Context: an optimization exercise on an open-source flow, tuned for small area, a short achievable clock period and few clock cycles per item. The choices shown serve that exercise and are no tape-out recipe. At most, simulation tests tie the RTL to the original design; equivalence was not proved. Not every run is shown, and edits may drop behaviour that the tests do not exercise. For runs 1 to 5, only the layout was checked, not whether the RTL still works. Power figures rest on the tool's default switching activity, not on a simulated workload.

==> flow/design.v, too long to show whole: its modules and the start of the top module <==
// module complex_multiplier: 3504 lines
// module cm_enc: 4 lines
// module cm_sel: 3 lines
// module cm_sel0: 3 lines
// module cm_sels: 3 lines
// module cm_fa: 4 lines
// module cm_ha: 4 lines
// module cm_x3: 3 lines
// module cm_x2: 3 lines
// module cm_xn2: 3 lines
// module cm_sgn: 3 lines
// module cm_negp: 3 lines
// module cm_negm: 3 lines
// module cm_fa1: 4 lines
// module cm_enc0: 4 lines
// module cm_g: 3 lines
// module cm_and2: 3 lines
module complex_multiplier #(
    parameter INT_WIDTH = 8,
    parameter FRAC_WIDTH = 8
) (
    input wire clk,
    input wire rst,
    input wire signed [INT_WIDTH+FRAC_WIDTH-1:0] a_real,
    input wire signed [INT_WIDTH+FRAC_WIDTH-1:0] a_imag,
    input wire signed [INT_WIDTH+FRAC_WIDTH-1:0] b_real,
    input wire signed [INT_WIDTH+FRAC_WIDTH-1:0] b_imag,
    output wire signed [INT_WIDTH+FRAC_WIDTH-1:0] out_real,
    output wire signed [INT_WIDTH+FRAC_WIDTH-1:0] out_imag,
    input wire start,
    output reg done
);
  // ...
==> flow/flow/run.sh <==
#!/bin/bash
# The standard layout (standard.sh, standard synthesis unchanged), with two
# placement/resizer settings changed: the input and output ports get a plain buffer
# (buf_4) instead of the resizer's default pick, and the resizer may swap a cell for one
# of another footprint when it repairs timing.
set -euo pipefail
bash standard.sh BUFFER_PORTS_ARGS="-buffer_cell sky130_fd_sc_hd__buf_4" MATCH_CELL_FOOTPRINT=0 finish > layout.log 2>&1
==> flow/standard.sh <==
#!/bin/bash
# synth_recipe.tcl (not shown) runs the flow's synth.tcl, then flattens the netlist and writes it again
# the make line also repeats each setting of config.mk as NAME=value (left out here)
make -C /OpenROAD-flow-scripts/flow DESIGN_CONFIG=/design/flow/config.mk WORK_HOME=/design/flow/orfs CLKGATE_MAP_FILE= SYNTH_SCRIPT=/design/flow/synth_recipe.tcl "${@:-finish}"
==> flow/config.mk <==
export PLATFORM = sky130hd
export DESIGN_NAME = complex_multiplier
export DESIGN_NICKNAME = complex_multiplier
export VERILOG_FILES = /design/flow/design.v
export SDC_FILE = /design/flow/constraint.sdc
export NUM_CORES = 4
export LEC_CHECK = 0
export CAP_MARGIN = 20
export CORE_MARGIN = 2
export CORE_UTILIZATION = 40
export SETUP_SLACK_MARGIN = 4.5
export SLEW_MARGIN = 20
export SYNTH_HIERARCHICAL = 1
export SYNTH_MINIMUM_KEEP_SIZE = 0
==> flow/constraint.sdc <==
create_clock -name core_clock -period 10.0 [get_ports {clk}]
set_input_delay 2.0000 -clock core_clock [delete_from_list [all_inputs] [get_ports {clk}]]
set_output_delay 2.0000 -clock core_clock [all_outputs]
set_load 0.01 [all_outputs]
Run 1, clock nets:
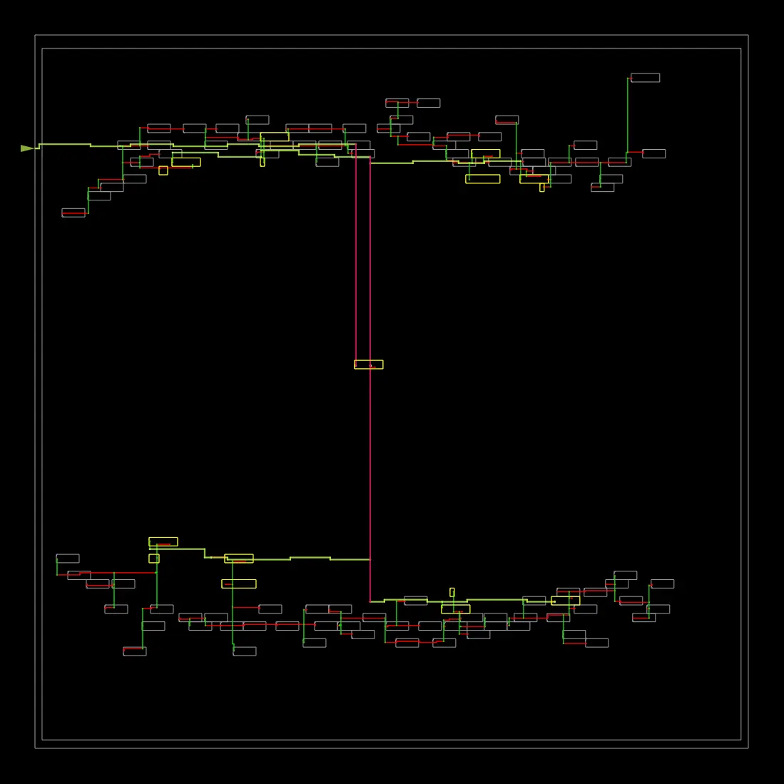
clock buffer count: 12
Seq cells: 97
clk sinks: 97

Run 1, placement by cell class:
Scale bar: 50 µm.
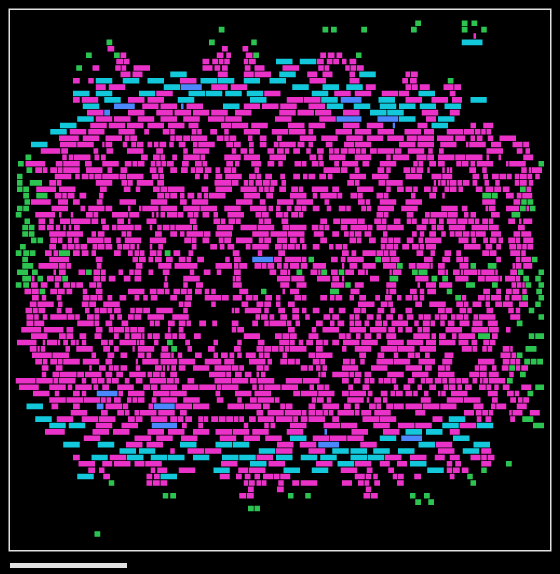
| class | colour | cells | share of their area |
|---|---|---|---|
| remaining logic cells | magenta | 1,725 | 85% |
| registers | cyan | 97 | 8.9% |
| clock drivers and dummy loads | blue | 16 | 1.4% |
| remaining buffers and delay cells | green | 133 | 5.0% |

Run 1, ports around the boundary:
Pins as bars across the die edge, other pins in grey.
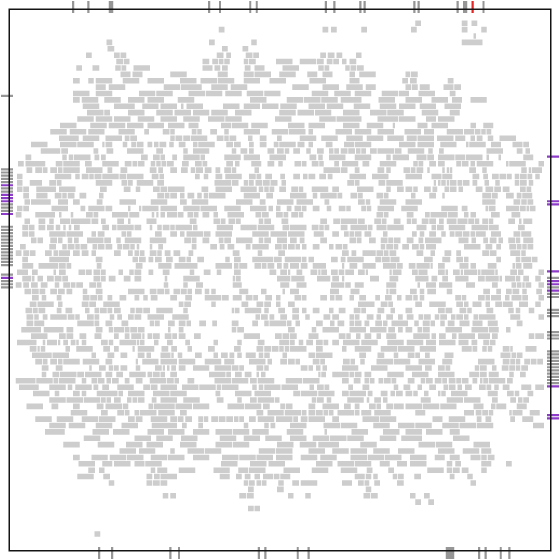
| port | colour | pins | direction | edge |
|---|---|---|---|---|
| `rst` | red | 1 | input | top |
| `b_imag` | purple | 16 | input | 10 right, 6 left |
all pins by edge: 34 left, 31 right, 19 top, 16 bottom

==> results.tsv, run 1 <==
stage	metric	value	unit
sta	slew_viol_final	0	
die	rows	82	
layout	nets	2516	
global_route	grt_max_degree	44	
synthesis	muxShareOfSynthArea	0	%
worst_setup_path	worst_path_max_delay_cell	fa_1	
layout	antennaDiodeCount	0	
power	cellLeakagePower	9.28	nW
sta	worst_slew_pin_slew	979	ps
clocking	cts_tree	yes	
sta	fin_crit	5440	ps
sta	rsz0062_at_grt	true	
worst_setup_path	cpMostUsedCell	fa_1	
synthesis	netlist_area	20400	µm²
synthesis	ys_types	19	
sta	fmax	184	MHz
sta	min_period_over_period	54.4	%
detailed_routing	drc	0	
worst_setup_path	path_depth	10	
synthesis	synth-xor-area-share	23.7	%
status	status	finished clean	
synthesis	yosys.area_share.adder	43.0	%
synthesis	yosysWarningCount	7	
die	chipWidth	230	µm
die	core	50300	µm²
min_path	hold_path_class	primary input to asynchronous set/reset pin	
global_route	grt_pass1_wl	102000	µm
worst_setup_path	crit_family	adder cells	
synthesis	synthTopCellsByCount	o22ai_1 (464), fa_1 (367), xnor2_1 (362)	
synthesis	synth_top_family_by_area	adder cells	
die	start_util	40.7	%
worst_setup_path	cpPeakStageDelay	590	ps
detailed_routing	initialDrtViolationCount	2389	
global_route	first_global_vias	17200	
worst_setup_path	cp_num_buf_inv	2	
detailed_routing	drtAntennaViolNets	0	
synthesis	synth_compound_area_share	19.4	%
clocking	root_buffer	clkbuf_16	
layout	nFillCells	4861	
placement	hpwl	46100	µm
layout	layout_commonest_cell	o22ai_1	
synthesis	synth_top_area_share	35.9	%
synthesis	syn-num-nets	2404	
placement	dp_cells	2626	
flow_run	cap_violations	0	
layout	mostFrequentLayoutCells	o22ai_1 (464), fa_1 (367), xnor2_1 (350)	
detailed_routing	routedWlPerCell	24.7	µm
worst_setup_path	path_class	primary input to flip-flop	
global_route	grt_antenna_before_repair	0	
worst_setup_path	start_kind	primary input	
global_route	overflow	0	
synthesis	yosysTopAreaCell	fa_1	
layout	layout-area-overhead-vs-synth	10.6	%
layout	final_cells	2643	
die	die_height	230	µm
clocking	cts_buffers	9	
global_route	grtUsageTotal	25.1	%
detailed_routing	vias	16600	
worst_setup_path	critPathRequiredTime	10250	ps
sta	setup_viol	0	
clocking	cts_setup_buffers	0	
synthesis	synth.most_common_cell	o22ai_1	
power	pwr_density_cell	309	nW/µm²
sta	finalHoldViolCount	0	
sta	fin_ws	4560	ps
synthesis	async_flop_share	1.03	%
detailed_routing	via_per_inst	6.29	
power	vdd_drop_max	0.201	mV
layout	drive_gt1_share	9.79	%
detailed_routing	dr.pass1.iters	5	
synthesis	synth_area_leaders	fa_1 (36%), xnor2_1 (16%), o22ai_1 (14%)	
sta	hold_slack	1450	ps
synthesis	yosysSeqAreaShare	9.52	%
worst_setup_path	path_cells	clkbuf_8 > and3b_1 > a21oi_2 > buf_6 > o22ai_1 > fa_1 > fa_1 > fa_1 > fa_1 > fa_1	
synthesis	synth_simple_gate_area_share	2.05	%
synthesis	synth-edff-count	0	
synthesis	syn_inst	1854	
clocking	cts_max_path_buffers	2	
clocking	h-tree-depth	3	
synthesis	syn_area_per_cell	11.0	µm²
placement	io_buffers	99	
die	io_pins	100	
worst_setup_path	critical_path_arrival	5690	ps
clocking	ctsResizeCount	12	
die	dieArea	52900	µm²
synthesis	synth-seq-cells	97	
sta	slew_headroom	34.6	%
synthesis	synthFlopType	dfxtp_1	
## run 1: report_power, final
group	switching, mW	total [mW]	internal (mW)
combinational	2.97	5.84	2.87
clock	0.153	0.373	0.220
sequential	0.0976	0.772	0.675
total	3.22	6.98	3.76
## run 1: through the flow
step / utilization, % / cell area, µm² / power [mW]
6_report: 45.0 / 22600 / 6.98
5_1_grt: 45.0 / 22600 / 7.87
4_1_cts: 44.8 / 22500 / 7.20
3_5_place_dp: 44.1 / 22200 / 6.78
3_3_place_gp: 44.1 / 22200 / 6.69
2_1_floorplan: - / 20500 / 5.30
## run 1: routing by layer
| metal | GRT usage, % | vias to the layer above | share of wire (%) |
|---|---|---|---|
| met5 | 0 | - | 0 |
| met4 | 6.73 | 0 | 2.6 |
| met3 | 6.98 | 99 | 13 |
| met2 | 36.5 | 1259 | 43 |
| met1 | 36.4 | 8280 | 41 |
| li1 | - | 6989 | - |
## run 1: layout make-up
type / count / area, µm² / share of cell area, %
inverters: 58 / 218 / 0.963
well taps: 672 / 841 / 3.72
flip-flops and latches: 97 / 1950 / 8.61
clock buffers: 12 / 236 / 1.05
repair buffers: 133 / 1090 / 4.84
multi-input cells: 1667 / 18200 / 80.5
clock inverters: 4 / 76.3 / 0.338
Run 1, track usage over the die:
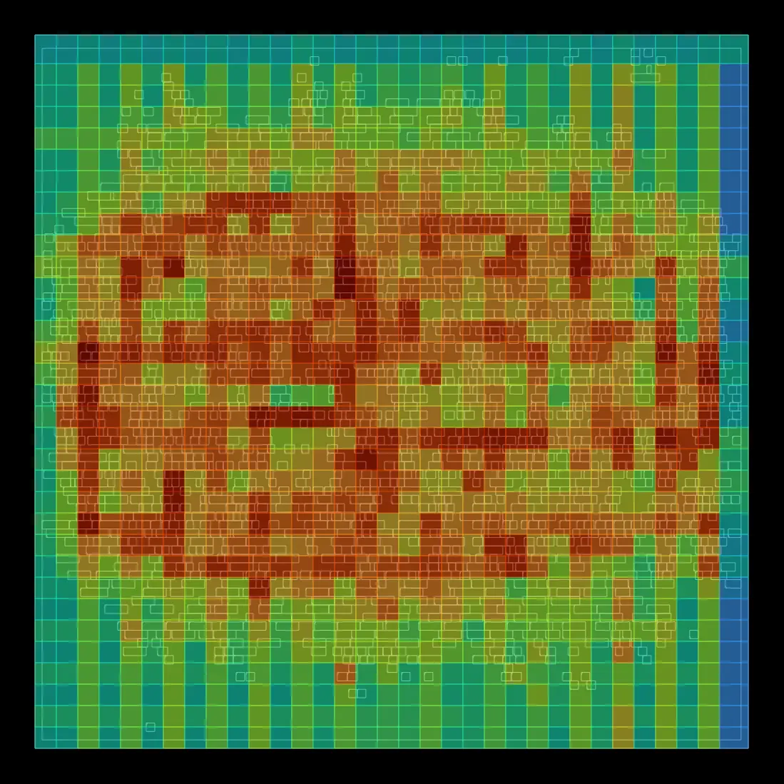

## Run 2: large edit since run 1, in outline
flow/design.v: 3557 -> 3572 lines; modules unchanged: 15
  complex_multiplier: edited, 3504 -> 3520 lines
  cm_or2: new, 3 lines
  removed: cm_fa1
==> module cm_or2 as of run 2 <==
module cm_or2 (input wire a, input wire b, output wire y);
  assign y = a | b;
endmodule
--- a/flow/config.mk
+++ b/flow/config.mk
@@ -9,5 +9,5 @@
 export CORE_MARGIN = 2
 export CORE_UTILIZATION = 40
-export SETUP_SLACK_MARGIN = 4.5
+export SETUP_SLACK_MARGIN = 4.8
 export SLEW_MARGIN = 20
 export SYNTH_HIERARCHICAL = 1
Run 2, track usage over the die:
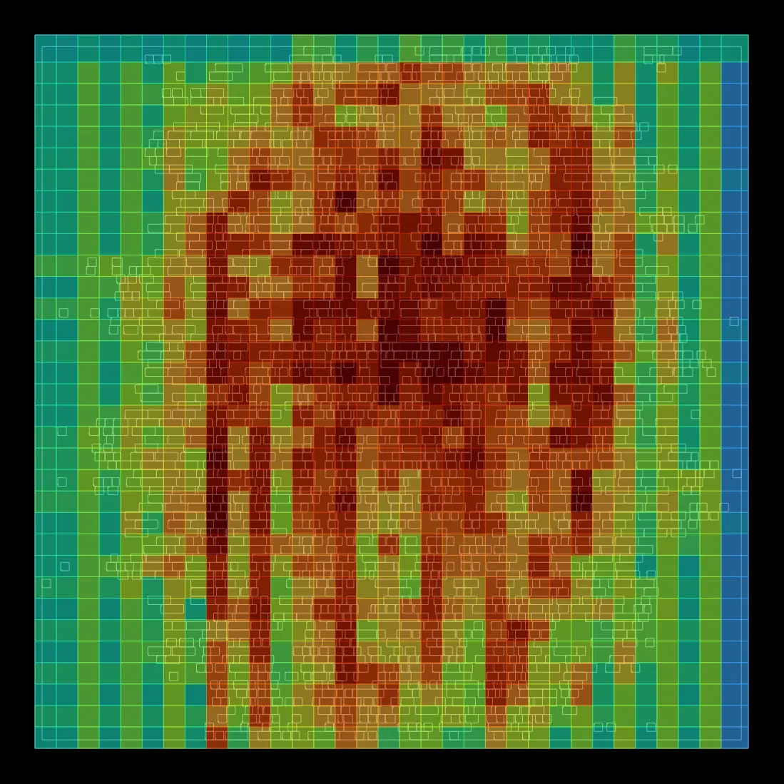
GR peak layer: met2
DR WL/cell: 26.5 µm
grt met2 use: 44.3%
Total GRT Usage: 26.4%

Run 2, port wiring:
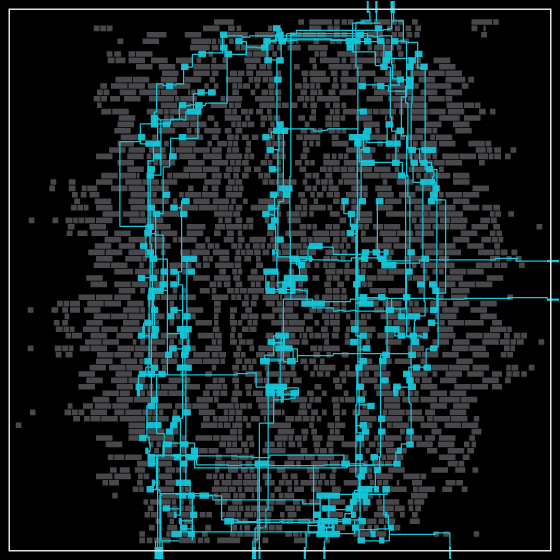
| port | colour | bits | direction | edge | end cells | buffers | wire |
|---|---|---|---|---|---|---|---|
| `b_imag` | cyan | 16 | input | 10 bottom, 4 top, 2 right | 299 | 18 | 5,370 µm |

==> run 2 against run 1 <==
- largest power group unchanged
- total power grew 4.0%
- largest cell class unchanged
- sequential share of layout area fell by 0.30 points
- still clean on timing, DRC and antenna
- first-iteration DRC count shrank 37%
- synthesized cell count down 1.3%
==> results.tsv, run 2 <==
stage	metric	value	unit
status	status	finished clean	
detailed_routing	drc	0	
synthesis	netlist_area	20300	µm²
power	top_power_group	combinational cells	
sta	slew_viol_final	0	
synthesis	syn-num-nets	2372	
flow_run	cap_violations	0	
layout	utilization	46.7	%
power	pwr-share-comb	83.8	%
clocking	root_buffer	clkbuf_16	
worst_setup_path	start_kind	primary input	
die	core	50200	µm²
die	rows	82	
sta	min_period_over_period	51.5	%
clocking	h-tree-depth	3	
clocking	cts_buffers	9	
layout	antennaDiodeCount	0	
worst_setup_path	cpMostUsedCell	fa_1	
worst_setup_path	crit_family	adder cells	
power	p_int	3.93	mW
die	die_height	229	µm
worst_setup_path	path_class	primary input to flip-flop	
global_route	grt_antenna_before_repair	0	
power	p_clk_share	5.6	%
min_path	hold_path_class	primary input to asynchronous set/reset pin	
power	cellLeakagePower	9.43	nW
layout	drive_gt1_share	13.5	%
detailed_routing	drtAntennaViolNets	0	
synthesis	synth_area_leaders	fa_1 (36%), xnor2_1 (16%), o22ai_1 (14%)	
synthesis	ys_types	20	
detailed_routing	via_per_inst	6.35	
worst_setup_path	critical_path_arrival	5410	ps
synthesis	synthFlopType	dfxtp_1	
die	start_util	40.5	%
sta	hold_slack	1450	ps
die	dieArea	52700	µm²
synthesis	synthTopCellsByCount	o22ai_1 (464), xnor2_1 (370), fa_1 (367)	
detailed_routing	vias	16800	
worst_setup_path	cpPeakStageDelay	600	ps
worst_setup_path	path_depth	10	
power	pwr_density_cell	310	nW/µm²
clocking	cts_max_path_buffers	2	
layout	final_area	23400	µm²
placement	detailed_place.area	22200	µm²
sta	worst_slew_pin_slew	1090	ps
sta	slew_headroom	27.2	%
sta	setup_viol	0	
synthesis	synth_top_area_share	36.1	%
synthesis	synth-edff-count	0	
layout	mostFrequentLayoutCells	o22ai_1 (452), xnor2_1 (356), fa_1 (348)	
detailed_routing	dr.pass1.iters	5	
layout	multi_input_area	18700	µm²
die	io_pins	100	
layout	seq_area	1950	µm²
worst_setup_path	critPathRequiredTime	10260	ps
layout	layout-area-overhead-vs-synth	15.1	%
sta	fmax	194	MHz
power	seqPwrFrac	10.6	%
synthesis	syn_inst	1830	
worst_setup_path	cp_num_buf_inv	2	
power	power.switching	3.33	mW
sta	finalHoldViolCount	0	
sta	fin_ws	4850	ps
global_route	first_global_vias	18200	
clocking	cts.sink_count	97	
worst_setup_path	path_cells	buf_16 > and3b_1 > a21oi_4 > buf_12 > o22ai_1 > fa_1 > fa_1 > fa_1 > fa_1 > fa_1	
power	power	7.26	mW
layout	final_cells	2648	
synthesis	yosysSeqAreaShare	9.57	%
synthesis	yosysWarningCount	7	
power	comb_power	6.08	mW
synthesis	yosysTopAreaCell	fa_1	
synthesis	synth-seq-cells	97	
==> run 2: changes by cell type after synthesis, sizes merged <==
cell   previous run  this run
ha              116       108
inv              58        26
or2               0         8
xnor2           362       370
==> run 2: logic make-up (layout without fill, tap and decap cells) <==
logic type / Yosys count / after routing / synth area share, %
flops: 97 / 97 / 9.57
simple gates: 75 / 75 / 2.31
compound gates: 591 / 598 / 19.5
fa+ha+maj: 475 / 475 / 42.8
xor+xnor: 534 / 537 / 24.2
buf+inv: 58 / 194 / 1.66
==> run 2: cell type report <==
| cell class | instances | area share (%) |
|---|---|---|
| clock buffer | 11 | 1.04 |
| clock inverter | 5 | 0.438 |
| inverter | 26 | 0.417 |
| multi-input combinational | 1685 | 79.7 |
| sequential | 97 | 8.31 |
| tap | 672 | 3.59 |
| timing repair buffer | 152 | 6.52 |
==> run 2: what timing repair did <==
item,CTS,global route
buffers inserted,16,10
pin swaps,8,4
endpoints found under the setup margin,93,46
resized for setup,58,34
cloned,8,5
==> run 2: layer usage <==
metal / GRT usage, % / wire [µm]
met3: 5.37 / 5660
met5: 0.0919 / 0
met4: 16.2 / 4400
met2: 44.3 / 33800
met1: 31.1 / 26300
Run 2, ports around the boundary:
Pins as bars across the die edge, other pins in grey.
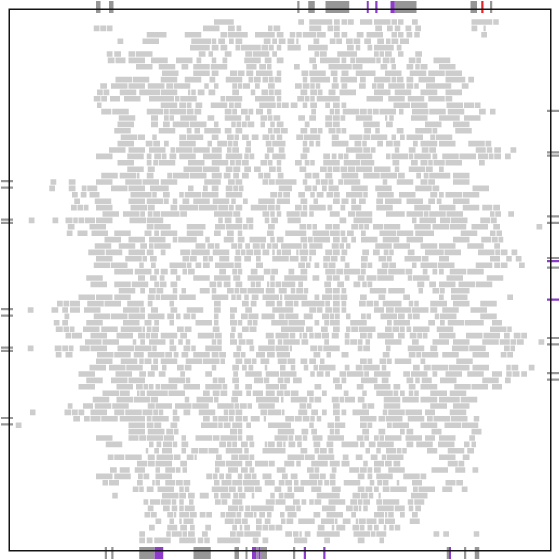

==> run 3: changes to the inputs <==
--- a/flow/config.mk
+++ b/flow/config.mk
@@ -10,3 +10,3 @@
 export CORE_UTILIZATION = 40
-export SETUP_SLACK_MARGIN = 4.8
+export SETUP_SLACK_MARGIN = 5.0
 export SLEW_MARGIN = 20
Run 3, ports around the boundary:
Pins as bars across the die edge, other pins in grey.
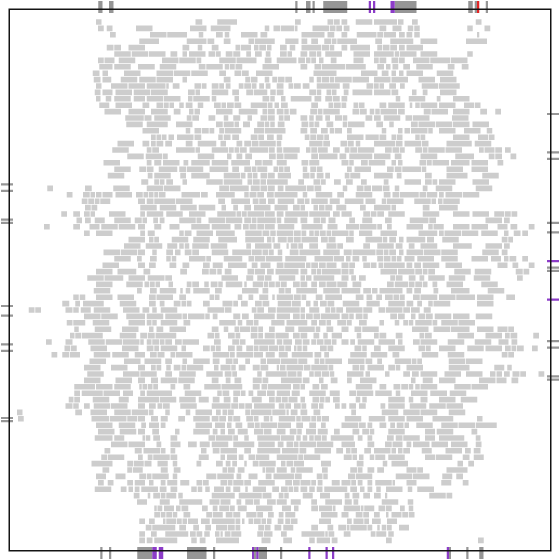
Die W: 229 µm
PortBufs: 99

==> run 3 against run 2 <==
- still clean on timing, DRC and antenna
- setup slack better by 110 ps
- first-iteration DRC count up 31%
- core utilization increased by 3.6 points
- worst hold slack is essentially flat
- synthesized area unchanged
- wire length grew 14%
- synthesized cell count did not move
- via count increased by 7.3%
- critical endpoint is now re_q1_8
- largest cell class unchanged
- largest power group unchanged
==> results.tsv, run 3 <==
stage	metric	value	unit
synthesis	syn_area_per_cell	11.1	µm²
synthesis	yosysTopAreaCell	fa_1	
worst_setup_path	cpMostUsedCell	fa_1	
clocking	root_buffer	clkbuf_16	
sta	fmax	198	MHz
power	comb_power	6.56	mW
die	rows	82	
layout	nFillCells	4385	
detailed_routing	vias	18000	
layout	final_area	25200	µm²
clocking	cts_tree	yes	
worst_setup_path	crit_fanout	20	
power	p_seq	0.778	mW
clocking	h-tree-depth	3	
synthesis	synth_simple_gate_area_share	2.31	%
power	seqPwrFrac	10.1	%
synthesis	synth-seq-cells	97	
worst_setup_path	path_cells	buf_16 > and3b_2 > a21oi_4 > buf_12 > o22ai_1 > fa_1 > fa_1 > fa_1 > fa_2 > fa_1	
flow_run	cap_violations	0	
worst_setup_path	path_depth	10	
die	io_pins	100	
detailed_routing	m1WireLength	28200	µm
detailed_routing	drtAntennaViolNets	0	
synthesis	ys_types	20	
synthesis	synth_top_family_by_area	adder cells	
worst_setup_path	path_class	primary input to flip-flop	
worst_setup_path	worst_path_max_delay_cell	fa_1	
clocking	cts_setup_buffers	69	
power	power.switching	3.51	mW
layout	drive_gt1_share	20.8	%
layout	mostFrequentLayoutCells	o22ai_1 (435), xnor2_1 (356), fa_1 (318)	
sta	worst_slew_pin_slew	803	ps
detailed_routing	wl_met2	36700	µm
detailed_routing	highest_layer	met4	
global_route	grt_antenna_before_repair	1	
worst_setup_path	crit_family	adder cells	
die	dieArea	52700	µm²
synthesis	netlist_area	20300	µm²
layout	layout-area-overhead-vs-synth	24.0	%
global_route	overflow	0	
power	powerClk	0.402	mW
power	vdd_drop_max	0.396	mV
clocking	ctsResizeCount	122	
global_route	first_global_vias	18800	
power	top_power_group	combinational cells	
layout	antennaDiodeCount	0	
sta	fin_crit	5050	ps
synthesis	synth-edff-count	0	
detailed_routing	dr.pass1.iters	5	
power	pwr_density_cell	307	nW/µm²
worst_setup_path	cp_num_buf_inv	2	
clocking	clk_pin_slew	60	ps
die	start_util	40.5	%
sta	min_period_over_period	50.5	%
worst_setup_path	end_kind	flip-flop	
power	cellLeakagePower	10.2	nW
synthesis	synth_compound_area_share	19.5	%
clocking	cts_buffers	9	
synthesis	syn-num-nets	2372	
synthesis	synth.most_common_cell	o22ai_1	
power	pwr-share-comb	84.8	%
synthesis	synth_top_area_share	36.1	%
synthesis	yosysSeqAreaShare	9.57	%
sta	rsz0062_at_grt	true	
synthesis	synth_area_leaders	fa_1 (36%), xnor2_1 (16%), o22ai_1 (14%)	
detailed_routing	initialDrtViolationCount	1981	
global_route	grt_max_degree	45	
detailed_routing	drc	0	
synthesis	synthFlopType	dfxtp_1	
worst_setup_path	critical_path_arrival	5310	ps
worst_setup_path	cpPeakStageDelay	580	ps
placement	gp_congestion	0.935	
sta	fin_tns_setup	0	ps
sta	finalHoldViolCount	0	
synthesis	muxShareOfSynthArea	0	%
sta	slew_viol_final	0	
global_route	grt_pass1_wl	116000	µm
synthesis	yosys.area_share.adder	42.8	%
worst_setup_path	start_kind	primary input	
layout	nets	2607	
synthesis	synth-xor-area-share	24.2	%
synthesis	synthTopCellsByCount	o22ai_1 (464), xnor2_1 (370), fa_1 (367)	
sta	setup_viol	0	
sta	slew_headroom	46.5	%
global_route	grtUsageTotal	29.5	%
placement	detailed_place.area	22300	µm²
power	p_clk_share	5.2	%
clocking	cts_max_path_buffers	2	
worst_setup_path	critPathRequiredTime	10260	ps
status	status	finished clean	
die	core	50200	µm²
power	p_int	4.23	mW
placement	hpwl	47700	µm
synthesis	syn_inst	1830	
clocking	cts-hold-fix-buffers	0	
clocking	cts.sink_count	97	
detailed_routing	dr_wl_met3	8500	µm
synthesis	yosysWarningCount	7	
detailed_routing	via_per_inst	6.58	
layout	layout_commonest_cell	o22ai_1	
power	swShare	45.4	%
synthesis	async_flop_share	1.03	%
min_path	hold_path_class	primary input to asynchronous set/reset pin	
detailed_routing	drt-total-wl	79900	µm
Run 3, track usage over the die:
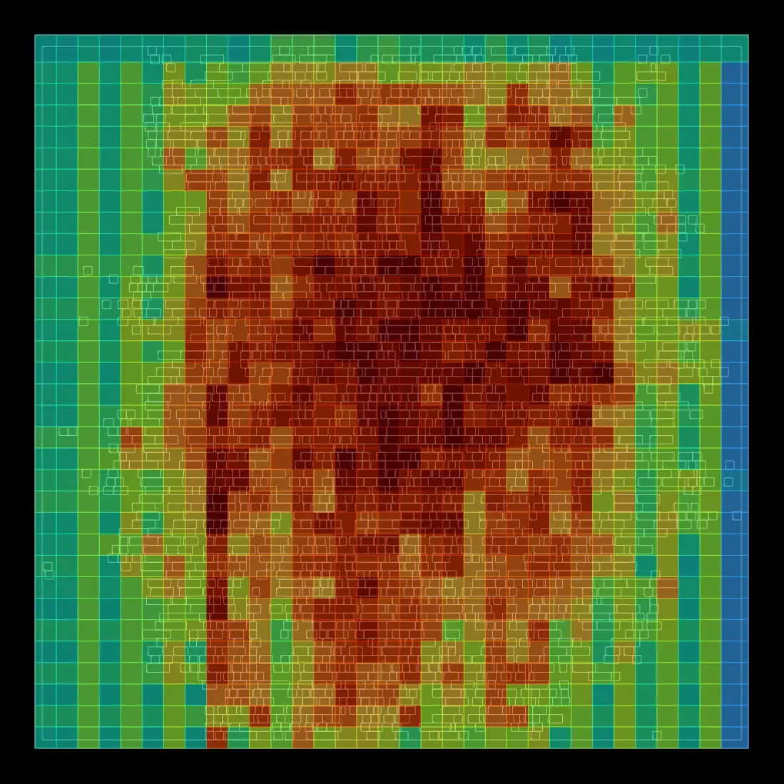
met1 GRT Util: 34.9%
grt met2 use: 48.5%
met3 GRT Util: 6.54%
fin util: 50.3%
DR WL/cell: 29.2 µm

==> run 3: cell type report <==
type                       count  area (µm²)  area share [%]
sequential                    97        1950            7.73
clock buffer                  10         239           0.948
inverter                      26        97.6           0.387
multi-input combinational   1688       19100            75.8
timing repair buffer         243        2870            11.4
tap                          672         841            3.33
clock inverter                 6         105           0.417
==> run 3: per-layer routing <==
layer  up-vias  global-route usage (%)
met5         -                       0
li1       7226                       -
met4         0                    19.0
met3       466                    6.54
met1      8946                    34.9
met2      1393                    48.5
==> run 3: kinds of logic (layout without fill, tap and decap cells) <==
kind of cell	Yosys count	after routing
adders and majority gates	475	475
AOI/OAI and AO/OA	591	601
DFF	97	97
buffers and inverters	58	285
xor gates and xnor gates	534	537
and+or+nand+nor	75	75
==> run 3: per-stage QoR <==
step	utilization (%)	worst slack (ps)	hold slack, ps	instances	power [mW]
global placement	44.5	3720	1840	2589	6.79
global route	50.3	4930	1440	2742	8.53
floorplan	-	4750	1730	1830	5.37
detailed placement	44.5	3630	1850	2589	6.88
CTS	48.7	4920	1440	2703	7.62
finish	50.3	4950	1450	2742	7.74
Run 3, port wiring:
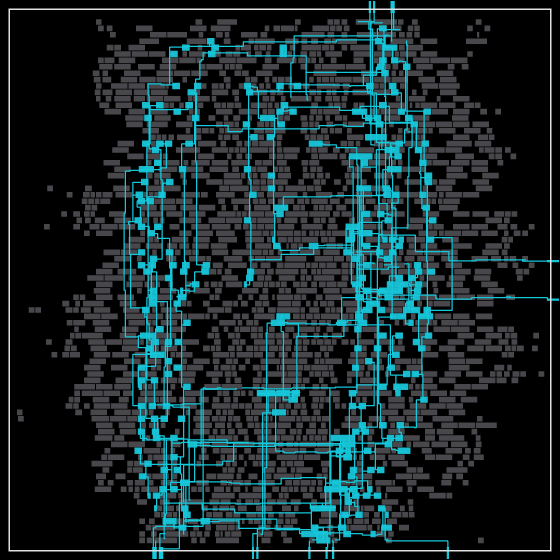

==> run 4: changes to the inputs <==
--- a/flow/config.mk
+++ b/flow/config.mk
@@ -10,3 +10,5 @@
 export CORE_UTILIZATION = 40
-export SETUP_SLACK_MARGIN = 5.0
+export CTS_BUF_LIST = sky130_fd_sc_hd__clkbuf_4 sky130_fd_sc_hd__clkbuf_8
+export CTS_CLUSTER_SIZE = 30
+export SETUP_SLACK_MARGIN = 4.8
 export SLEW_MARGIN = 20
Run 4, port wiring:
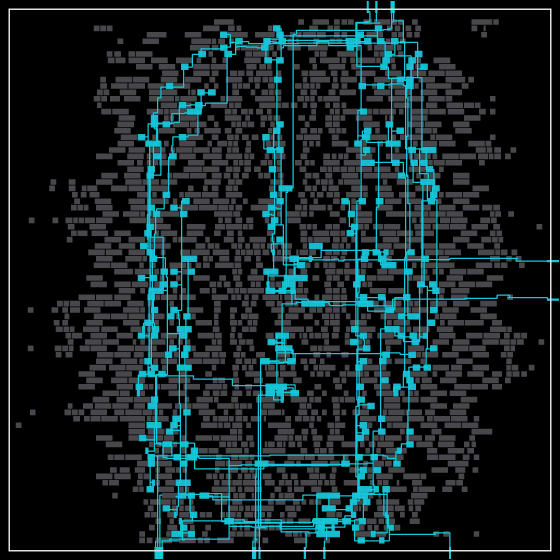
| port | colour | bits | direction | edge | end cells | buffers | wire |
|---|---|---|---|---|---|---|---|
| `b_imag` | cyan | 16 | input | 10 bottom, 4 top, 2 right | 298 | 18 | 5,300 µm |

Run 4, clock nets:
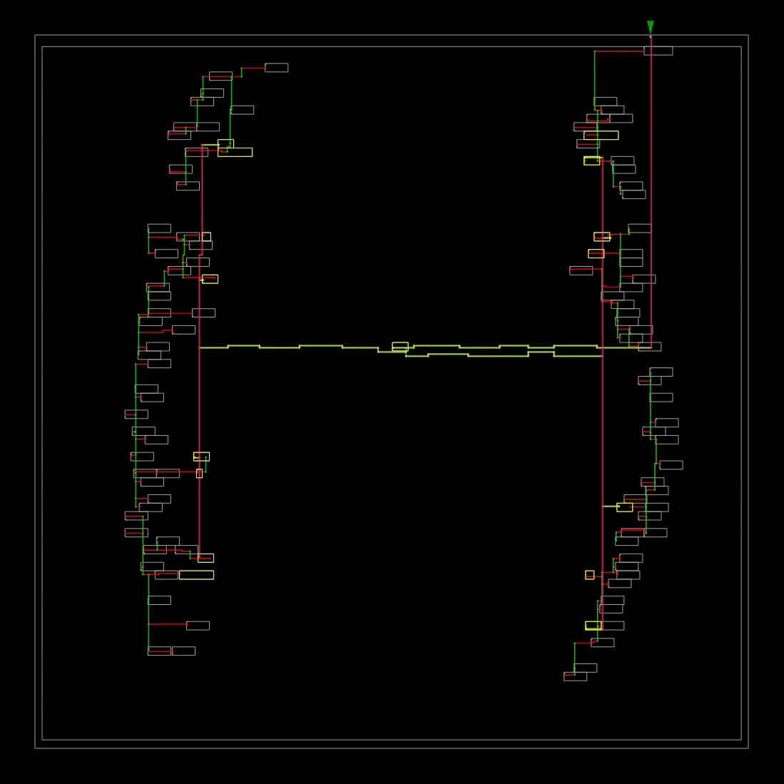
Clock group: 0.319 mW
cts bufs inserted: 9
clock buffer count: 11

==> run 4 against run 3 <==
- still clean
- sequential power down 0.6%
- synthesized area unchanged
- setup slack worse by 110 ps
- via count shrank 7.5%
- sequential share of layout area up 0.69 points
- worst hold slack got worse by 63 ps
- combinational power shrank 5.8%
- critical endpoint is now re_q1_10
- highest routed layer unchanged
==> results.tsv, run 4 <==
stage	metric	value	unit
die	io_pins	100	
global_route	overflow	0	
die	start_util	40.5	%
synthesis	synth_top_area_share	36.1	%
detailed_routing	highest_layer	met4	
power	p_clk_share	4.4	%
detailed_routing	drtAntennaViolNets	0	
min_path	hold_path_class	primary input to asynchronous set/reset pin	
synthesis	synth_top_family_by_area	adder cells	
placement	io_buffers	99	
worst_setup_path	start_kind	primary input	
synthesis	yosysWarningCount	7	
synthesis	syn_area_per_cell	11.1	µm²
clocking	h-tree-depth	3	
sta	slew_headroom	27.4	%
status	status	finished clean	
synthesis	yosysSeqAreaShare	9.57	%
die	chipWidth	229	µm
placement	gp_congestion	0.932	
detailed_routing	wl_met2	33500	µm
layout	antennaDiodeCount	0	
synthesis	synth_simple_gate_area_share	2.31	%
synthesis	synth-seq-cells	97	
power	power.switching	3.35	mW
global_route	grt_pass1_wl	107000	µm
detailed_routing	dr.pass1.iters	5	
die	core	50200	µm²
die	rows	82	
sta	worst_slew_pin_slew	1080	ps
sta	fin_crit	5160	ps
die	die_height	229	µm
power	pwr_density_cell	315	nW/µm²
layout	nets	2507	
synthesis	muxShareOfSynthArea	0	%
power	power	7.28	mW
layout	nFillCells	4558	
sta	fin_ws	4840	ps
power	top_power_group	combinational cells	
worst_setup_path	cpMostUsedCell	fa_1	
detailed_routing	drc	0	
worst_setup_path	critical_path_arrival	5480	ps
sta	min_period_over_period	51.6	%
global_route	grt_antenna_before_repair	0	
power	vdd_drop_max	0.298	mV
power	comb_power	6.18	mW
synthesis	syn_inst	1830	
layout	seq_area	1950	µm²
detailed_routing	routedWlPerCell	26.2	µm
sta	setup_viol	0	
power	swShare	46.1	%
global_route	grtUsageTotal	26.5	%
worst_setup_path	worst_path_max_delay_cell	fa_1	
placement	hpwl	47300	µm
power	p_seq	0.773	mW
synthesis	synth.most_common_cell	o22ai_1	
synthesis	yosysTopAreaCell	fa_1	
synthesis	synth_area_leaders	fa_1 (36%), xnor2_1 (16%), o22ai_1 (14%)	
synthesis	synthFlopType	dfxtp_1	
synthesis	ys_types	20	
flow_run	cap_violations	0	
detailed_routing	vias	16700	
synthesis	synth_compound_area_share	19.5	%
power	cellLeakagePower	9.28	nW
worst_setup_path	cpPeakStageDelay	590	ps
clocking	clk_pin_slew	90	ps
worst_setup_path	crit_family	adder cells	
layout	mostFrequentLayoutCells	o22ai_1 (452), xnor2_1 (356), fa_1 (348)	
worst_setup_path	path_depth	10	
worst_setup_path	path_cells	buf_12 > and3b_1 > a21oi_4 > buf_4 > o22ai_1 > fa_1 > fa_1 > fa_1 > fa_1 > fa_1	
worst_setup_path	path_class	primary input to flip-flop	
layout	layout_commonest_cell	o22ai_1	
synthesis	syn-num-nets	2372	
layout	final_cells	2642	
layout	layout-area-overhead-vs-synth	13.6	%
detailed_routing	via_per_inst	6.31	
synthesis	synth-edff-count	0	
sta	rsz0062_at_grt	true	
sta	hold_slack	1380	ps
power	seqPwrFrac	10.6	%
synthesis	synth-xor-area-share	24.2	%
worst_setup_path	crit_fanout	44	
sta	fin_tns_setup	0	ps
worst_setup_path	cp_num_buf_inv	2	
layout	drive_gt1_share	13.2	%
placement	dp_cells	2593	
detailed_routing	dr_wl_met3	5450	µm
clocking	cts.sink_count	97	
clocking	cts_tree	yes	
synthesis	netlist_area	20300	µm²
worst_setup_path	critPathRequiredTime	10330	ps
global_route	grt_max_degree	45	
sta	fmax	194	MHz
power	pwr-share-comb	85.0	%
detailed_routing	drt-total-wl	69200	µm
die	dieArea	52700	µm²
worst_setup_path	end_kind	flip-flop	
synthesis	yosys.area_share.adder	42.8	%
sta	slew_viol_final	0	
detailed_routing	m1WireLength	26300	µm
clocking	cts_max_path_buffers	2	
clocking	root_buffer	clkbuf_8	
global_route	first_global_vias	18200	
detailed_routing	initialDrtViolationCount	1522	
placement	pre_cts_slack	3610	ps
power	p_int	3.92	mW
layout	multi_input_area	18700	µm²
sta	finalHoldViolCount	0	
synthesis	synthTopCellsByCount	o22ai_1 (464), xnor2_1 (370), fa_1 (367)	
synthesis	async_flop_share	1.03	%
==> run 4: cell counts after synthesis <==
No cell type changed its count.
==> run 4: cell type report <==
class / instances / area share [%]
sequential: 97 / 8.42
multi-input combinational: 1684 / 80.8
clock inverter: 5 / 0.444
inverter: 26 / 0.422
tap: 672 / 3.64
clock buffer: 11 / 0.628
timing repair buffer: 147 / 5.68
==> run 4: timing repair <==
item	CTS	global route
gates cloned	8	1
hold buffers	0	0
endpoints found under the setup margin	89	39
pin swaps	7	12
resized for setup	45	28
setup buffers	16	8
==> run 4: routing by layer <==
layer | vias to the layer above | track usage (%)
met3 | 284 | 5.32
met5 | - | 0
met1 | 8485 | 31.3
met4 | 0 | 16.4
met2 | 895 | 44.3
li1 | 7017 | -
==> run 4: through the flow <==
| step | util (%) | instance area (µm²) |
|---|---|---|
| 6_report | 46.1 | 23100 |
| 4_1_cts | 45.7 | 22900 |
| 2_1_floorplan | - | 20700 |
| 5_1_grt | 46.1 | 23100 |
| 3_3_place_gp | 44.3 | 22200 |
| 3_5_place_dp | 44.3 | 22200 |
Run 4, sizing map:
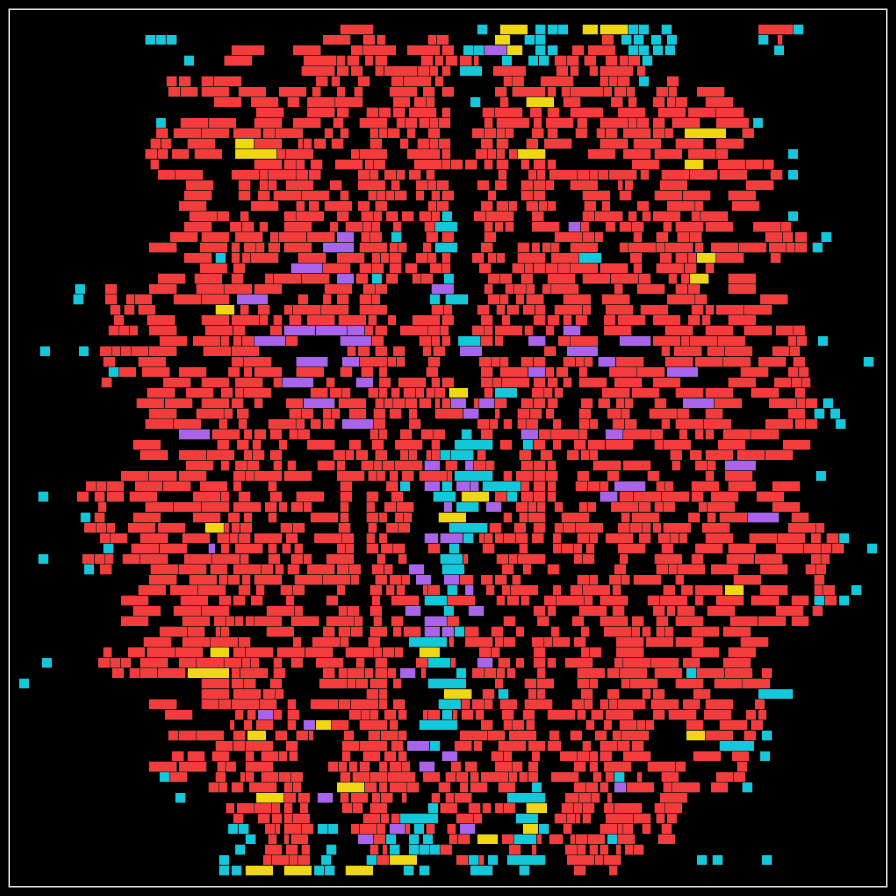

==> run 5: changes to the inputs <==
--- a/flow/config.mk
+++ b/flow/config.mk
@@ -9,5 +9,4 @@
 export CORE_MARGIN = 2
-export CORE_UTILIZATION = 40
-export CTS_BUF_LIST = sky130_fd_sc_hd__clkbuf_4 sky130_fd_sc_hd__clkbuf_8
-export CTS_CLUSTER_SIZE = 30
+export CORE_UTILIZATION = 60
+export PLACE_DENSITY = 0.75
 export SETUP_SLACK_MARGIN = 4.8
Run 5, sizing map:
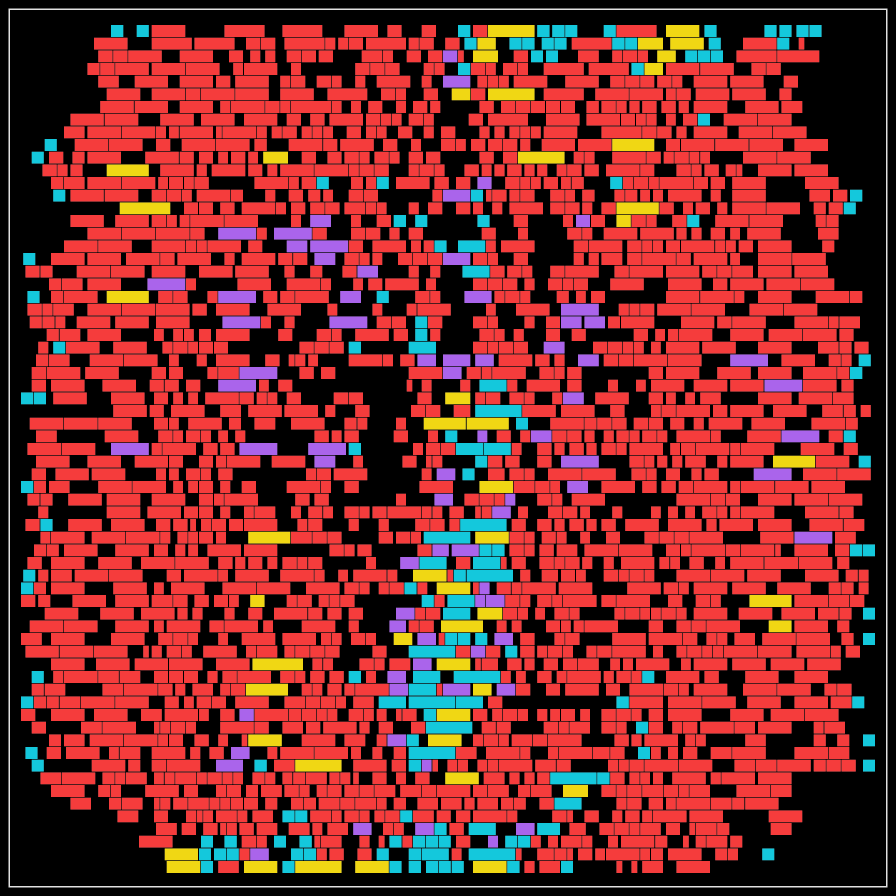
| size | colour | cells | share | most used |
|---|---|---|---|---|
| x2 | purple | 74 | 3.7% | a21boi_2 |
| x3 and x4 | cyan | 155 | 7.8% | buf_4 |
| x6 and larger | yellow | 49 | 2.5% | buf_12 |
| x1 and smaller | red | 1,709 | 86% | o22ai_1 |

==> run 5 against run 4 <==
- count of clock-buffer cells in the layout stayed put
- design area is 0.62% higher
- non-clock buffer count is 13 higher
- combinational power is 2% lower
- sequential share of layout area is 0.052 points lower
- fmax is 0.78% lower
- core utilization is 23 points higher
- setup slack worse by 41 ps
- synthesized cell count stayed put
- sequential power hardly changed
- via count is 4.4% higher
- largest cell class unchanged
- largest power group unchanged
==> results.tsv, run 5 <==
stage	metric	value	unit
synthesis	synth-edff-count	0	
synthesis	synthTopCellsByCount	o22ai_1 (464), xnor2_1 (370), fa_1 (367)	
placement	dp_cells	2365	
synthesis	yosys.area_share.adder	42.8	%
clocking	root_buffer	clkbuf_16	
placement	io_buffers	99	
worst_setup_path	crit_family	adder cells	
sta	fin_tns_setup	0	ps
synthesis	synth-xor-area-share	24.2	%
detailed_routing	vias	17400	
detailed_routing	drt-total-wl	68400	µm
power	pwr_density_cell	312	nW/µm²
layout	drive_gt1_share	14.0	%
power	pwr-share-comb	83.6	%
synthesis	synthFlopType	dfxtp_1	
sta	rsz0062_at_grt	false	
synthesis	synth_simple_gate_area_share	2.31	%
placement	hpwl	45100	µm
placement	pre_cts_slack	3660	ps
detailed_routing	drc	0	
power	p_int	3.91	mW
power	p_clk_share	5.8	%
clocking	cts_max_path_buffers	2	
power	swShare	46.1	%
die	start_util	60.8	%
layout	nets	2524	
sta	slew_viol_final	0	
worst_setup_path	path_cells	buf_16 > and3b_1 > a21oi_4 > buf_12 > o22ai_2 > fa_1 > fa_1 > fa_1 > fa_2 > fa_1	
synthesis	muxShareOfSynthArea	0	%
worst_setup_path	start_kind	primary input	
die	core	33400	µm²
die	die_height	188	µm
synthesis	yosysSeqAreaShare	9.57	%
worst_setup_path	critical_path_arrival	5440	ps
layout	antennaDiodeCount	0	
clocking	clk_pin_slew	90	ps
layout	final_area	23300	µm²
sta	min_period_over_period	52.0	%
detailed_routing	initialDrtViolationCount	2256	
layout	final_cells	2435	
worst_setup_path	end_kind	flip-flop	
global_route	first_global_vias	18100	
clocking	cts-hold-fix-buffers	0	
sta	fin_crit	5200	ps
flow_run	cap_violations	0	
detailed_routing	dr.pass1.iters	8	
synthesis	synth_compound_area_share	19.5	%
worst_setup_path	path_class	primary input to flip-flop	
global_route	grtUsageTotal	39.0	%
global_route	grt_max_degree	45	
worst_setup_path	cp_num_buf_inv	2	
synthesis	synth.most_common_cell	o22ai_1	
synthesis	synth-seq-cells	97	
die	dieArea	35400	µm²
layout	layout_commonest_cell	o22ai_1	
die	io_pins	100	
synthesis	yosysTopAreaCell	fa_1	
clocking	h-tree-depth	3	
die	rows	67	
sta	hold_slack	1430	ps
layout	mostFrequentLayoutCells	o22ai_1 (451), xnor2_1 (356), fa_1 (348)	
sta	fin_ws	4800	ps
synthesis	yosysWarningCount	7	
clocking	cts_tree	yes	
synthesis	synth_top_area_share	36.1	%
detailed_routing	drtAntennaViolNets	0	
sta	worst_slew_pin_slew	1020	ps
global_route	grt_antenna_before_repair	1	
synthesis	netlist_area	20300	µm²
clocking	cts.sink_count	97	
worst_setup_path	critPathRequiredTime	10250	ps
detailed_routing	routedWlPerCell	28.1	µm
worst_setup_path	cpMostUsedCell	fa_1	
status	status	finished clean	
global_route	overflow	0	
synthesis	ys_types	20	
synthesis	synth_area_leaders	fa_1 (36%), xnor2_1 (16%), o22ai_1 (14%)	
layout	layout-area-overhead-vs-synth	14.3	%
worst_setup_path	worst_path_max_delay_cell	fa_1	
placement	gp_congestion	0.937	
clocking	cts_buffers	9	
sta	slew_headroom	31.9	%
die	chipWidth	188	µm
synthesis	async_flop_share	1.03	%
sta	setup_viol	0	
worst_setup_path	path_depth	10	
power	power.switching	3.35	mW
sta	fmax	192	MHz
synthesis	syn_inst	1830	
synthesis	synth_top_family_by_area	adder cells	
detailed_routing	via_per_inst	7.15	
power	power	7.26	mW
synthesis	syn_area_per_cell	11.1	µm²
synthesis	syn-num-nets	2372	
layout	utilization	69.5	%
worst_setup_path	cpPeakStageDelay	580	ps
global_route	grt_pass1_wl	104000	µm
sta	finalHoldViolCount	0	
min_path	hold_path_class	primary input to asynchronous set/reset pin	
power	cellLeakagePower	9.49	nW
power	seqPwrFrac	10.7	%
placement	detailed_place.area	21900	µm²
power	vdd_drop_max	0.522	mV
worst_setup_path	crit_fanout	43	
Run 5, port wiring:
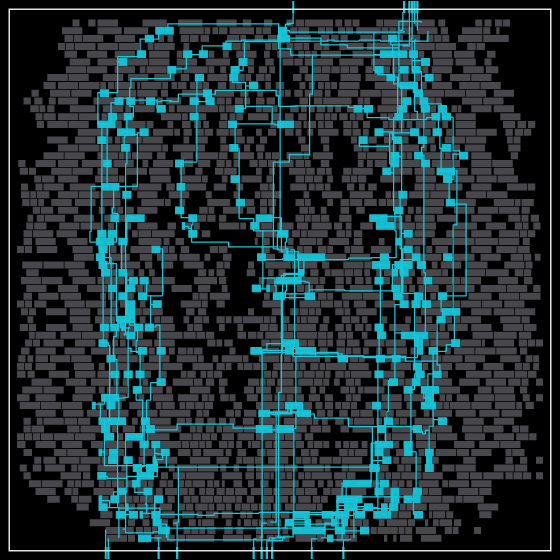
| port | colour | bits | direction | edge | end cells | buffers | wire |
|---|---|---|---|---|---|---|---|
| `b_imag` | cyan | 16 | input | 10 bottom, 6 top | 298 | 18 | 4,610 µm |

## run 5: cell counts after synthesis
No cell type changed its count.
## run 5: power groups by stage
stage               Clock [mW]  Sequential, mW  Combinational [mW]
floorplan                    0           0.766                4.57
global placement             0           0.783                5.75
detailed placement           0           0.787                5.90
CTS                      0.420           0.780                6.06
global route             0.432           0.802                6.76
finish                   0.418           0.774                6.07
## run 5: routing by layer
metal | global-route usage (%) | up-vias | wire (µm)
met3 | 8.82 | 391 | 7500
met4 | 23.3 | 2 | 4670
met5 | 0 | - | 7
li1 | - | 7022 | -
met2 | 61.8 | 1406 | 31400
met1 | 49.1 | 8592 | 24800
## run 5: area by class of cell
cell class	count	area [µm²]
Clock buffer	11	243
Clock inverter	5	85.1
Fill cell	2490	10200
Inverter	26	97.6
Multi-Input combinational cell	1688	18700
Sequential cell	97	1950
Tap cell	448	561
Timing Repair Buffer	160	1600
## run 5: timing repair
item / 4_1_cts / 5_1_grt
pin swaps: 13 / 4
setup endpoints to repair: 92 / 51
gates cloned: 12 / 3
setup buffers: 24 / 15
resized for setup: 58 / 35
Run 5, track usage over the die:
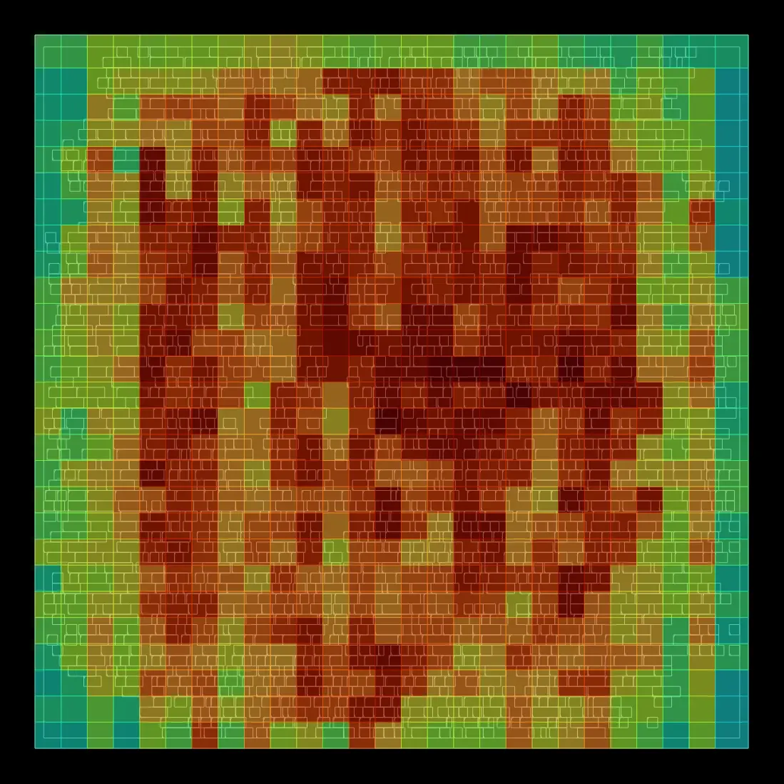

==> run 6: changes to the inputs <==
--- a/flow/design.v
+++ b/flow/design.v
@@ -1124,22 +1124,22 @@
   cm_g u563 (.g1(g562), .p1(p562), .g0(g561), .g(g563));
-  wire p564;
-  cm_and2 u564 (.a(p562), .b(p561), .y(p564));
-  wire g565;
-  cm_g u565 (.g1(g560), .p1(p560), .g0(g559), .g(g565));
-  wire p566;
-  cm_and2 u566 (.a(p560), .b(p559), .y(p566));
+  wire g564;
+  cm_g u564 (.g1(g560), .p1(p560), .g0(g559), .g(g564));
+  wire p565;
+  cm_and2 u565 (.a(p562), .b(p561), .y(p565));
+  wire g566;
+  cm_g u566 (.g1(g563), .p1(p565), .g0(g564), .g(g566));
   wire g567;
-  cm_g u567 (.g1(g563), .p1(p564), .g0(g565), .g(g567));
-  wire p568;
-  cm_and2 u568 (.a(p564), .b(p566), .y(p568));
-  wire g569;
-  cm_g u569 (.g1(g558), .p1(p558), .g0(g557), .g(g569));
-  wire p570;
-  cm_and2 u570 (.a(p558), .b(p557), .y(p570));
-  wire g571;
-  cm_and2 u571 (.a(pp35), .b(g556), .y(g571));
-  wire g572;
-  cm_g u572 (.g1(g569), .p1(p570), .g0(g571), .g(g572));
+  cm_g u567 (.g1(g558), .p1(p558), .g0(g557), .g(g567));
+  wire g568;
+  cm_and2 u568 (.a(pp35), .b(g556), .y(g568));
+  wire p569;
+  cm_and2 u569 (.a(p558), .b(p557), .y(p569));
+  wire g570;
+  cm_g u570 (.g1(g567), .p1(p569), .g0(g568), .g(g570));
+  wire p571;
+  cm_and2 u571 (.a(p560), .b(p559), .y(p571));
+  wire p572;
+  cm_and2 u572 (.a(p565), .b(p571), .y(p572));
   wire g573;
-  cm_g u573 (.g1(g567), .p1(p568), .g0(g572), .g(g573));
+  cm_g u573 (.g1(g566), .p1(p572), .g0(g570), .g(g573));
   wire inv574 = ~ng384;
@@ -1200,22 +1200,22 @@
   cm_g u604 (.g1(g603), .p1(p603), .g0(g602), .g(g604));
-  wire p605;
-  cm_and2 u605 (.a(p603), .b(p602), .y(p605));
-  wire g606;
-  cm_g u606 (.g1(g601), .p1(p601), .g0(g600), .g(g606));
-  wire p607;
-  cm_and2 u607 (.a(p601), .b(p600), .y(p607));
+  wire g605;
+  cm_g u605 (.g1(g601), .p1(p601), .g0(g600), .g(g605));
+  wire p606;
+  cm_and2 u606 (.a(p603), .b(p602), .y(p606));
+  wire g607;
+  cm_g u607 (.g1(g604), .p1(p606), .g0(g605), .g(g607));
   wire g608;
-  cm_g u608 (.g1(g604), .p1(p605), .g0(g606), .g(g608));
-  wire p609;
-  cm_and2 u609 (.a(p605), .b(p607), .y(p609));
-  wire g610;
-  cm_g u610 (.g1(g599), .p1(p599), .g0(g598), .g(g610));
-  wire p611;
-  cm_and2 u611 (.a(p599), .b(p598), .y(p611));
-  wire g612;
-  cm_g u612 (.g1(g597), .p1(p597), .g0(g596), .g(g612));
-  wire g613;
-  cm_g u613 (.g1(g610), .p1(p611), .g0(g612), .g(g613));
+  cm_g u608 (.g1(g599), .p1(p599), .g0(g598), .g(g608));
+  wire g609;
+  cm_g u609 (.g1(g597), .p1(p597), .g0(g596), .g(g609));
+  wire p610;
+  cm_and2 u610 (.a(p599), .b(p598), .y(p610));
+  wire g611;
+  cm_g u611 (.g1(g608), .p1(p610), .g0(g609), .g(g611));
+  wire p612;
+  cm_and2 u612 (.a(p601), .b(p600), .y(p612));
+  wire p613;
+  cm_and2 u613 (.a(p606), .b(p612), .y(p613));
   wire g614;
-  cm_g u614 (.g1(g608), .p1(p609), .g0(g613), .g(g614));
+  cm_g u614 (.g1(g607), .p1(p613), .g0(g611), .g(g614));
   wire s615, c615;
@@ -2661,22 +2661,22 @@
   cm_g u1343 (.g1(g1342), .p1(p1342), .g0(g1341), .g(g1343));
-  wire p1344;
-  cm_and2 u1344 (.a(p1342), .b(p1341), .y(p1344));
-  wire g1345;
-  cm_g u1345 (.g1(g1340), .p1(p1340), .g0(g1339), .g(g1345));
-  wire p1346;
-  cm_and2 u1346 (.a(p1340), .b(p1339), .y(p1346));
+  wire g1344;
+  cm_g u1344 (.g1(g1340), .p1(p1340), .g0(g1339), .g(g1344));
+  wire p1345;
+  cm_and2 u1345 (.a(p1342), .b(p1341), .y(p1345));
+  wire g1346;
+  cm_g u1346 (.g1(g1343), .p1(p1345), .g0(g1344), .g(g1346));
   wire g1347;
-  cm_g u1347 (.g1(g1343), .p1(p1344), .g0(g1345), .g(g1347));
-  wire p1348;
-  cm_and2 u1348 (.a(p1344), .b(p1346), .y(p1348));
-  wire g1349;
-  cm_g u1349 (.g1(g1338), .p1(p1338), .g0(g1337), .g(g1349));
-  wire p1350;
-  cm_and2 u1350 (.a(p1338), .b(p1337), .y(p1350));
-  wire g1351;
-  cm_and2 u1351 (.a(pp816), .b(g1336), .y(g1351));
-  wire g1352;
-  cm_g u1352 (.g1(g1349), .p1(p1350), .g0(g1351), .g(g1352));
+  cm_g u1347 (.g1(g1338), .p1(p1338), .g0(g1337), .g(g1347));
+  wire g1348;
+  cm_and2 u1348 (.a(pp816), .b(g1336), .y(g1348));
+  wire p1349;
+  cm_and2 u1349 (.a(p1338), .b(p1337), .y(p1349));
+  wire g1350;
+  cm_g u1350 (.g1(g1347), .p1(p1349), .g0(g1348), .g(g1350));
+  wire p1351;
+  cm_and2 u1351 (.a(p1340), .b(p1339), .y(p1351));
+  wire p1352;
+  cm_and2 u1352 (.a(p1345), .b(p1351), .y(p1352));
   wire g1353;
-  cm_g u1353 (.g1(g1347), .p1(p1348), .g0(g1352), .g(g1353));
+  cm_g u1353 (.g1(g1346), .p1(p1352), .g0(g1350), .g(g1353));
   wire s1354, c1354;
@@ -2721,22 +2721,22 @@
   cm_g u1373 (.g1(g1372), .p1(p1372), .g0(g1371), .g(g1373));
-  wire p1374;
-  cm_and2 u1374 (.a(p1372), .b(p1371), .y(p1374));
-  wire g1375;
-  cm_g u1375 (.g1(g1370), .p1(p1370), .g0(g1369), .g(g1375));
-  wire p1376;
-  cm_and2 u1376 (.a(p1370), .b(p1369), .y(p1376));
+  wire g1374;
+  cm_g u1374 (.g1(g1370), .p1(p1370), .g0(g1369), .g(g1374));
+  wire p1375;
+  cm_and2 u1375 (.a(p1372), .b(p1371), .y(p1375));
+  wire g1376;
+  cm_g u1376 (.g1(g1373), .p1(p1375), .g0(g1374), .g(g1376));
   wire g1377;
-  cm_g u1377 (.g1(g1373), .p1(p1374), .g0(g1375), .g(g1377));
-  wire p1378;
-  cm_and2 u1378 (.a(p1374), .b(p1376), .y(p1378));
-  wire g1379;
-  cm_g u1379 (.g1(g1368), .p1(p1368), .g0(g1367), .g(g1379));
-  wire p1380;
-  cm_and2 u1380 (.a(p1368), .b(p1367), .y(p1380));
-  wire g1381;
-  cm_and2 u1381 (.a(pp1079), .b(g1366), .y(g1381));
-  wire g1382;
-  cm_g u1382 (.g1(g1379), .p1(p1380), .g0(g1381), .g(g1382));
+  cm_g u1377 (.g1(g1368), .p1(p1368), .g0(g1367), .g(g1377));
+  wire g1378;
+  cm_and2 u1378 (.a(pp1079), .b(g1366), .y(g1378));
+  wire p1379;
+  cm_and2 u1379 (.a(p1368), .b(p1367), .y(p1379));
+  wire g1380;
+  cm_g u1380 (.g1(g1377), .p1(p1379), .g0(g1378), .g(g1380));
+  wire p1381;
+  cm_and2 u1381 (.a(p1370), .b(p1369), .y(p1381));
+  wire p1382;
+  cm_and2 u1382 (.a(p1375), .b(p1381), .y(p1382));
   wire g1383;
-  cm_g u1383 (.g1(g1377), .p1(p1378), .g0(g1382), .g(g1383));
+  cm_g u1383 (.g1(g1376), .p1(p1382), .g0(g1380), .g(g1383));
   wire s1384, c1384;
==> flow/flow/run.sh (replaced) <==
#!/bin/bash
# The standard layout (standard.sh, standard synthesis unchanged), with two
# placement/resizer settings changed: the input and output ports get a plain buffer
# (buf_2) instead of the resizer's default pick, and the resizer may swap a cell for one
# of another footprint when it repairs timing.
set -euo pipefail
bash standard.sh BUFFER_PORTS_ARGS="-buffer_cell sky130_fd_sc_hd__buf_2" MATCH_CELL_FOOTPRINT=0 finish > layout.log 2>&1
--- a/flow/config.mk
+++ b/flow/config.mk
@@ -9,4 +9,5 @@
 export CORE_MARGIN = 2
-export CORE_UTILIZATION = 60
-export PLACE_DENSITY = 0.75
+export CORE_UTILIZATION = 40
+export CTS_BUF_LIST = sky130_fd_sc_hd__clkbuf_4 sky130_fd_sc_hd__clkbuf_8
+export CTS_CLUSTER_SIZE = 30
 export SETUP_SLACK_MARGIN = 4.8
Run 6, track usage over the die:
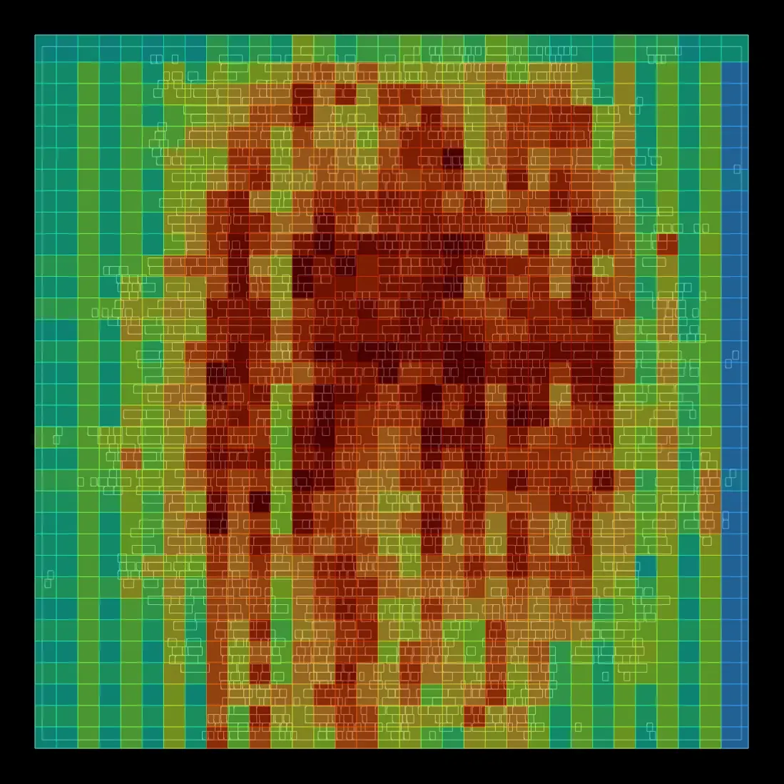
fin util: 47.4%
Total GRT Usage: 26.9%
grt met2 use: 44.8%
met1 GRT Util: 32.1%

==> run 6 against run 5 <==
- critical path depth did not move
- wire length rose by 7.7%
- sequential share of layout area fell by 0.19 points
- non-clock buffer count rose by 52
- clock power fell by 32%
- fmax fell by 1.3%
- setup slack got worse by 70 ps
- cell count rose by 11%
- total power fell by 3.5%
- design area rose by 2.4%
- count of clock-buffer cells in the layout fell by 1
- highest routed layer unchanged
- core utilization fell by 22 points
==> results.tsv, run 6 <==
stage	metric	value	unit
global_route	grt_max_degree	44	
clocking	h-tree-depth	3	
global_route	busiest_layer	met2	
synthesis	syn_area_per_cell	11.1	µm²
sta	worst_slew_pin_slew	1120	ps
detailed_routing	vias	17400	
die	rows	82	
synthesis	synth-edff-count	0	
layout	mostFrequentLayoutCells	o22ai_1 (452), xnor2_1 (356), fa_1 (344)	
die	start_util	40.5	%
synthesis	yosysWarningCount	7	
sta	fin_crit	5270	ps
synthesis	yosysSeqAreaShare	9.57	%
placement	hpwl	48200	µm
worst_setup_path	path_class	primary input to flip-flop	
layout	final_cells	2708	
detailed_routing	highest_layer	met5	
die	dieArea	52700	µm²
power	power.switching	3.35	mW
synthesis	synth_simple_gate_area_share	2.31	%
clocking	cts_max_path_buffers	2	
layout	nets	2572	
detailed_routing	wl_met2	34500	µm
sta	min_period_over_period	52.7	%
die	chipWidth	229	µm
clocking	clk_pin_slew	90	ps
worst_setup_path	crit_fanout	40	
power	p_seq	0.773	mW
synthesis	netlist_area	20300	µm²
placement	detailed_place.area	22100	µm²
detailed_routing	via_per_inst	6.42	
worst_setup_path	end_kind	flip-flop	
power	p_clk_share	4.1	%
flow_run	cap_violations	0	
placement	io_buffers	99	
detailed_routing	routedWlPerCell	27.2	µm
power	seqPwrFrac	11.0	%
power	top_power_group	combinational cells	
clocking	cts.sink_count	97	
worst_setup_path	critical_path_arrival	5580	ps
detailed_routing	drtAntennaViolNets	0	
layout	drive_gt1_share	16.3	%
synthesis	synth_area_leaders	fa_1 (36%), xnor2_1 (16%), o22ai_1 (14%)	
detailed_routing	dr.pass1.iters	6	
worst_setup_path	path_cells	buf_2 > buf_12 > and3b_2 > a21oi_4 > o22ai_1 > fa_2 > fa_1 > fa_1 > fa_1 > fa_1	
clocking	cts_tree	yes	
worst_setup_path	critPathRequiredTime	10310	ps
die	io_pins	100	
global_route	first_global_vias	18200	
power	powerClk	0.286	mW
placement	pre_cts_slack	3580	ps
synthesis	synth-seq-cells	97	
sta	fmax	190	MHz
synthesis	syn-num-nets	2372	
die	core	50200	µm²
sta	fin_tns_setup	0	ps
power	power	7.00	mW
synthesis	synth_top_family_by_area	adder cells	
placement	dp_cells	2606	
power	vdd_drop_max	0.217	mV
synthesis	yosysTopAreaCell	fa_1	
power	p_int	3.66	mW
synthesis	yosys.area_share.adder	42.8	%
synthesis	syn_inst	1830	
sta	fin_ws	4730	ps
synthesis	async_flop_share	1.03	%
layout	layout_commonest_cell	o22ai_1	
synthesis	ys_types	20	
detailed_routing	initialDrtViolationCount	1865	
synthesis	synth_compound_area_share	19.5	%
detailed_routing	drt-total-wl	73600	µm
power	pwr_density_cell	294	nW/µm²
global_route	overflow	0	
clocking	cts-hold-fix-buffers	0	
synthesis	synth.most_common_cell	o22ai_1	
placement	gp_congestion	0.910	
synthesis	synth_top_area_share	36.1	%
power	swShare	47.8	%
worst_setup_path	cpPeakStageDelay	610	ps
sta	hold_slack	1380	ps
clocking	root_buffer	clkbuf_8	
worst_setup_path	start_kind	primary input	
power	comb_power	5.94	mW
synthesis	muxShareOfSynthArea	0	%
worst_setup_path	worst_path_max_delay_cell	fa_2	
global_route	grt_antenna_before_repair	3	
clocking	cts_buffers	9	
detailed_routing	drc	0	
layout	layout-area-overhead-vs-synth	17.0	%
detailed_routing	dr_wl_met3	6350	µm
layout	final_area	23800	µm²
min_path	hold_path_class	primary input to asynchronous set/reset pin	
sta	slew_headroom	24.7	%
synthesis	synthFlopType	dfxtp_1	
synthesis	synth-xor-area-share	24.2	%
sta	rsz0062_at_grt	true	
worst_setup_path	cpMostUsedCell	fa_1	
synthesis	synthTopCellsByCount	o22ai_1 (464), xnor2_1 (370), fa_1 (367)	
global_route	grt_util_met3	4.56	%
detailed_routing	m1WireLength	27100	µm
status	status	finished clean	
power	cellLeakagePower	9.67	nW
sta	setup_viol	0	
power	pwr-share-comb	84.9	%
global_route	grt_pass1_wl	107000	µm
sta	finalHoldViolCount	0	
sta	slew_viol_final	0	
Testbench counts for the RTL of run 6, summed over its fixed seeds: cycles 4,000, items 4,000.
Run 6, ports around the boundary:
Pins as bars across the die edge, other pins in grey.
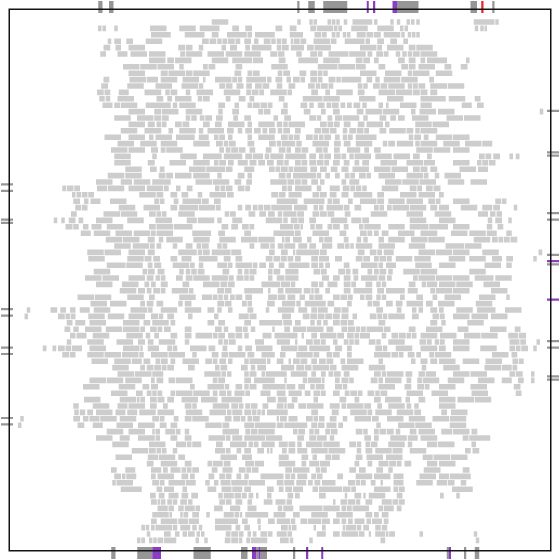
die height: 229 µm

## run 6: cell counts after synthesis
No cell type changed its count.
## run 6: area by class of cell
class	count	area (µm²)
clock inverters	5	81.3
well taps	672	841
multi-input cells	1684	18700
inverters	26	97.6
clock buffers	10	131
flip-flops and latches	97	1950
diodes	2	5.00
repair buffers	212	2000
fillers	4587	26400
## run 6: worst max-delay path, delay by kind of cell
kind / cells / cell delay [ps]
adder cells (fa/ha/maj): 5 / 2420
AO/OA/AOI/OAI: 2 / 430
AND/OR/NAND/NOR: 1 / 340
buffers and inverters: 2 / 300
## run 6: what timing repair did
| item | in CTS | in global routing |
|---|---|---|
| gates cloned | 11 | 13 |
| resized for setup | 85 | 33 |
| endpoints found under the setup margin | 93 | 45 |
| setup buffers | 19 | 42 |
| pin swaps | 15 | 10 |
## run 6: cells by family (layout without fill, tap and decap cells)
| logic type | count (synthesis) | after routing |
|---|---|---|
| compound gates | 591 | 597 |
| xor+xnor | 534 | 537 |
| fa+ha+maj | 475 | 475 |
| flops | 97 | 97 |
| simple gates | 75 | 75 |
| buf+inv | 58 | 253 |
| other cells | 0 | 2 |
Run 6, sizing map:
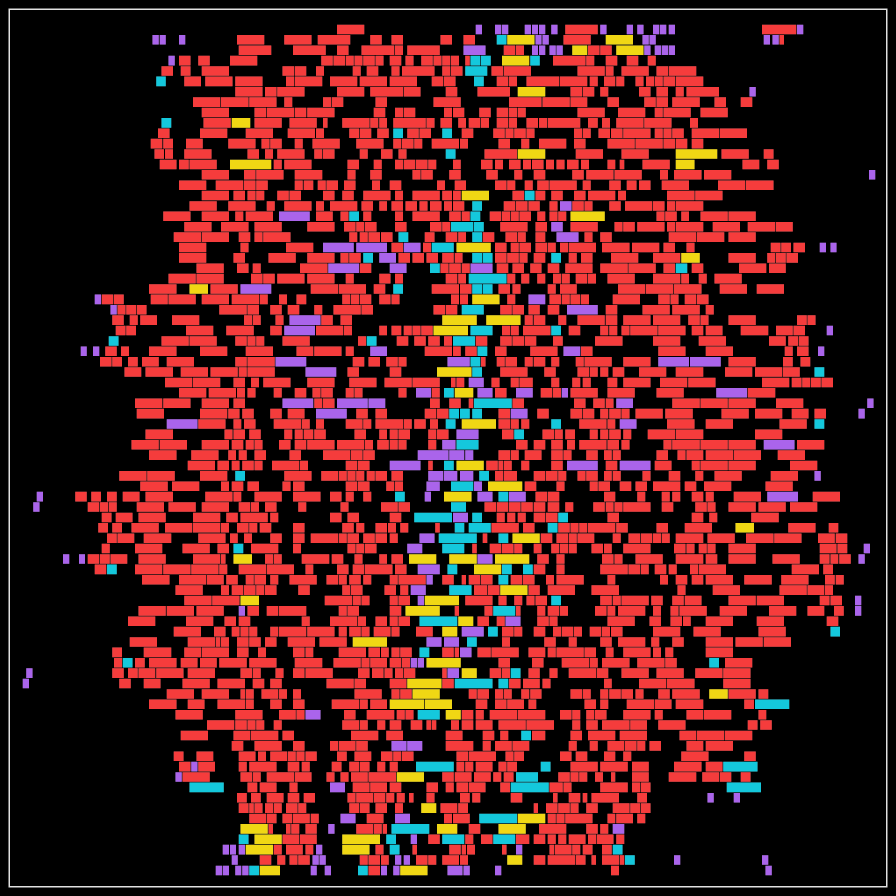

==> run 7: changes to the inputs <==
==> flow/flow/run.sh (replaced) <==
#!/bin/bash
# The standard layout (standard.sh, standard synthesis unchanged), with two
# placement/resizer settings changed: the input and output ports get a plain buffer
# (buf_4) instead of the resizer's default pick, and the resizer may swap a cell for one
# of another footprint when it repairs timing.
set -euo pipefail
bash standard.sh BUFFER_PORTS_ARGS="-buffer_cell sky130_fd_sc_hd__buf_4" MATCH_CELL_FOOTPRINT=0 finish > layout.log 2>&1
--- a/flow/config.mk
+++ b/flow/config.mk
@@ -12,3 +12,3 @@
 export CTS_CLUSTER_SIZE = 30
-export SETUP_SLACK_MARGIN = 4.8
+export SETUP_SLACK_MARGIN = 4.9
 export SLEW_MARGIN = 20
Run 7, sizing map:
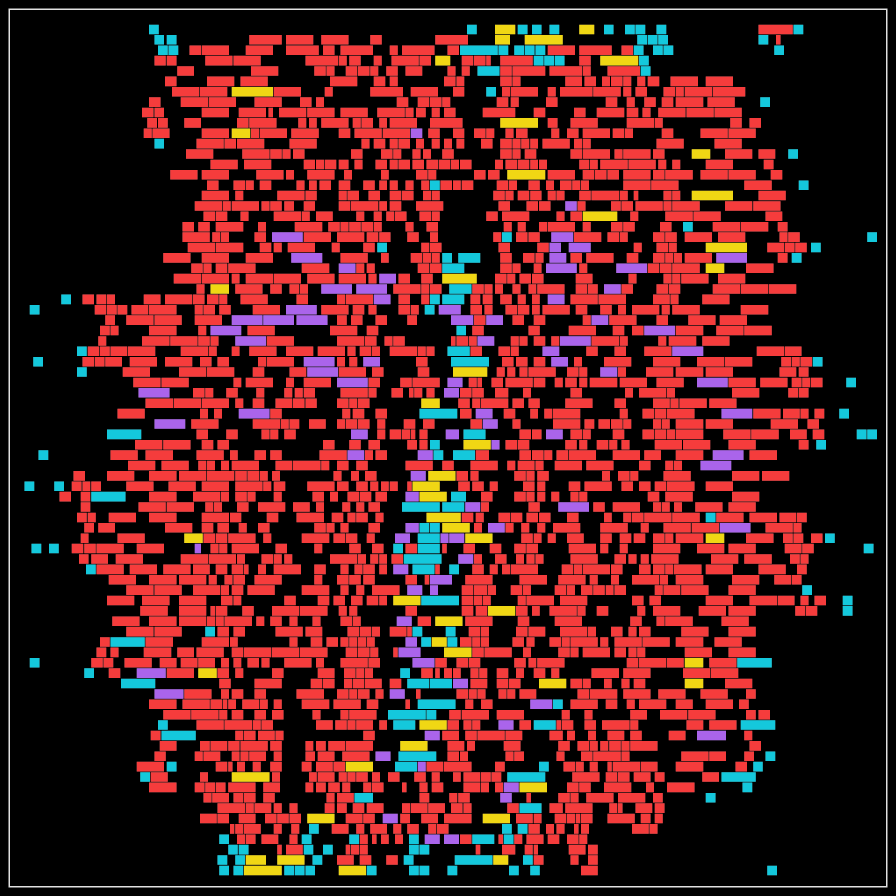
area grow syn2layout: 16.5%
cell area after layout: 23,700 µm²
Final WS setup: 4890 ps
nonclk buf count: 159

Run 7, clock nets:
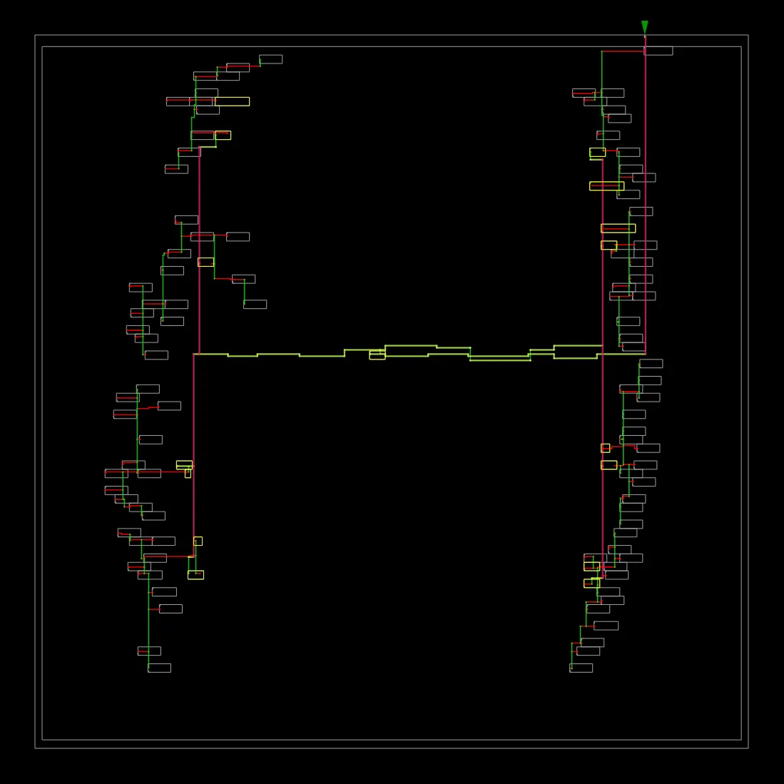
Clock group: 0.318 mW

==> run 7 against run 6 <==
- critical endpoint is now re_q1_7
- non-clock buffer count shrank 53
- cell count decreased by 1.8%
- worst hold slack improved by 9.5 ps
- clock power increased by 11%
- sequential power up 0.6%
==> results.tsv, run 7 <==
stage	metric	value	unit
power	pwr_density_cell	313	nW/µm²
sta	min_period_over_period	51.1	%
worst_setup_path	end_kind	flip-flop	
synthesis	syn_inst	1830	
synthesis	yosys.area_share.adder	42.8	%
clocking	cts_tree	yes	
global_route	grt_pass1_wl	107000	µm
layout	multi_input_area	18900	µm²
layout	nFillCells	4597	
worst_setup_path	critical_path_arrival	5500	ps
synthesis	synth_simple_gate_area_share	2.31	%
clocking	clk_pin_slew	80	ps
layout	layout_commonest_cell	o22ai_1	
placement	dp_cells	2588	
die	chipWidth	229	µm
synthesis	ys_types	20	
placement	io_buffers	99	
sta	rsz0062_at_grt	true	
sta	finalHoldViolCount	0	
flow_run	cap_violations	0	
worst_setup_path	critPathRequiredTime	10390	ps
power	cellLeakagePower	9.48	nW
placement	pre_cts_slack	3670	ps
worst_setup_path	cp_num_buf_inv	1	
detailed_routing	drc	0	
detailed_routing	vias	17000	
power	p_clk_share	4.3	%
die	start_util	40.5	%
placement	gp_congestion	0.931	
sta	setup_viol	0	
sta	slew_viol_final	0	
layout	drive_gt1_share	15.3	%
power	top_power_group	combinational cells	
power	pwr-share-comb	85.2	%
sta	fin_crit	5110	ps
clocking	cts_buffers	9	
sta	fmax	196	MHz
synthesis	synth_top_area_share	36.1	%
sta	fin_tns_setup	0	ps
power	vdd_drop_max	0.454	mV
layout	antennaDiodeCount	0	
detailed_routing	routedWlPerCell	27.3	µm
detailed_routing	dr.pass1.iters	8	
layout	nets	2524	
synthesis	async_flop_share	1.03	%
worst_setup_path	cpPeakStageDelay	680	ps
layout	mostFrequentLayoutCells	o22ai_1 (446), xnor2_1 (356), fa_1 (339)	
worst_setup_path	path_class	primary input to flip-flop	
synthesis	synth-edff-count	0	
power	seqPwrFrac	10.5	%
sta	worst_slew_pin_slew	1060	ps
synthesis	yosysTopAreaCell	fa_1	
synthesis	muxShareOfSynthArea	0	%
worst_setup_path	crit_family	adder cells	
status	status	finished clean	
die	io_pins	100	
detailed_routing	initialDrtViolationCount	1872	
die	die_height	229	µm
worst_setup_path	path_cells	buf_4 > and3b_1 > a21oi_4 > o22ai_1 > fa_1 > fa_1 > fa_1 > fa_2	
power	comb_power	6.32	mW
synthesis	syn-num-nets	2372	
placement	hpwl	48100	µm
detailed_routing	drt-total-wl	72700	µm
die	core	50200	µm²
clocking	cts_max_path_buffers	2	
synthesis	netlist_area	20300	µm²
sta	slew_headroom	28.9	%
## run 7: cell counts after synthesis
No cell type changed its count.
## run 7: kinds of logic after synthesis
family / after synthesis
AND/OR/NAND/NOR: 75
buffers and inverters: 58
adder cells (fa/ha/maj): 475
flip-flops: 97
XOR/XNOR: 534
AO/OA/AOI/OAI: 591
## run 7: final cells by class
type                       instances  share of cell area, %
clock buffer                      11                  0.613
clock inverter                     5                  0.433
inverter                          26                  0.412
multi-input combinational       1689                   79.8
sequential                        97                   8.23
tap                              672                   3.55
timing repair buffer             159                   6.99
## run 7: through the flow
| step | cell area, µm² | power, mW | util [%] |
|---|---|---|---|
| floorplan | 20800 | 5.36 | - |
| global placement | 22300 | 6.74 | 44.4 |
| detailed placement | 22300 | 6.81 | 44.4 |
| CTS | 23300 | 7.40 | 46.3 |
| global route | 23700 | 8.25 | 47.2 |
| finish | 23700 | 7.41 | 47.2 |
## run 7: per-layer routing
layer	vias up	part of all wire (%)	track usage, %
li1	7045	-	-
met1	8534	37	32.5
met2	1140	48	45.2
met3	324	8.7	3.95
met4	0	6.3	16.1
met5	-	0	0
Run 7, track usage over the die:
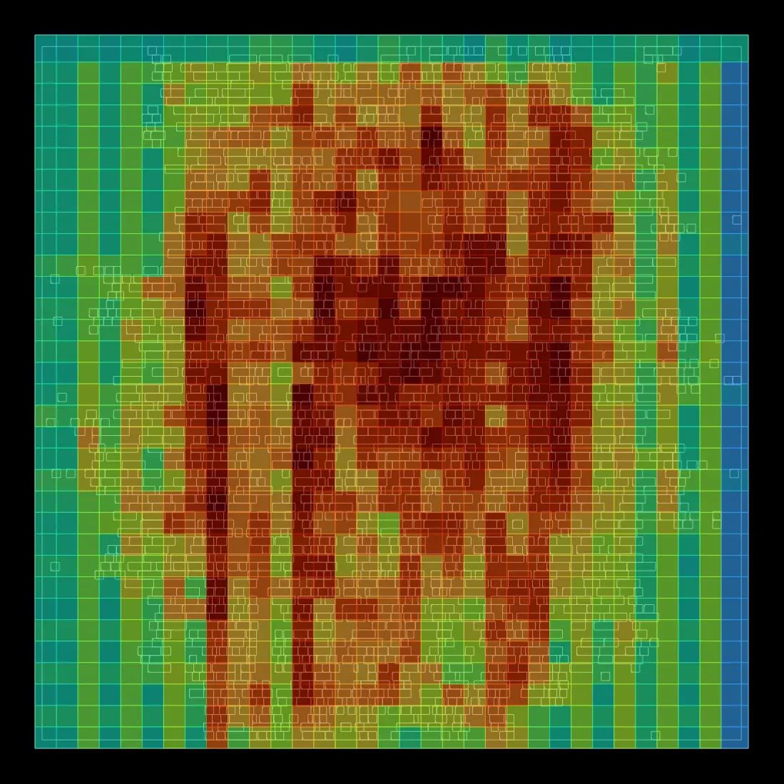

==> run 8: changes to the inputs <==
--- a/flow/config.mk
+++ b/flow/config.mk
@@ -12,3 +12,3 @@
 export CTS_CLUSTER_SIZE = 30
-export SETUP_SLACK_MARGIN = 4.9
+export SETUP_SLACK_MARGIN = 4.7
 export SLEW_MARGIN = 20
Run 8, track usage over the die:
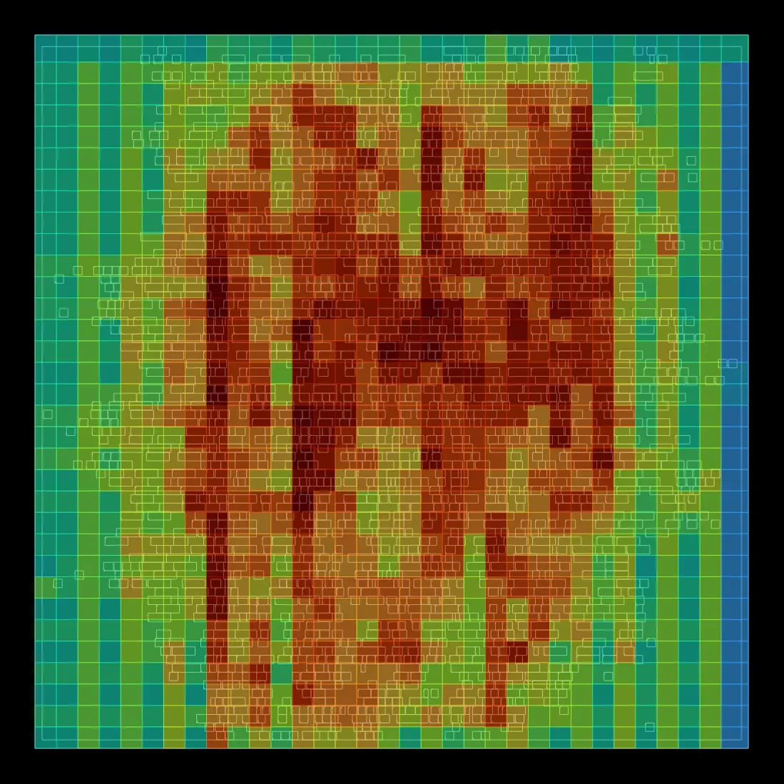
DR WL/cell: 26.2 µm
Total GRT Usage: 26.5%

==> run 8 against run 7 <==
- still clean
- count of clock-buffer cells in the layout stayed put
- critical path depth is 1 higher
- total power is 3.5% lower
- critical path type unchanged
- critical endpoint is now re_q1_11
- highest routed layer unchanged
==> results.tsv, run 8 <==
stage	metric	value	unit
synthesis	syn_area_per_cell	11.1	µm²
layout	layout_commonest_cell	o22ai_1	
worst_setup_path	crit_family	adder cells	
power	seqPwrFrac	10.8	%
sta	slew_headroom	19.1	%
power	pwr-share-comb	85.1	%
placement	gp_congestion	0.922	
placement	hpwl	47700	µm
die	start_util	40.5	%
clocking	cts_buffers	9	
worst_setup_path	critical_path_arrival	5570	ps
worst_setup_path	critPathRequiredTime	10320	ps
sta	min_period_over_period	52.5	%
layout	final_area	23000	µm²
global_route	grt_antenna_before_repair	0	
detailed_routing	initialDrtViolationCount	1338	
global_route	first_global_vias	17800	
synthesis	yosysSeqAreaShare	9.57	%
global_route	grt_max_degree	44	
detailed_routing	drc	0	
detailed_routing	dr.pass1.iters	7	
placement	dp_cells	2590	
clocking	cts_tree	yes	
synthesis	synth_top_family_by_area	adder cells	
sta	hold_slack	1390	ps
clocking	clk_pin_slew	90	ps
clocking	h-tree-depth	3	
synthesis	yosys.area_share.adder	42.8	%
power	pwr_density_cell	312	nW/µm²
flow_run	cap_violations	0	
sta	fin_tns_setup	0	ps
min_path	hold_path_class	primary input to asynchronous set/reset pin	
synthesis	synth_compound_area_share	19.5	%
worst_setup_path	end_kind	flip-flop	
placement	io_buffers	99	
synthesis	synth-xor-area-share	24.2	%
die	rows	82	
die	core	50200	µm²
power	vdd_drop_max	0.429	mV
clocking	cts_setup_buffers	20	
synthesis	synth-seq-cells	97	
placement	pre_cts_slack	3640	ps
detailed_routing	via_per_inst	6.28	
detailed_routing	vias	16600	
worst_setup_path	path_cells	buf_6 > nor2_1 > a21oi_4 > o22ai_1 > fa_1 > fa_1 > fa_1 > fa_1 > fa_1	
worst_setup_path	path_depth	9	
synthesis	async_flop_share	1.03	%
synthesis	synth_simple_gate_area_share	2.31	%
synthesis	muxShareOfSynthArea	0	%
sta	slew_viol_final	0	
layout	layout-area-overhead-vs-synth	12.8	%
power	swShare	46.6	%
power	power	7.15	mW
worst_setup_path	start_kind	primary input	
synthesis	synth-edff-count	0	
layout	nets	2512	
synthesis	synthTopCellsByCount	o22ai_1 (464), xnor2_1 (370), fa_1 (367)	
global_route	grt_pass1_wl	106000	µm
layout	nFillCells	4638	
clocking	cts.sink_count	97	
global_route	overflow	0	
layout	utilization	45.7	%
clocking	root_buffer	clkbuf_8	
power	p_clk_share	4.1	%
synthesis	netlist_area	20300	µm²
die	chipWidth	229	µm
synthesis	yosysTopAreaCell	fa_1	
die	die_height	229	µm
synthesis	yosysWarningCount	7	
worst_setup_path	cp_num_buf_inv	1	
clocking	cts-hold-fix-buffers	0	
synthesis	syn-num-nets	2372	
synthesis	syn_inst	1830	
layout	drive_gt1_share	11.7	%
worst_setup_path	worst_path_max_delay_cell	fa_1	
clocking	cts_max_path_buffers	2	
status	status	finished clean	
worst_setup_path	cpMostUsedCell	fa_1	
sta	setup_viol	0	
synthesis	synth_area_leaders	fa_1 (36%), xnor2_1 (16%), o22ai_1 (14%)	
power	p_int	3.82	mW
power	cellLeakagePower	9.28	nW
synthesis	synth.most_common_cell	o22ai_1	
sta	rsz0062_at_grt	true	
sta	fin_crit	5250	ps
detailed_routing	drtAntennaViolNets	0	
sta	worst_slew_pin_slew	1210	ps
placement	detailed_place.area	22100	µm²
layout	final_cells	2647	
sta	finalHoldViolCount	0	
sta	fin_ws	4750	ps
detailed_routing	drt-total-wl	69200	µm
worst_setup_path	crit_fanout	35	
clocking	ctsResizeCount	30	
sta	fmax	190	MHz
worst_setup_path	cpPeakStageDelay	570	ps
power	power.switching	3.34	mW
Run 8, port wiring:
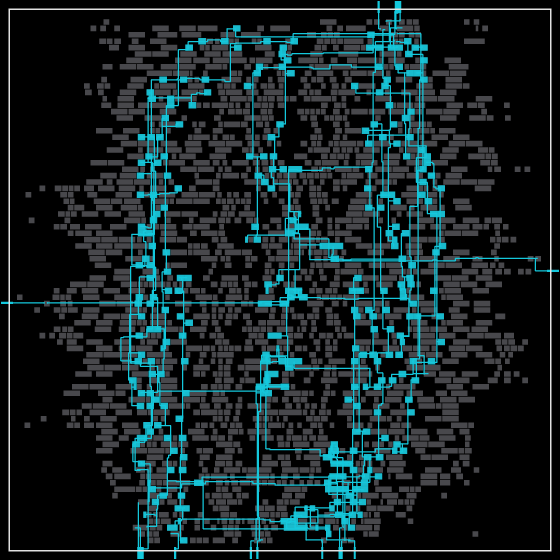
IO Pins: 100

## run 8: cell counts after synthesis
Identical to the previous run, type by type.
## run 8: metal layers
metal | vias up | wire length (µm) | global-route usage (%)
li1 | 7014 | - | -
met4 | 0 | 4120 | 15.0
met1 | 8402 | 26200 | 31.4
met3 | 283 | 5010 | 4.94
met5 | - | 0 | 0
met2 | 913 | 33900 | 45.2
## run 8: final cells by class
| class | count | area, µm² | share of cell area [%] |
|---|---|---|---|
| multi-input combinational | 1684 | 18500 | 80.6 |
| inverter | 26 | 97.6 | 0.425 |
| clock inverter | 5 | 86.3 | 0.376 |
| sequential | 97 | 1950 | 8.48 |
| timing repair buffer | 152 | 1330 | 5.81 |
| tap | 672 | 841 | 3.66 |
| clock buffer | 11 | 139 | 0.605 |
## run 8: power groups by stage
| stage | clock network (mW) | logic, mW | registers (mW) |
|---|---|---|---|
| finish | 0.296 | 6.08 | 0.773 |
| detailed placement | 0 | 6.01 | 0.788 |
| CTS | 0.309 | 6.12 | 0.780 |
| global placement | 0 | 5.92 | 0.786 |
| floorplan | 0 | 4.53 | 0.766 |
| global route | 0.320 | 6.87 | 0.800 |
Run 8, placement by cell class:
Scale bar: 50 µm.
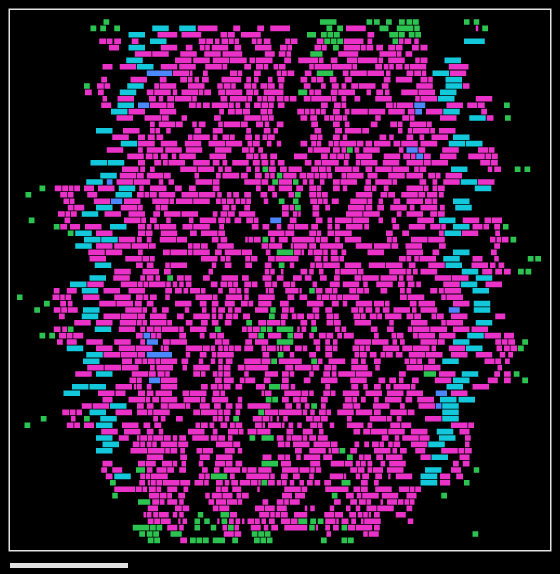

==> run 9: changes to the inputs <==
--- a/flow/config.mk
+++ b/flow/config.mk
@@ -12,3 +12,3 @@
 export CTS_CLUSTER_SIZE = 30
-export SETUP_SLACK_MARGIN = 4.7
+export SETUP_SLACK_MARGIN = 4.8
 export SLEW_MARGIN = 20
Run 9, placement by cell class:
Scale bar: 50 µm.
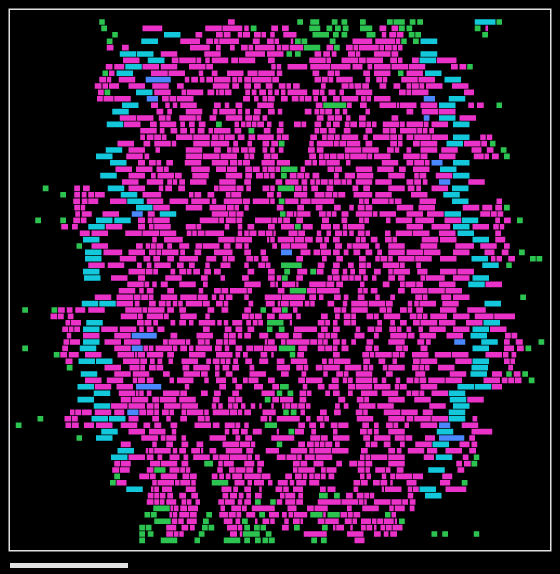
| class | colour | cells | share of their area |
|---|---|---|---|
| remaining buffers and delay cells | green | 154 | 6.4% |
| registers | cyan | 97 | 8.7% |
| remaining logic cells | magenta | 1,710 | 84% |
| clock drivers and dummy loads | blue | 15 | 1.2% |

==> run 9 against run 8 <==
- first-iteration DRC count rose by 9.6%
- combinational power up 2%
- flip-flop and latch count is the same
- synthesized cell count is the same
- wire length down 1.1%
- clock power rose by 14%
- critical endpoint is now im_q1_11
- largest power group unchanged
- highest routed layer unchanged
==> results.tsv, run 9 <==
stage	metric	value	unit
global_route	busiest_layer	met2	
layout	antennaDiodeCount	0	
synthesis	netlist_area	20300	µm²
clocking	root_buffer	clkbuf_8	
global_route	grt_max_degree	45	
layout	nets	2514	
clocking	clk_pin_slew	90	ps
detailed_routing	dr.pass1.iters	5	
power	power	7.30	mW
layout	layout_commonest_cell	o22ai_1	
worst_setup_path	critPathRequiredTime	10310	ps
min_path	hold_path_class	primary input to asynchronous set/reset pin	
global_route	grt_antenna_before_repair	0	
power	swShare	45.8	%
detailed_routing	vias	16700	
sta	slew_headroom	29.1	%
power	pwr_density_cell	314	nW/µm²
die	dieArea	52700	µm²
synthesis	syn_inst	1830	
worst_setup_path	path_cells	buf_12 > and3b_1 > a21oi_4 > buf_8 > o22ai_1 > fa_1 > fa_1 > fa_1 > fa_1 > fa_1	
power	powerClk	0.337	mW
sta	worst_slew_pin_slew	1060	ps
layout	layout-area-overhead-vs-synth	14.3	%
synthesis	synthFlopType	dfxtp_1	
die	rows	82	
clocking	cts_buffers	9	
power	p_int	3.96	mW
worst_setup_path	start_kind	primary input	
sta	fin_tns_setup	0	ps
die	start_util	40.5	%
global_route	grtUsageTotal	26.1	%
clocking	h-tree-depth	3	
sta	fin_crit	5170	ps
worst_setup_path	cp_num_buf_inv	2	
synthesis	yosysTopAreaCell	fa_1	
die	die_height	229	µm
sta	fmax	193	MHz
detailed_routing	routedWlPerCell	25.9	µm
power	p_seq	0.773	mW
global_route	grt_pass1_wl	105000	µm
power	seqPwrFrac	10.6	%
synthesis	synth.most_common_cell	o22ai_1	
layout	mostFrequentLayoutCells	o22ai_1 (452), xnor2_1 (356), fa_1 (348)	
clocking	cts_max_path_buffers	2	
synthesis	synth-seq-cells	97	
synthesis	yosysWarningCount	7	
global_route	grt_util_met3	4.07	%
power	top_power_group	combinational cells	
layout	utilization	46.3	%
placement	io_buffers	99	
detailed_routing	drtAntennaViolNets	0	
synthesis	async_flop_share	1.03	%
global_route	grtUsageMet1	31.1	%
clocking	cts.sink_count	97	
worst_setup_path	cpMostUsedCell	fa_1	
sta	setup_viol	0	
sta	finalHoldViolCount	0	
die	chipWidth	229	µm
detailed_routing	drt-total-wl	68500	µm
power	vdd_drop_max	0.314	mV
sta	slew_viol_final	0	
sta	rsz0062_at_grt	true	
placement	gp_congestion	0.924	
detailed_routing	initialDrtViolationCount	1466	
worst_setup_path	path_class	primary input to flip-flop	
flow_run	cap_violations	0	
power	pwr-share-comb	84.8	%
worst_setup_path	path_depth	10	
worst_setup_path	crit_family	adder cells	
synthesis	synth_top_area_share	36.1	%
status	status	finished clean	
die	io_pins	100	
worst_setup_path	end_kind	flip-flop	
global_route	first_global_vias	17900	
clocking	cts_tree	yes	
synthesis	syn_area_per_cell	11.1	µm²
worst_setup_path	worst_path_max_delay_cell	fa_1	
synthesis	syn-num-nets	2372	
detailed_routing	drc	0	
layout	drive_gt1_share	13.5	%
synthesis	yosysSeqAreaShare	9.57	%
power	comb_power	6.19	mW
global_route	overflow	0	
synthesis	synth-edff-count	0	
global_route	met2_usage	44.5	%
detailed_routing	via_per_inst	6.31	
power	power.switching	3.34	mW
sta	min_period_over_period	51.7	%
sta	hold_slack	1390	ps
worst_setup_path	critical_path_arrival	5480	ps
die	core	50200	µm²
worst_setup_path	crit_fanout	43	
placement	hpwl	47600	µm
worst_setup_path	cpPeakStageDelay	560	ps
power	p_clk_share	4.6	%
synthesis	ys_types	20	
power	cellLeakagePower	9.35	nW
synthesis	synth_area_leaders	fa_1 (36%), xnor2_1 (16%), o22ai_1 (14%)	
synthesis	synthTopCellsByCount	o22ai_1 (464), xnor2_1 (370), fa_1 (367)	
Run 9, sizing map:
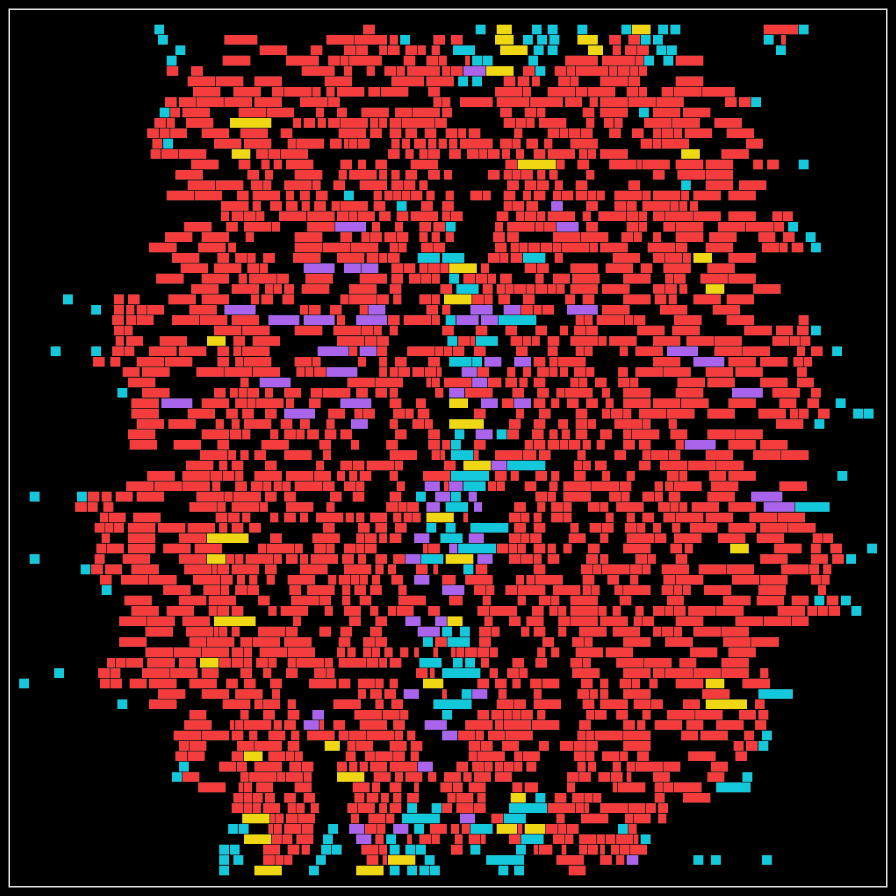
| size | colour | cells | share |
|---|---|---|---|
| x2 | purple | 68 | 3.4% |
| x1 and smaller | red | 1,709 | 86% |
| x3 and x4 | cyan | 158 | 8.0% |
| x6 and larger | yellow | 41 | 2.1% |

[run 9: cell counts after synthesis]
No cell type changed its count.
[run 9: what timing repair did]
item	in CTS	in global routing
cloned	8	2
gates resized for setup	45	30
setup endpoints to repair	79	41
setup buffers	24	6
hold buffers	0	0
pin swaps	10	10
[run 9: layout make-up]
cell class,instances,area [µm²]
inverter,26,97.6
fill,4615,26900
multi-input combinational,1684,18700
timing repair buffer,154,1420
clock buffer,10,138
sequential,97,1950
tap,672,841
clock inverter,5,128
[run 9: per-stage QoR]
step	cells	setup WS [ps]	area (µm²)
floorplan	1830	4750	20700
global placement	2593	3710	22200
global route	2648	4780	23200
finish	2648	4830	23200
detailed placement	2593	3630	22200
CTS	2640	4780	23000
[run 9: logic make-up after synthesis]
family / count (synthesis) / synth area share, %
AND/OR/NAND/NOR: 75 / 2.31
flip-flops: 97 / 9.57
adder cells (fa/ha/maj): 475 / 42.8
XOR/XNOR: 534 / 24.2
buffers and inverters: 58 / 1.66
AO/OA/AOI/OAI: 591 / 19.5
[run 9: per-layer routing]
layer	routed length [µm]	vias to the layer above
li1	-	7024
met2	33400	978
met1	25600	8378
met3	5120	336
met4	4380	0
met5	0	-
Run 9, track usage over the die:
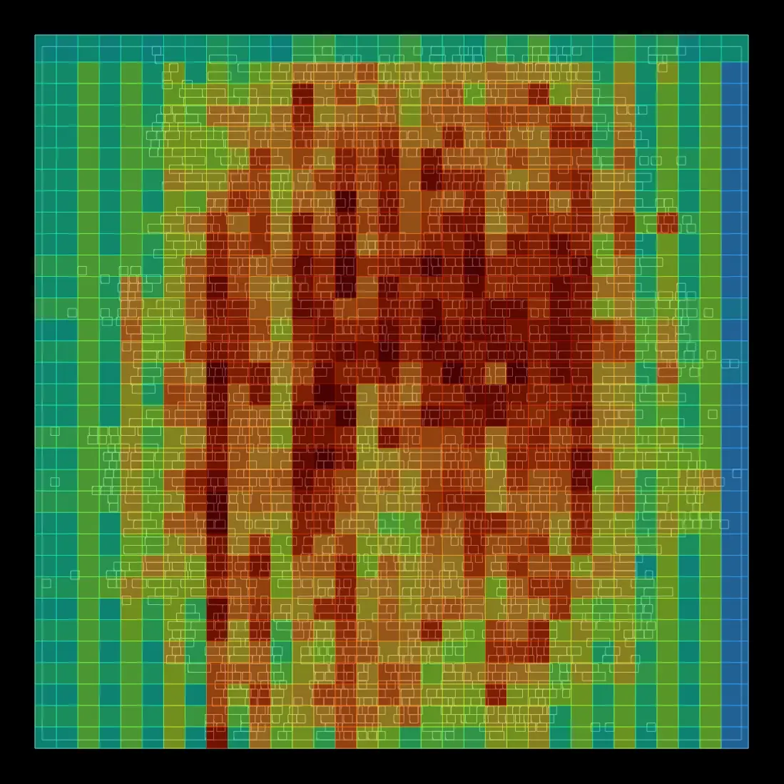

==> run 10: changes to the inputs <==
--- a/flow/config.mk
+++ b/flow/config.mk
@@ -12,2 +12,4 @@
 export CTS_CLUSTER_SIZE = 30
+export GPL_ROUTABILITY_DRIVEN = 0
+export PLACE_DENSITY = 0.7
 export SETUP_SLACK_MARGIN = 4.8
Run 10, track usage over the die:
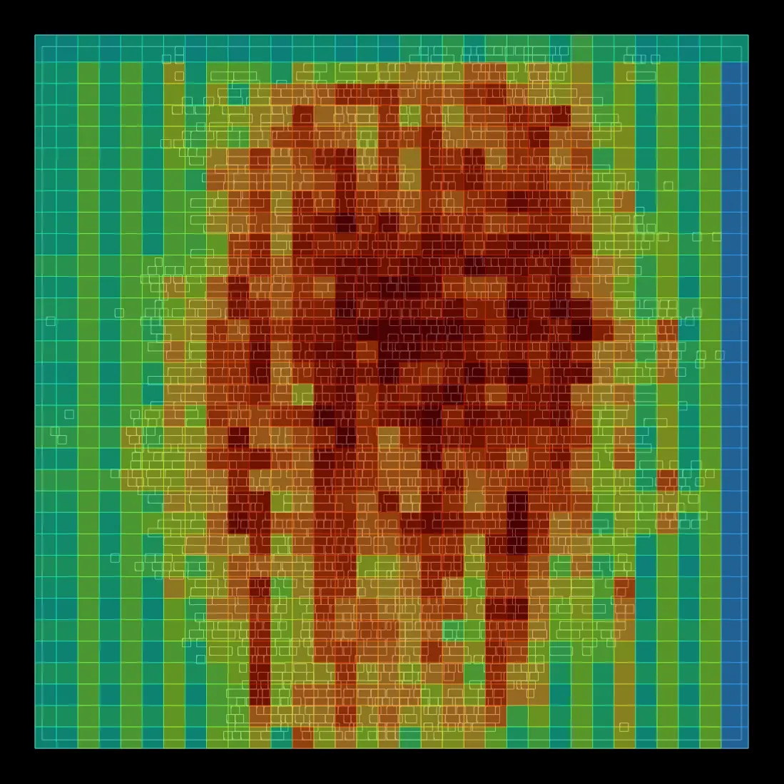
Total GRT Usage: 26.3%
fin util: 46.4%
DR WL/cell: 26.1 µm

Run 10, sizing map:
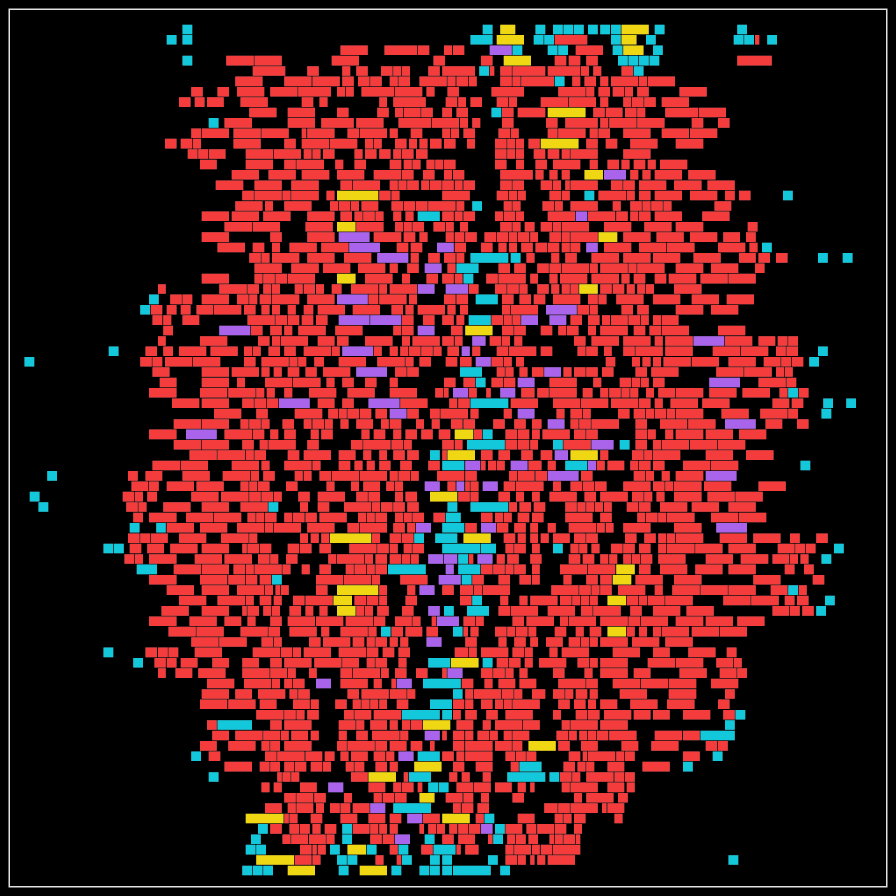
| size | colour | cells | share | most used |
|---|---|---|---|---|
| x3 and x4 | cyan | 159 | 8.1% | buf_4 |
| x2 | purple | 69 | 3.5% | a21boi_2 |
| x1 and smaller | red | 1,705 | 86% | o22ai_1 |
| x6 and larger | yellow | 40 | 2.0% | buf_12 |

==> run 10 against run 9 <==
- worst hold slack improved by 23 ps
- global-route usage rose by 0.19 points
- first-iteration DRC count rose by 32%
- design area rose by 0.18%
- synthesized cell count did not move
- cell count barely moved
- total power rose by 0.42%
- critical endpoint is now im_q1_8
==> results.tsv, run 10 <==
stage	metric	value	unit
die	chipWidth	229	µm
synthesis	synth_top_area_share	36.1	%
worst_setup_path	start_kind	primary input	
global_route	grt_max_degree	45	
detailed_routing	drc	0	
synthesis	synthTopCellsByCount	o22ai_1 (464), xnor2_1 (370), fa_1 (367)	
detailed_routing	highest_layer	met4	
die	dieArea	52700	µm²
global_route	met2_usage	43.1	%
sta	slew_headroom	36.8	%
sta	hold_slack	1420	ps
sta	min_period_over_period	52.0	%
worst_setup_path	path_class	primary input to flip-flop	
synthesis	async_flop_share	1.03	%
placement	io_buffers	99	
global_route	overflow	0	
power	power	7.33	mW
power	p_int	3.93	mW
layout	drive_gt1_share	13.6	%
placement	detailed_place.area	22200	µm²
synthesis	yosysWarningCount	7	
layout	layout-area-overhead-vs-synth	14.5	%
synthesis	syn_area_per_cell	11.1	µm²
synthesis	netlist_area	20300	µm²
detailed_routing	vias	17100	
clocking	cts_buffers	9	
sta	finalHoldViolCount	0	
power	cellLeakagePower	9.35	nW
sta	setup_viol	0	
layout	layout_commonest_cell	o22ai_1	
power	vdd_drop_max	0.205	mV
die	rows	82	
worst_setup_path	cpMostUsedCell	fa_2	
global_route	first_global_vias	18300	
worst_setup_path	path_cells	clkbuf_8 > nor2_1 > a21oi_4 > buf_12 > o22ai_1 > fa_2 > fa_1 > fa_2 > fa_2 > fa_1	
worst_setup_path	worst_path_max_delay_cell	fa_1	
placement	dp_cells	2593	
placement	hpwl	46800	µm
die	die_height	229	µm
layout	final_cells	2646	
detailed_routing	wl_met2	32500	µm
die	core	50200	µm²
worst_setup_path	critPathRequiredTime	10300	ps
global_route	grtUsageMet1	30.6	%
detailed_routing	dr_wl_met3	7680	µm
power	p_clk_share	4.6	%
global_route	grt_util_met3	7.18	%
synthesis	synth.most_common_cell	o22ai_1	
layout	final_area	23300	µm²
layout	mostFrequentLayoutCells	o22ai_1 (452), xnor2_1 (356), fa_1 (348)	
synthesis	yosysSeqAreaShare	9.57	%
sta	slew_viol_final	0	
die	io_pins	100	
placement	pre_cts_slack	3720	ps
synthesis	syn_inst	1830	
die	start_util	40.5	%
worst_setup_path	cp_num_buf_inv	2	
sta	worst_slew_pin_slew	944	ps
detailed_routing	drt-total-wl	69200	µm
status	status	finished clean	
synthesis	yosysTopAreaCell	fa_1	
worst_setup_path	path_depth	10	
sta	fin_ws	4800	ps
worst_setup_path	critical_path_arrival	5500	ps
sta	fmax	192	MHz
clocking	cts.sink_count	97	
global_route	grt_pass1_wl	106000	µm
synthesis	synth-edff-count	0	
min_path	hold_path_class	primary input to asynchronous set/reset pin	
worst_setup_path	crit_family	adder cells	
clocking	clk_pin_slew	100	ps
clocking	root_buffer	clkbuf_8	
detailed_routing	dr.pass1.iters	6	
power	swShare	46.5	%
clocking	h-tree-depth	3	
clocking	cts_tree	yes	
worst_setup_path	cpPeakStageDelay	540	ps
sta	fin_tns_setup	0	ps
synthesis	synth_area_leaders	fa_1 (36%), xnor2_1 (16%), o22ai_1 (14%)	
power	pwr_density_cell	315	nW/µm²
power	pwr-share-comb	84.8	%
synthesis	synth-seq-cells	97	
global_route	busiest_layer	met2	
synthesis	synthFlopType	dfxtp_1	
detailed_routing	initialDrtViolationCount	1936	
sta	fin_crit	5200	ps
global_route	grt_antenna_before_repair	0	
synthesis	ys_types	20	
power	power.switching	3.41	mW
detailed_routing	drtAntennaViolNets	0	
detailed_routing	via_per_inst	6.46	
worst_setup_path	end_kind	flip-flop	
sta	rsz0062_at_grt	true	
worst_setup_path	crit_fanout	41	
detailed_routing	m1WireLength	24300	µm
layout	nFillCells	4507	
power	seqPwrFrac	10.6	%
flow_run	cap_violations	0	
layout	nets	2510	
synthesis	syn-num-nets	2372	
clocking	cts_max_path_buffers	2	
run 10: cell families (layout without fill, tap and decap cells):
family | Yosys count | count (layout) | share of synthesized area, %
XOR/XNOR | 534 | 537 | 24.2
AO/OA/AOI/OAI | 591 | 598 | 19.5
flip-flops | 97 | 97 | 9.57
buffers and inverters | 58 | 191 | 1.66
other | 0 | 1 | 0
AND/OR/NAND/NOR | 75 | 75 | 2.31
adder cells (fa/ha/maj) | 475 | 475 | 42.8
run 10: final cells by class:
class	instances	area (µm²)	area share, %
repair buffers	149	1420	6.11
well taps	672	841	3.61
clock inverters	4	97.6	0.419
diodes	1	2.50	0.0107
inverters	26	97.6	0.419
clock buffers	12	165	0.709
multi-input cells	1685	18700	80.4
flip-flops and latches	97	1950	8.36
run 10: power groups by stage:
stage	sequential (mW)	clock, mW	combinational [mW]
after floorplan	0.766	0	4.57
after global placement	0.787	0	5.92
after detailed placement	0.789	0	6.06
after CTS	0.782	0.342	6.18
after global routing	0.802	0.357	6.98
final	0.776	0.335	6.22
run 10: timing repair:
action                                  4_1_cts  5_1_grt
cloned                                        9        1
pin swaps                                     9        8
resized for setup                            51       38
setup buffers                                16       10
endpoints found under the setup margin       83       51
hold buffers                                  0        0
Run 10, placement by cell class:
Scale bar: 50 µm.
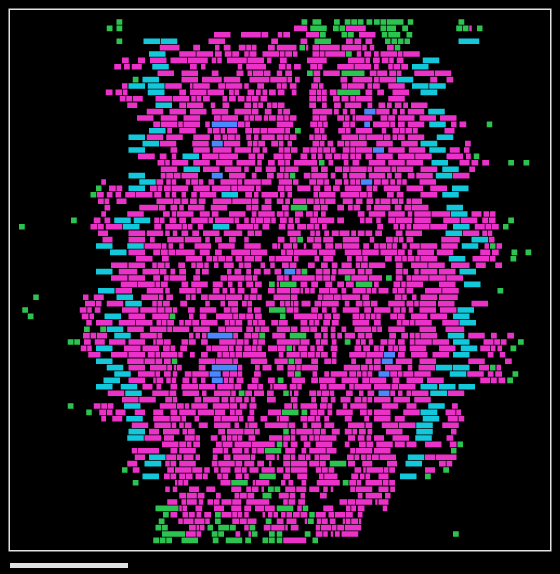

==> run 11: changes to the inputs <==
--- a/flow/config.mk
+++ b/flow/config.mk
@@ -12,5 +12,3 @@
 export CTS_CLUSTER_SIZE = 30
-export GPL_ROUTABILITY_DRIVEN = 0
-export PLACE_DENSITY = 0.7
-export SETUP_SLACK_MARGIN = 4.8
+export SETUP_SLACK_MARGIN = 4.85
 export SLEW_MARGIN = 20
Run 11, placement by cell class:
Scale bar: 50 µm.
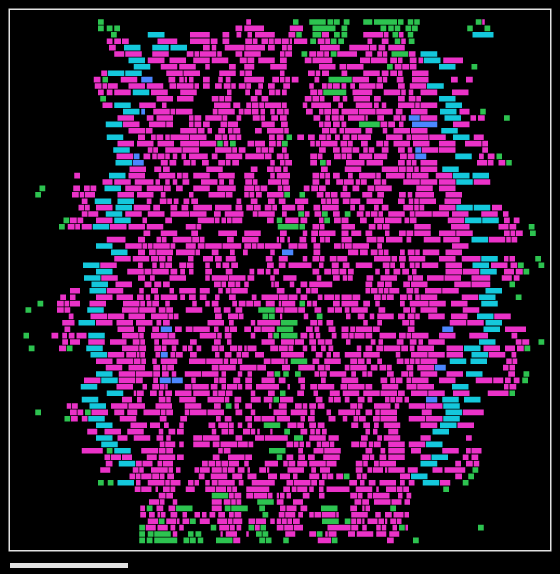
| class | colour | cells | share of their area |
|---|---|---|---|
| remaining logic cells | magenta | 1,713 | 84% |
| clock drivers and dummy loads | blue | 16 | 0.93% |
| remaining buffers and delay cells | green | 158 | 6.8% |
| registers | cyan | 97 | 8.6% |

Run 11, sizing map:
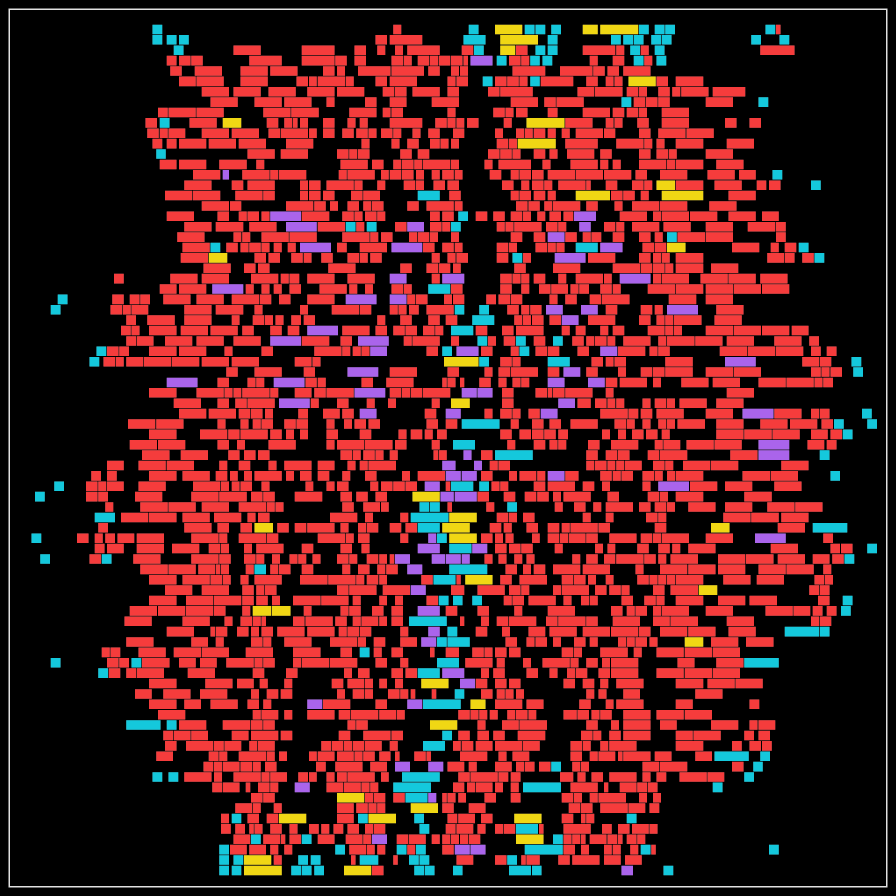
| size | colour | cells | share | most used |
|---|---|---|---|---|
| x6 and larger | yellow | 39 | 2.0% | buf_12 |
| x3 and x4 | cyan | 170 | 8.6% | buf_4 |
| x1 and smaller | red | 1,694 | 85% | o22ai_1 |
| x2 | purple | 81 | 4.1% | fa_2 |

==> run 11 against run 10 <==
- still clean
- critical path depth unchanged
- global-route usage increased by 0.61 points
- core utilization increased by 0.32 points
- critical endpoint is now re_q1_7
- largest cell class unchanged
- highest routed layer unchanged
==> results.tsv, run 11 <==
stage	metric	value	unit
placement	io_buffers	99	
synthesis	yosysSeqAreaShare	9.57	%
power	power.switching	3.35	mW
synthesis	synth_simple_gate_area_share	2.31	%
power	power	7.29	mW
layout	seq_cells	97	
die	rows	82	
die	chipWidth	229	µm
detailed_routing	initialDrtViolationCount	1648	
power	pwr-share-comb	85.6	%
die	start_util	40.5	%
worst_setup_path	cp_num_buf_inv	2	
min_path	hold_path_class	primary input to asynchronous set/reset pin	
worst_setup_path	path_class	primary input to flip-flop	
layout	seq_area	1950	µm²
synthesis	yosys.area_share.adder	42.8	%
worst_setup_path	start_kind	primary input	
layout	antennaDiodeCount	0	
clocking	root_buffer	clkbuf_8	
clocking	cts-hold-fix-buffers	0	
clocking	cts_max_path_buffers	2	
sta	setup_viol	0	
power	seqPwrFrac	10.6	%
synthesis	synth.most_common_cell	o22ai_1	
sta	slew_viol_final	0	
synthesis	synth_top_family_by_area	adder cells	
power	p_clk_share	3.8	%
global_route	grt_max_degree	45	
sta	worst_slew_pin_slew	1110	ps
global_route	grt_pass1_wl	108000	µm
die	die_height	229	µm
die	n_tap_cell	672	
synthesis	synth_area_leaders	fa_1 (36%), xnor2_1 (16%), o22ai_1 (14%)	
synthesis	async_flop_share	1.03	%
worst_setup_path	crit_family	adder cells	
sta	finalHoldViolCount	0	
synthesis	syn-num-nets	2372	
detailed_routing	drt-total-wl	70600	µm
synthesis	synthFlopType	dfxtp_1	
layout	drive_gt1_share	14.6	%
worst_setup_path	critPathRequiredTime	10320	ps
detailed_routing	drc	0	
die	dieArea	52700	µm²
worst_setup_path	end_kind	flip-flop	
power	p_int	3.94	mW
synthesis	synth-seq-cells	97	
layout	nonClkBufAreaFrac	6.59	%
synthesis	netlist_area	20300	µm²
sta	min_period_over_period	51.0	%
power	vdd_drop_max	0.393	mV
clocking	cts.sink_count	97	
worst_setup_path	cpMostUsedCell	fa_1	
worst_setup_path	path_depth	10	
detailed_routing	drtAntennaViolNets	0	
synthesis	syn_inst	1830	
synthesis	synth_compound_area_share	19.5	%
layout	inverters_excl_clock	26	
clocking	cts_buffers	9	
sta	fin_crit	5100	ps
synthesis	syn_area_per_cell	11.1	µm²
status	status	finished clean	
layout	buffers	158	
layout	layout.comb_gates.multi_input	1687	
==> run 11: layer usage <==
| metal | vias up | routed length, µm | global-route usage, % |
|---|---|---|---|
| met1 | 8436 | 26400 | 32.6 |
| met3 | 313 | 6200 | 4.74 |
| li1 | 7045 | - | - |
| met5 | - | 0 | 0 |
| met4 | 0 | 4090 | 15.5 |
| met2 | 1047 | 33900 | 45.2 |
==> run 11: per-stage QoR <==
stage / area (µm²) / util [%] / setup WS, ps / cells / hold slack, ps
3_3_place_gp: 22300 / 44.4 / 3730 / 2590 / 1840
2_1_floorplan: 20800 / - / 4750 / 1830 / 1730
4_1_cts: 23200 / 46.2 / 4850 / 2650 / 1370
6_report: 23500 / 46.7 / 4900 / 2656 / 1390
5_1_grt: 23500 / 46.7 / 4850 / 2656 / 1400
3_5_place_dp: 22300 / 44.4 / 3680 / 2590 / 1850
==> run 11: power by group through the flow <==
stage / registers (mW) / logic, mW / clock network [mW]
floorplan: 0.766 / 4.58 / 0
global placement: 0.785 / 5.94 / 0
detailed placement: 0.786 / 5.98 / 0
CTS: 0.778 / 6.27 / 0.286
global route: 0.798 / 7.06 / 0.297
finish: 0.771 / 6.25 / 0.276
Run 11, clock nets:
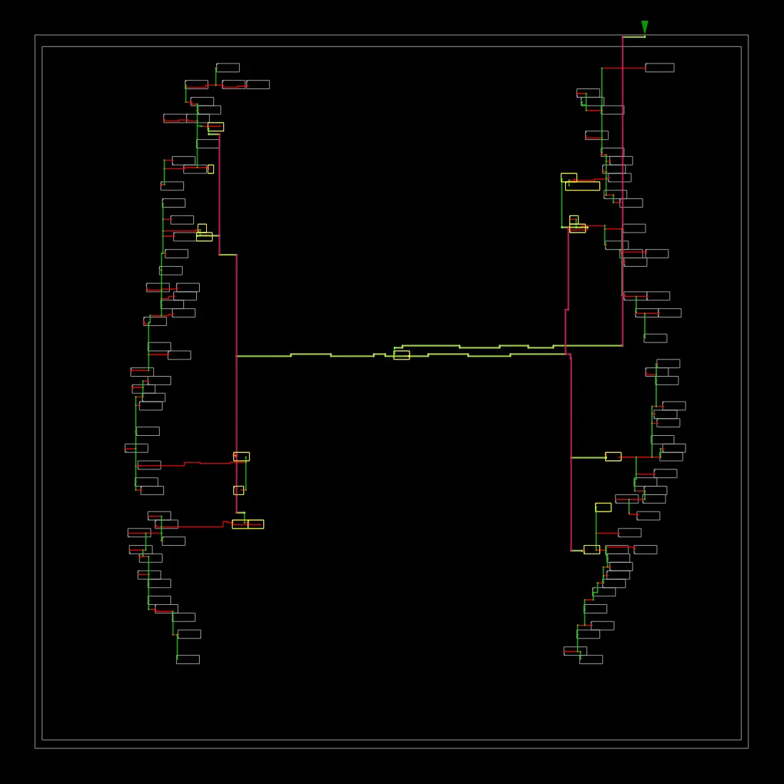

==> run 12: changes to the inputs <==
--- a/flow/config.mk
+++ b/flow/config.mk
@@ -10,5 +10,6 @@
 export CORE_UTILIZATION = 40
-export CTS_BUF_LIST = sky130_fd_sc_hd__clkbuf_4 sky130_fd_sc_hd__clkbuf_8
-export CTS_CLUSTER_SIZE = 30
-export SETUP_SLACK_MARGIN = 4.85
+export CTS_BUF_LIST = sky130_fd_sc_hd__clkbuf_8
+export CTS_CLUSTER_DIAMETER = 100
+export CTS_CLUSTER_SIZE = 50
+export SETUP_SLACK_MARGIN = 4.8
 export SLEW_MARGIN = 20
Run 12, clock nets:
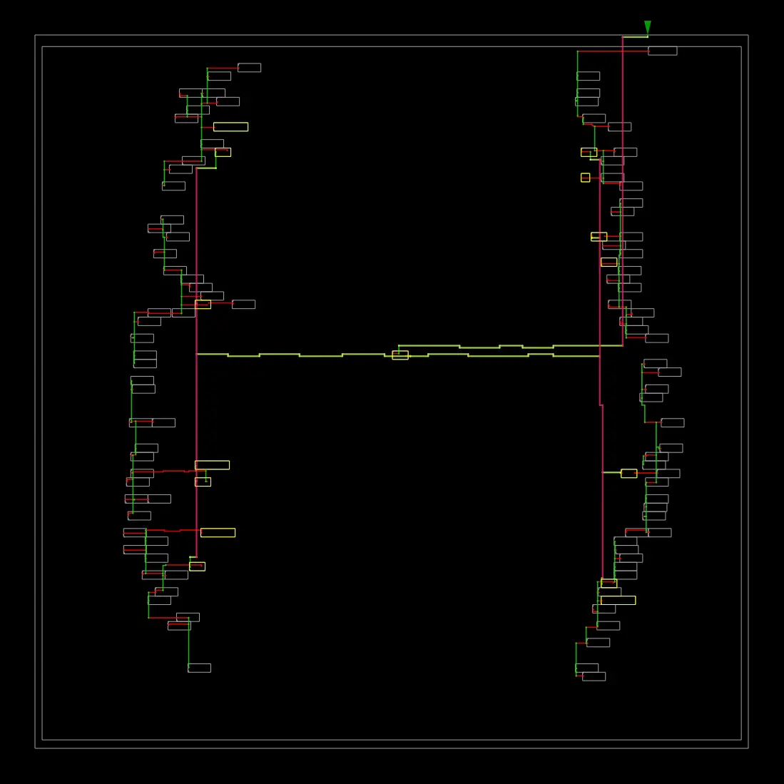
Clock group: 0.337 mW
clock buffer count: 10

Run 12, ports around the boundary:
Pins as bars across the die edge, other pins in grey.
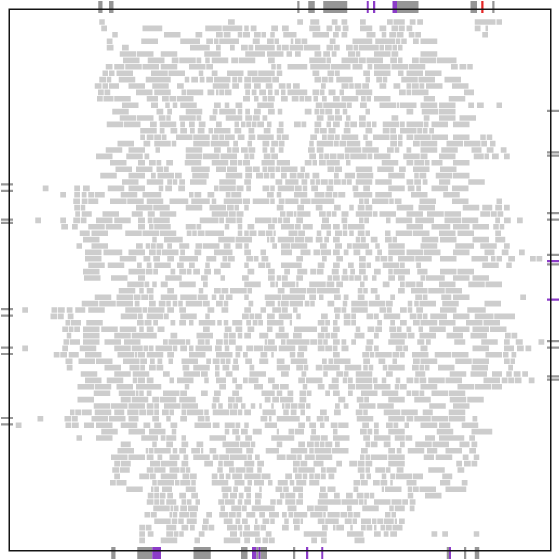
| port | colour | pins | direction | edge |
|---|---|---|---|---|
| `rst` | red | 1 | input | top |
| `b_imag` | purple | 16 | input | 10 bottom, 4 top, 2 right |
all pins by edge: 39 bottom, 38 top, 13 right, 10 left

==> run 12 against run 11 <==
- still clean on timing, DRC and antenna
- cell count fell by 0.30%
- critical path depth did not move
- synthesized area did not move
- combinational power fell by 1%
- global-route usage fell by 0.80 points
- largest cell class unchanged
==> results.tsv, run 12 <==
stage	metric	value	unit
power	p_seq	0.773	mW
status	status	finished clean	
die	io_pins	100	
layout	layout_commonest_cell	o22ai_1	
worst_setup_path	end_kind	flip-flop	
detailed_routing	drtAntennaViolNets	0	
layout	nets	2514	
global_route	grt_util_met3	4.07	%
die	dieArea	52700	µm²
global_route	grt_pass1_wl	105000	µm
min_path	hold_path_class	primary input to asynchronous set/reset pin	
synthesis	syn-num-nets	2372	
global_route	overflow	0	
worst_setup_path	start_kind	primary input	
flow_run	cap_violations	0	
clocking	h-tree-depth	3	
placement	io_buffers	99	
placement	gp_congestion	0.924	
sta	worst_slew_pin_slew	1060	ps
die	chipWidth	229	µm
clocking	cts_buffers	9	
worst_setup_path	crit_fanout	43	
detailed_routing	dr_wl_met3	5120	µm
sta	fmax	193	MHz
clocking	cts.sink_count	97	
global_route	grtUsageTotal	26.1	%
global_route	busiest_layer	met2	
global_route	grt_max_degree	45	
die	start_util	40.5	%
sta	fin_tns_setup	0	ps
power	top_power_group	combinational cells	
clocking	cts_tree	yes	
power	seqPwrFrac	10.6	%
worst_setup_path	critPathRequiredTime	10310	ps
sta	slew_headroom	29.1	%
sta	rsz0062_at_grt	true	
synthesis	syn_area_per_cell	11.1	µm²
power	p_clk_share	4.6	%
synthesis	syn_inst	1830	
clocking	clk_pin_slew	90	ps
power	cellLeakagePower	9.35	nW
layout	mostFrequentLayoutCells	o22ai_1 (452), xnor2_1 (356), fa_1 (348)	
detailed_routing	dr.pass1.iters	5	
detailed_routing	m1WireLength	25600	µm
power	swShare	45.8	%
layout	nFillCells	4615	
sta	slew_viol_final	0	
power	pwr_density_cell	314	nW/µm²
power	p_int	3.96	mW
synthesis	synthFlopType	dfxtp_1	
synthesis	synth-edff-count	0	
synthesis	synth.most_common_cell	o22ai_1	
synthesis	synth-seq-cells	97	
synthesis	yosysWarningCount	7	
detailed_routing	vias	16700	
synthesis	synthTopCellsByCount	o22ai_1 (464), xnor2_1 (370), fa_1 (367)	
detailed_routing	highest_layer	met4	
placement	hpwl	47600	µm
clocking	cts-hold-fix-buffers	0	
placement	pre_cts_slack	3630	ps
layout	utilization	46.3	%
synthesis	yosysSeqAreaShare	9.57	%
power	pwr-share-comb	84.8	%
synthesis	yosysTopAreaCell	fa_1	
synthesis	ys_types	20	
detailed_routing	drc	0	
detailed_routing	wl_met2	33400	µm
worst_setup_path	critical_path_arrival	5480	ps
sta	setup_viol	0	
global_route	first_global_vias	17900	
die	die_height	229	µm
global_route	grt_antenna_before_repair	0	
power	vdd_drop_max	0.314	mV
clocking	root_buffer	clkbuf_8	
layout	antennaDiodeCount	0	
die	rows	82	
power	power.switching	3.34	mW
synthesis	async_flop_share	1.03	%
sta	min_period_over_period	51.7	%
worst_setup_path	path_class	primary input to flip-flop	
power	comb_power	6.19	mW
synthesis	synth_top_area_share	36.1	%
detailed_routing	initialDrtViolationCount	1466	
layout	layout-area-overhead-vs-synth	14.3	%
clocking	cts_max_path_buffers	2	
power	power	7.30	mW
global_route	met2_usage	44.5	%
sta	fin_ws	4830	ps
sta	fin_crit	5170	ps
sta	finalHoldViolCount	0	
detailed_routing	drt-total-wl	68500	µm
detailed_routing	routedWlPerCell	25.9	µm
die	core	50200	µm²
global_route	grtUsageMet1	31.1	%
synthesis	netlist_area	20300	µm²
detailed_routing	via_per_inst	6.31	
synthesis	synth_area_leaders	fa_1 (36%), xnor2_1 (16%), o22ai_1 (14%)	
layout	drive_gt1_share	13.5	%
## run 12: what timing repair did
action                                  in CTS  in global routing
gates cloned                                 8                  2
gates resized for setup                     45                 30
endpoints found under the setup margin      79                 41
buffers inserted                            24                  6
pin swaps                                   10                 10
## run 12: critical path, cell delays in order
cell and delay [ps]:
buf_12 260, and3b_1 250, a21oi_4 130, buf_8 280, o22ai_1 160, fa_1 560, fa_1 440, fa_1 430
fa_1 450, fa_1 450
## run 12: per-stage QoR
step | cell area (µm²) | cells | hold slack [ps]
final | 23200 | 2648 | 1390
after global routing | 23200 | 2648 | 1380
after CTS | 23000 | 2640 | 1360
after detailed placement | 22200 | 2593 | 1850
after global placement | 22200 | 2593 | 1840
after floorplan | 20700 | 1830 | 1730
## run 12: final cells by class
type	count	area, µm²	share of cell area [%]
clock inverters	5	128	0.549
repair buffers	154	1420	6.12
clock buffers	10	138	0.592
multi-input cells	1684	18700	80.3
flip-flops and latches	97	1950	8.37
inverters	26	97.6	0.420
well taps	672	841	3.62
## run 12: logic make-up after synthesis
family | share of synthesized area [%]
AOI/OAI and AO/OA | 19.5
xor gates and xnor gates | 24.2
adders and majority gates | 42.8
DFF | 9.57
and+or+nand+nor | 2.31
buffers and inverters | 1.66

afterwards: timing with drivers on the ports:
In the flow no input, the clock included, has a driving cell. The finished layouts below were timed again as built, in two steps. Step 1 assumes that a clkbuf_16 drives the clock port and a buf_2 every other input. Step 2, shift: input delay + t, output delay - t, t = (earliest + latest rising clock arrival at the registers) / 2. This alone moves slack from input paths to output paths. a / b / c = ideal ports / drivers / drivers and shift; a / b = the first two.
run | t, ns | setup slack, ns | cell pins on the clock port's net
run 1 | 0.423 | 4.558 / 4.567 / 4.144 | 1
run 2 | 0.435 | 4.849 / 4.746 / 4.311 | 1
run 3 | 0.440 | 4.954 / 4.707 / 4.268 | 1
run 4 | 0.490 | 4.844 / 4.808 / 4.317 | 1
run 5 | 0.435 | 4.804 / 4.749 / 4.314 | 1
run 6 | 0.481 | 4.734 / 4.763 / 4.282 | 1
run 7 | 0.493 | 4.887 / 4.761 / 4.267 | 1
run 8 | 0.481 | 4.748 / 4.744 / 4.263 | 1
run 9 | 0.478 | 4.829 / 4.772 / 4.294 | 1
run 10 | 0.469 | 4.805 / 4.787 / 4.318 | 1
run 11 | 0.485 | 4.899 / 4.823 / 4.338 | 1
run 12 | 0.478 | 4.829 / 4.772 / 4.294 | 1
After both steps setup and hold are still met in every run listed. For run 3, which loses most, drivers alone change the setup slack by -0.247 ns; drivers and shift together by -0.686 ns.
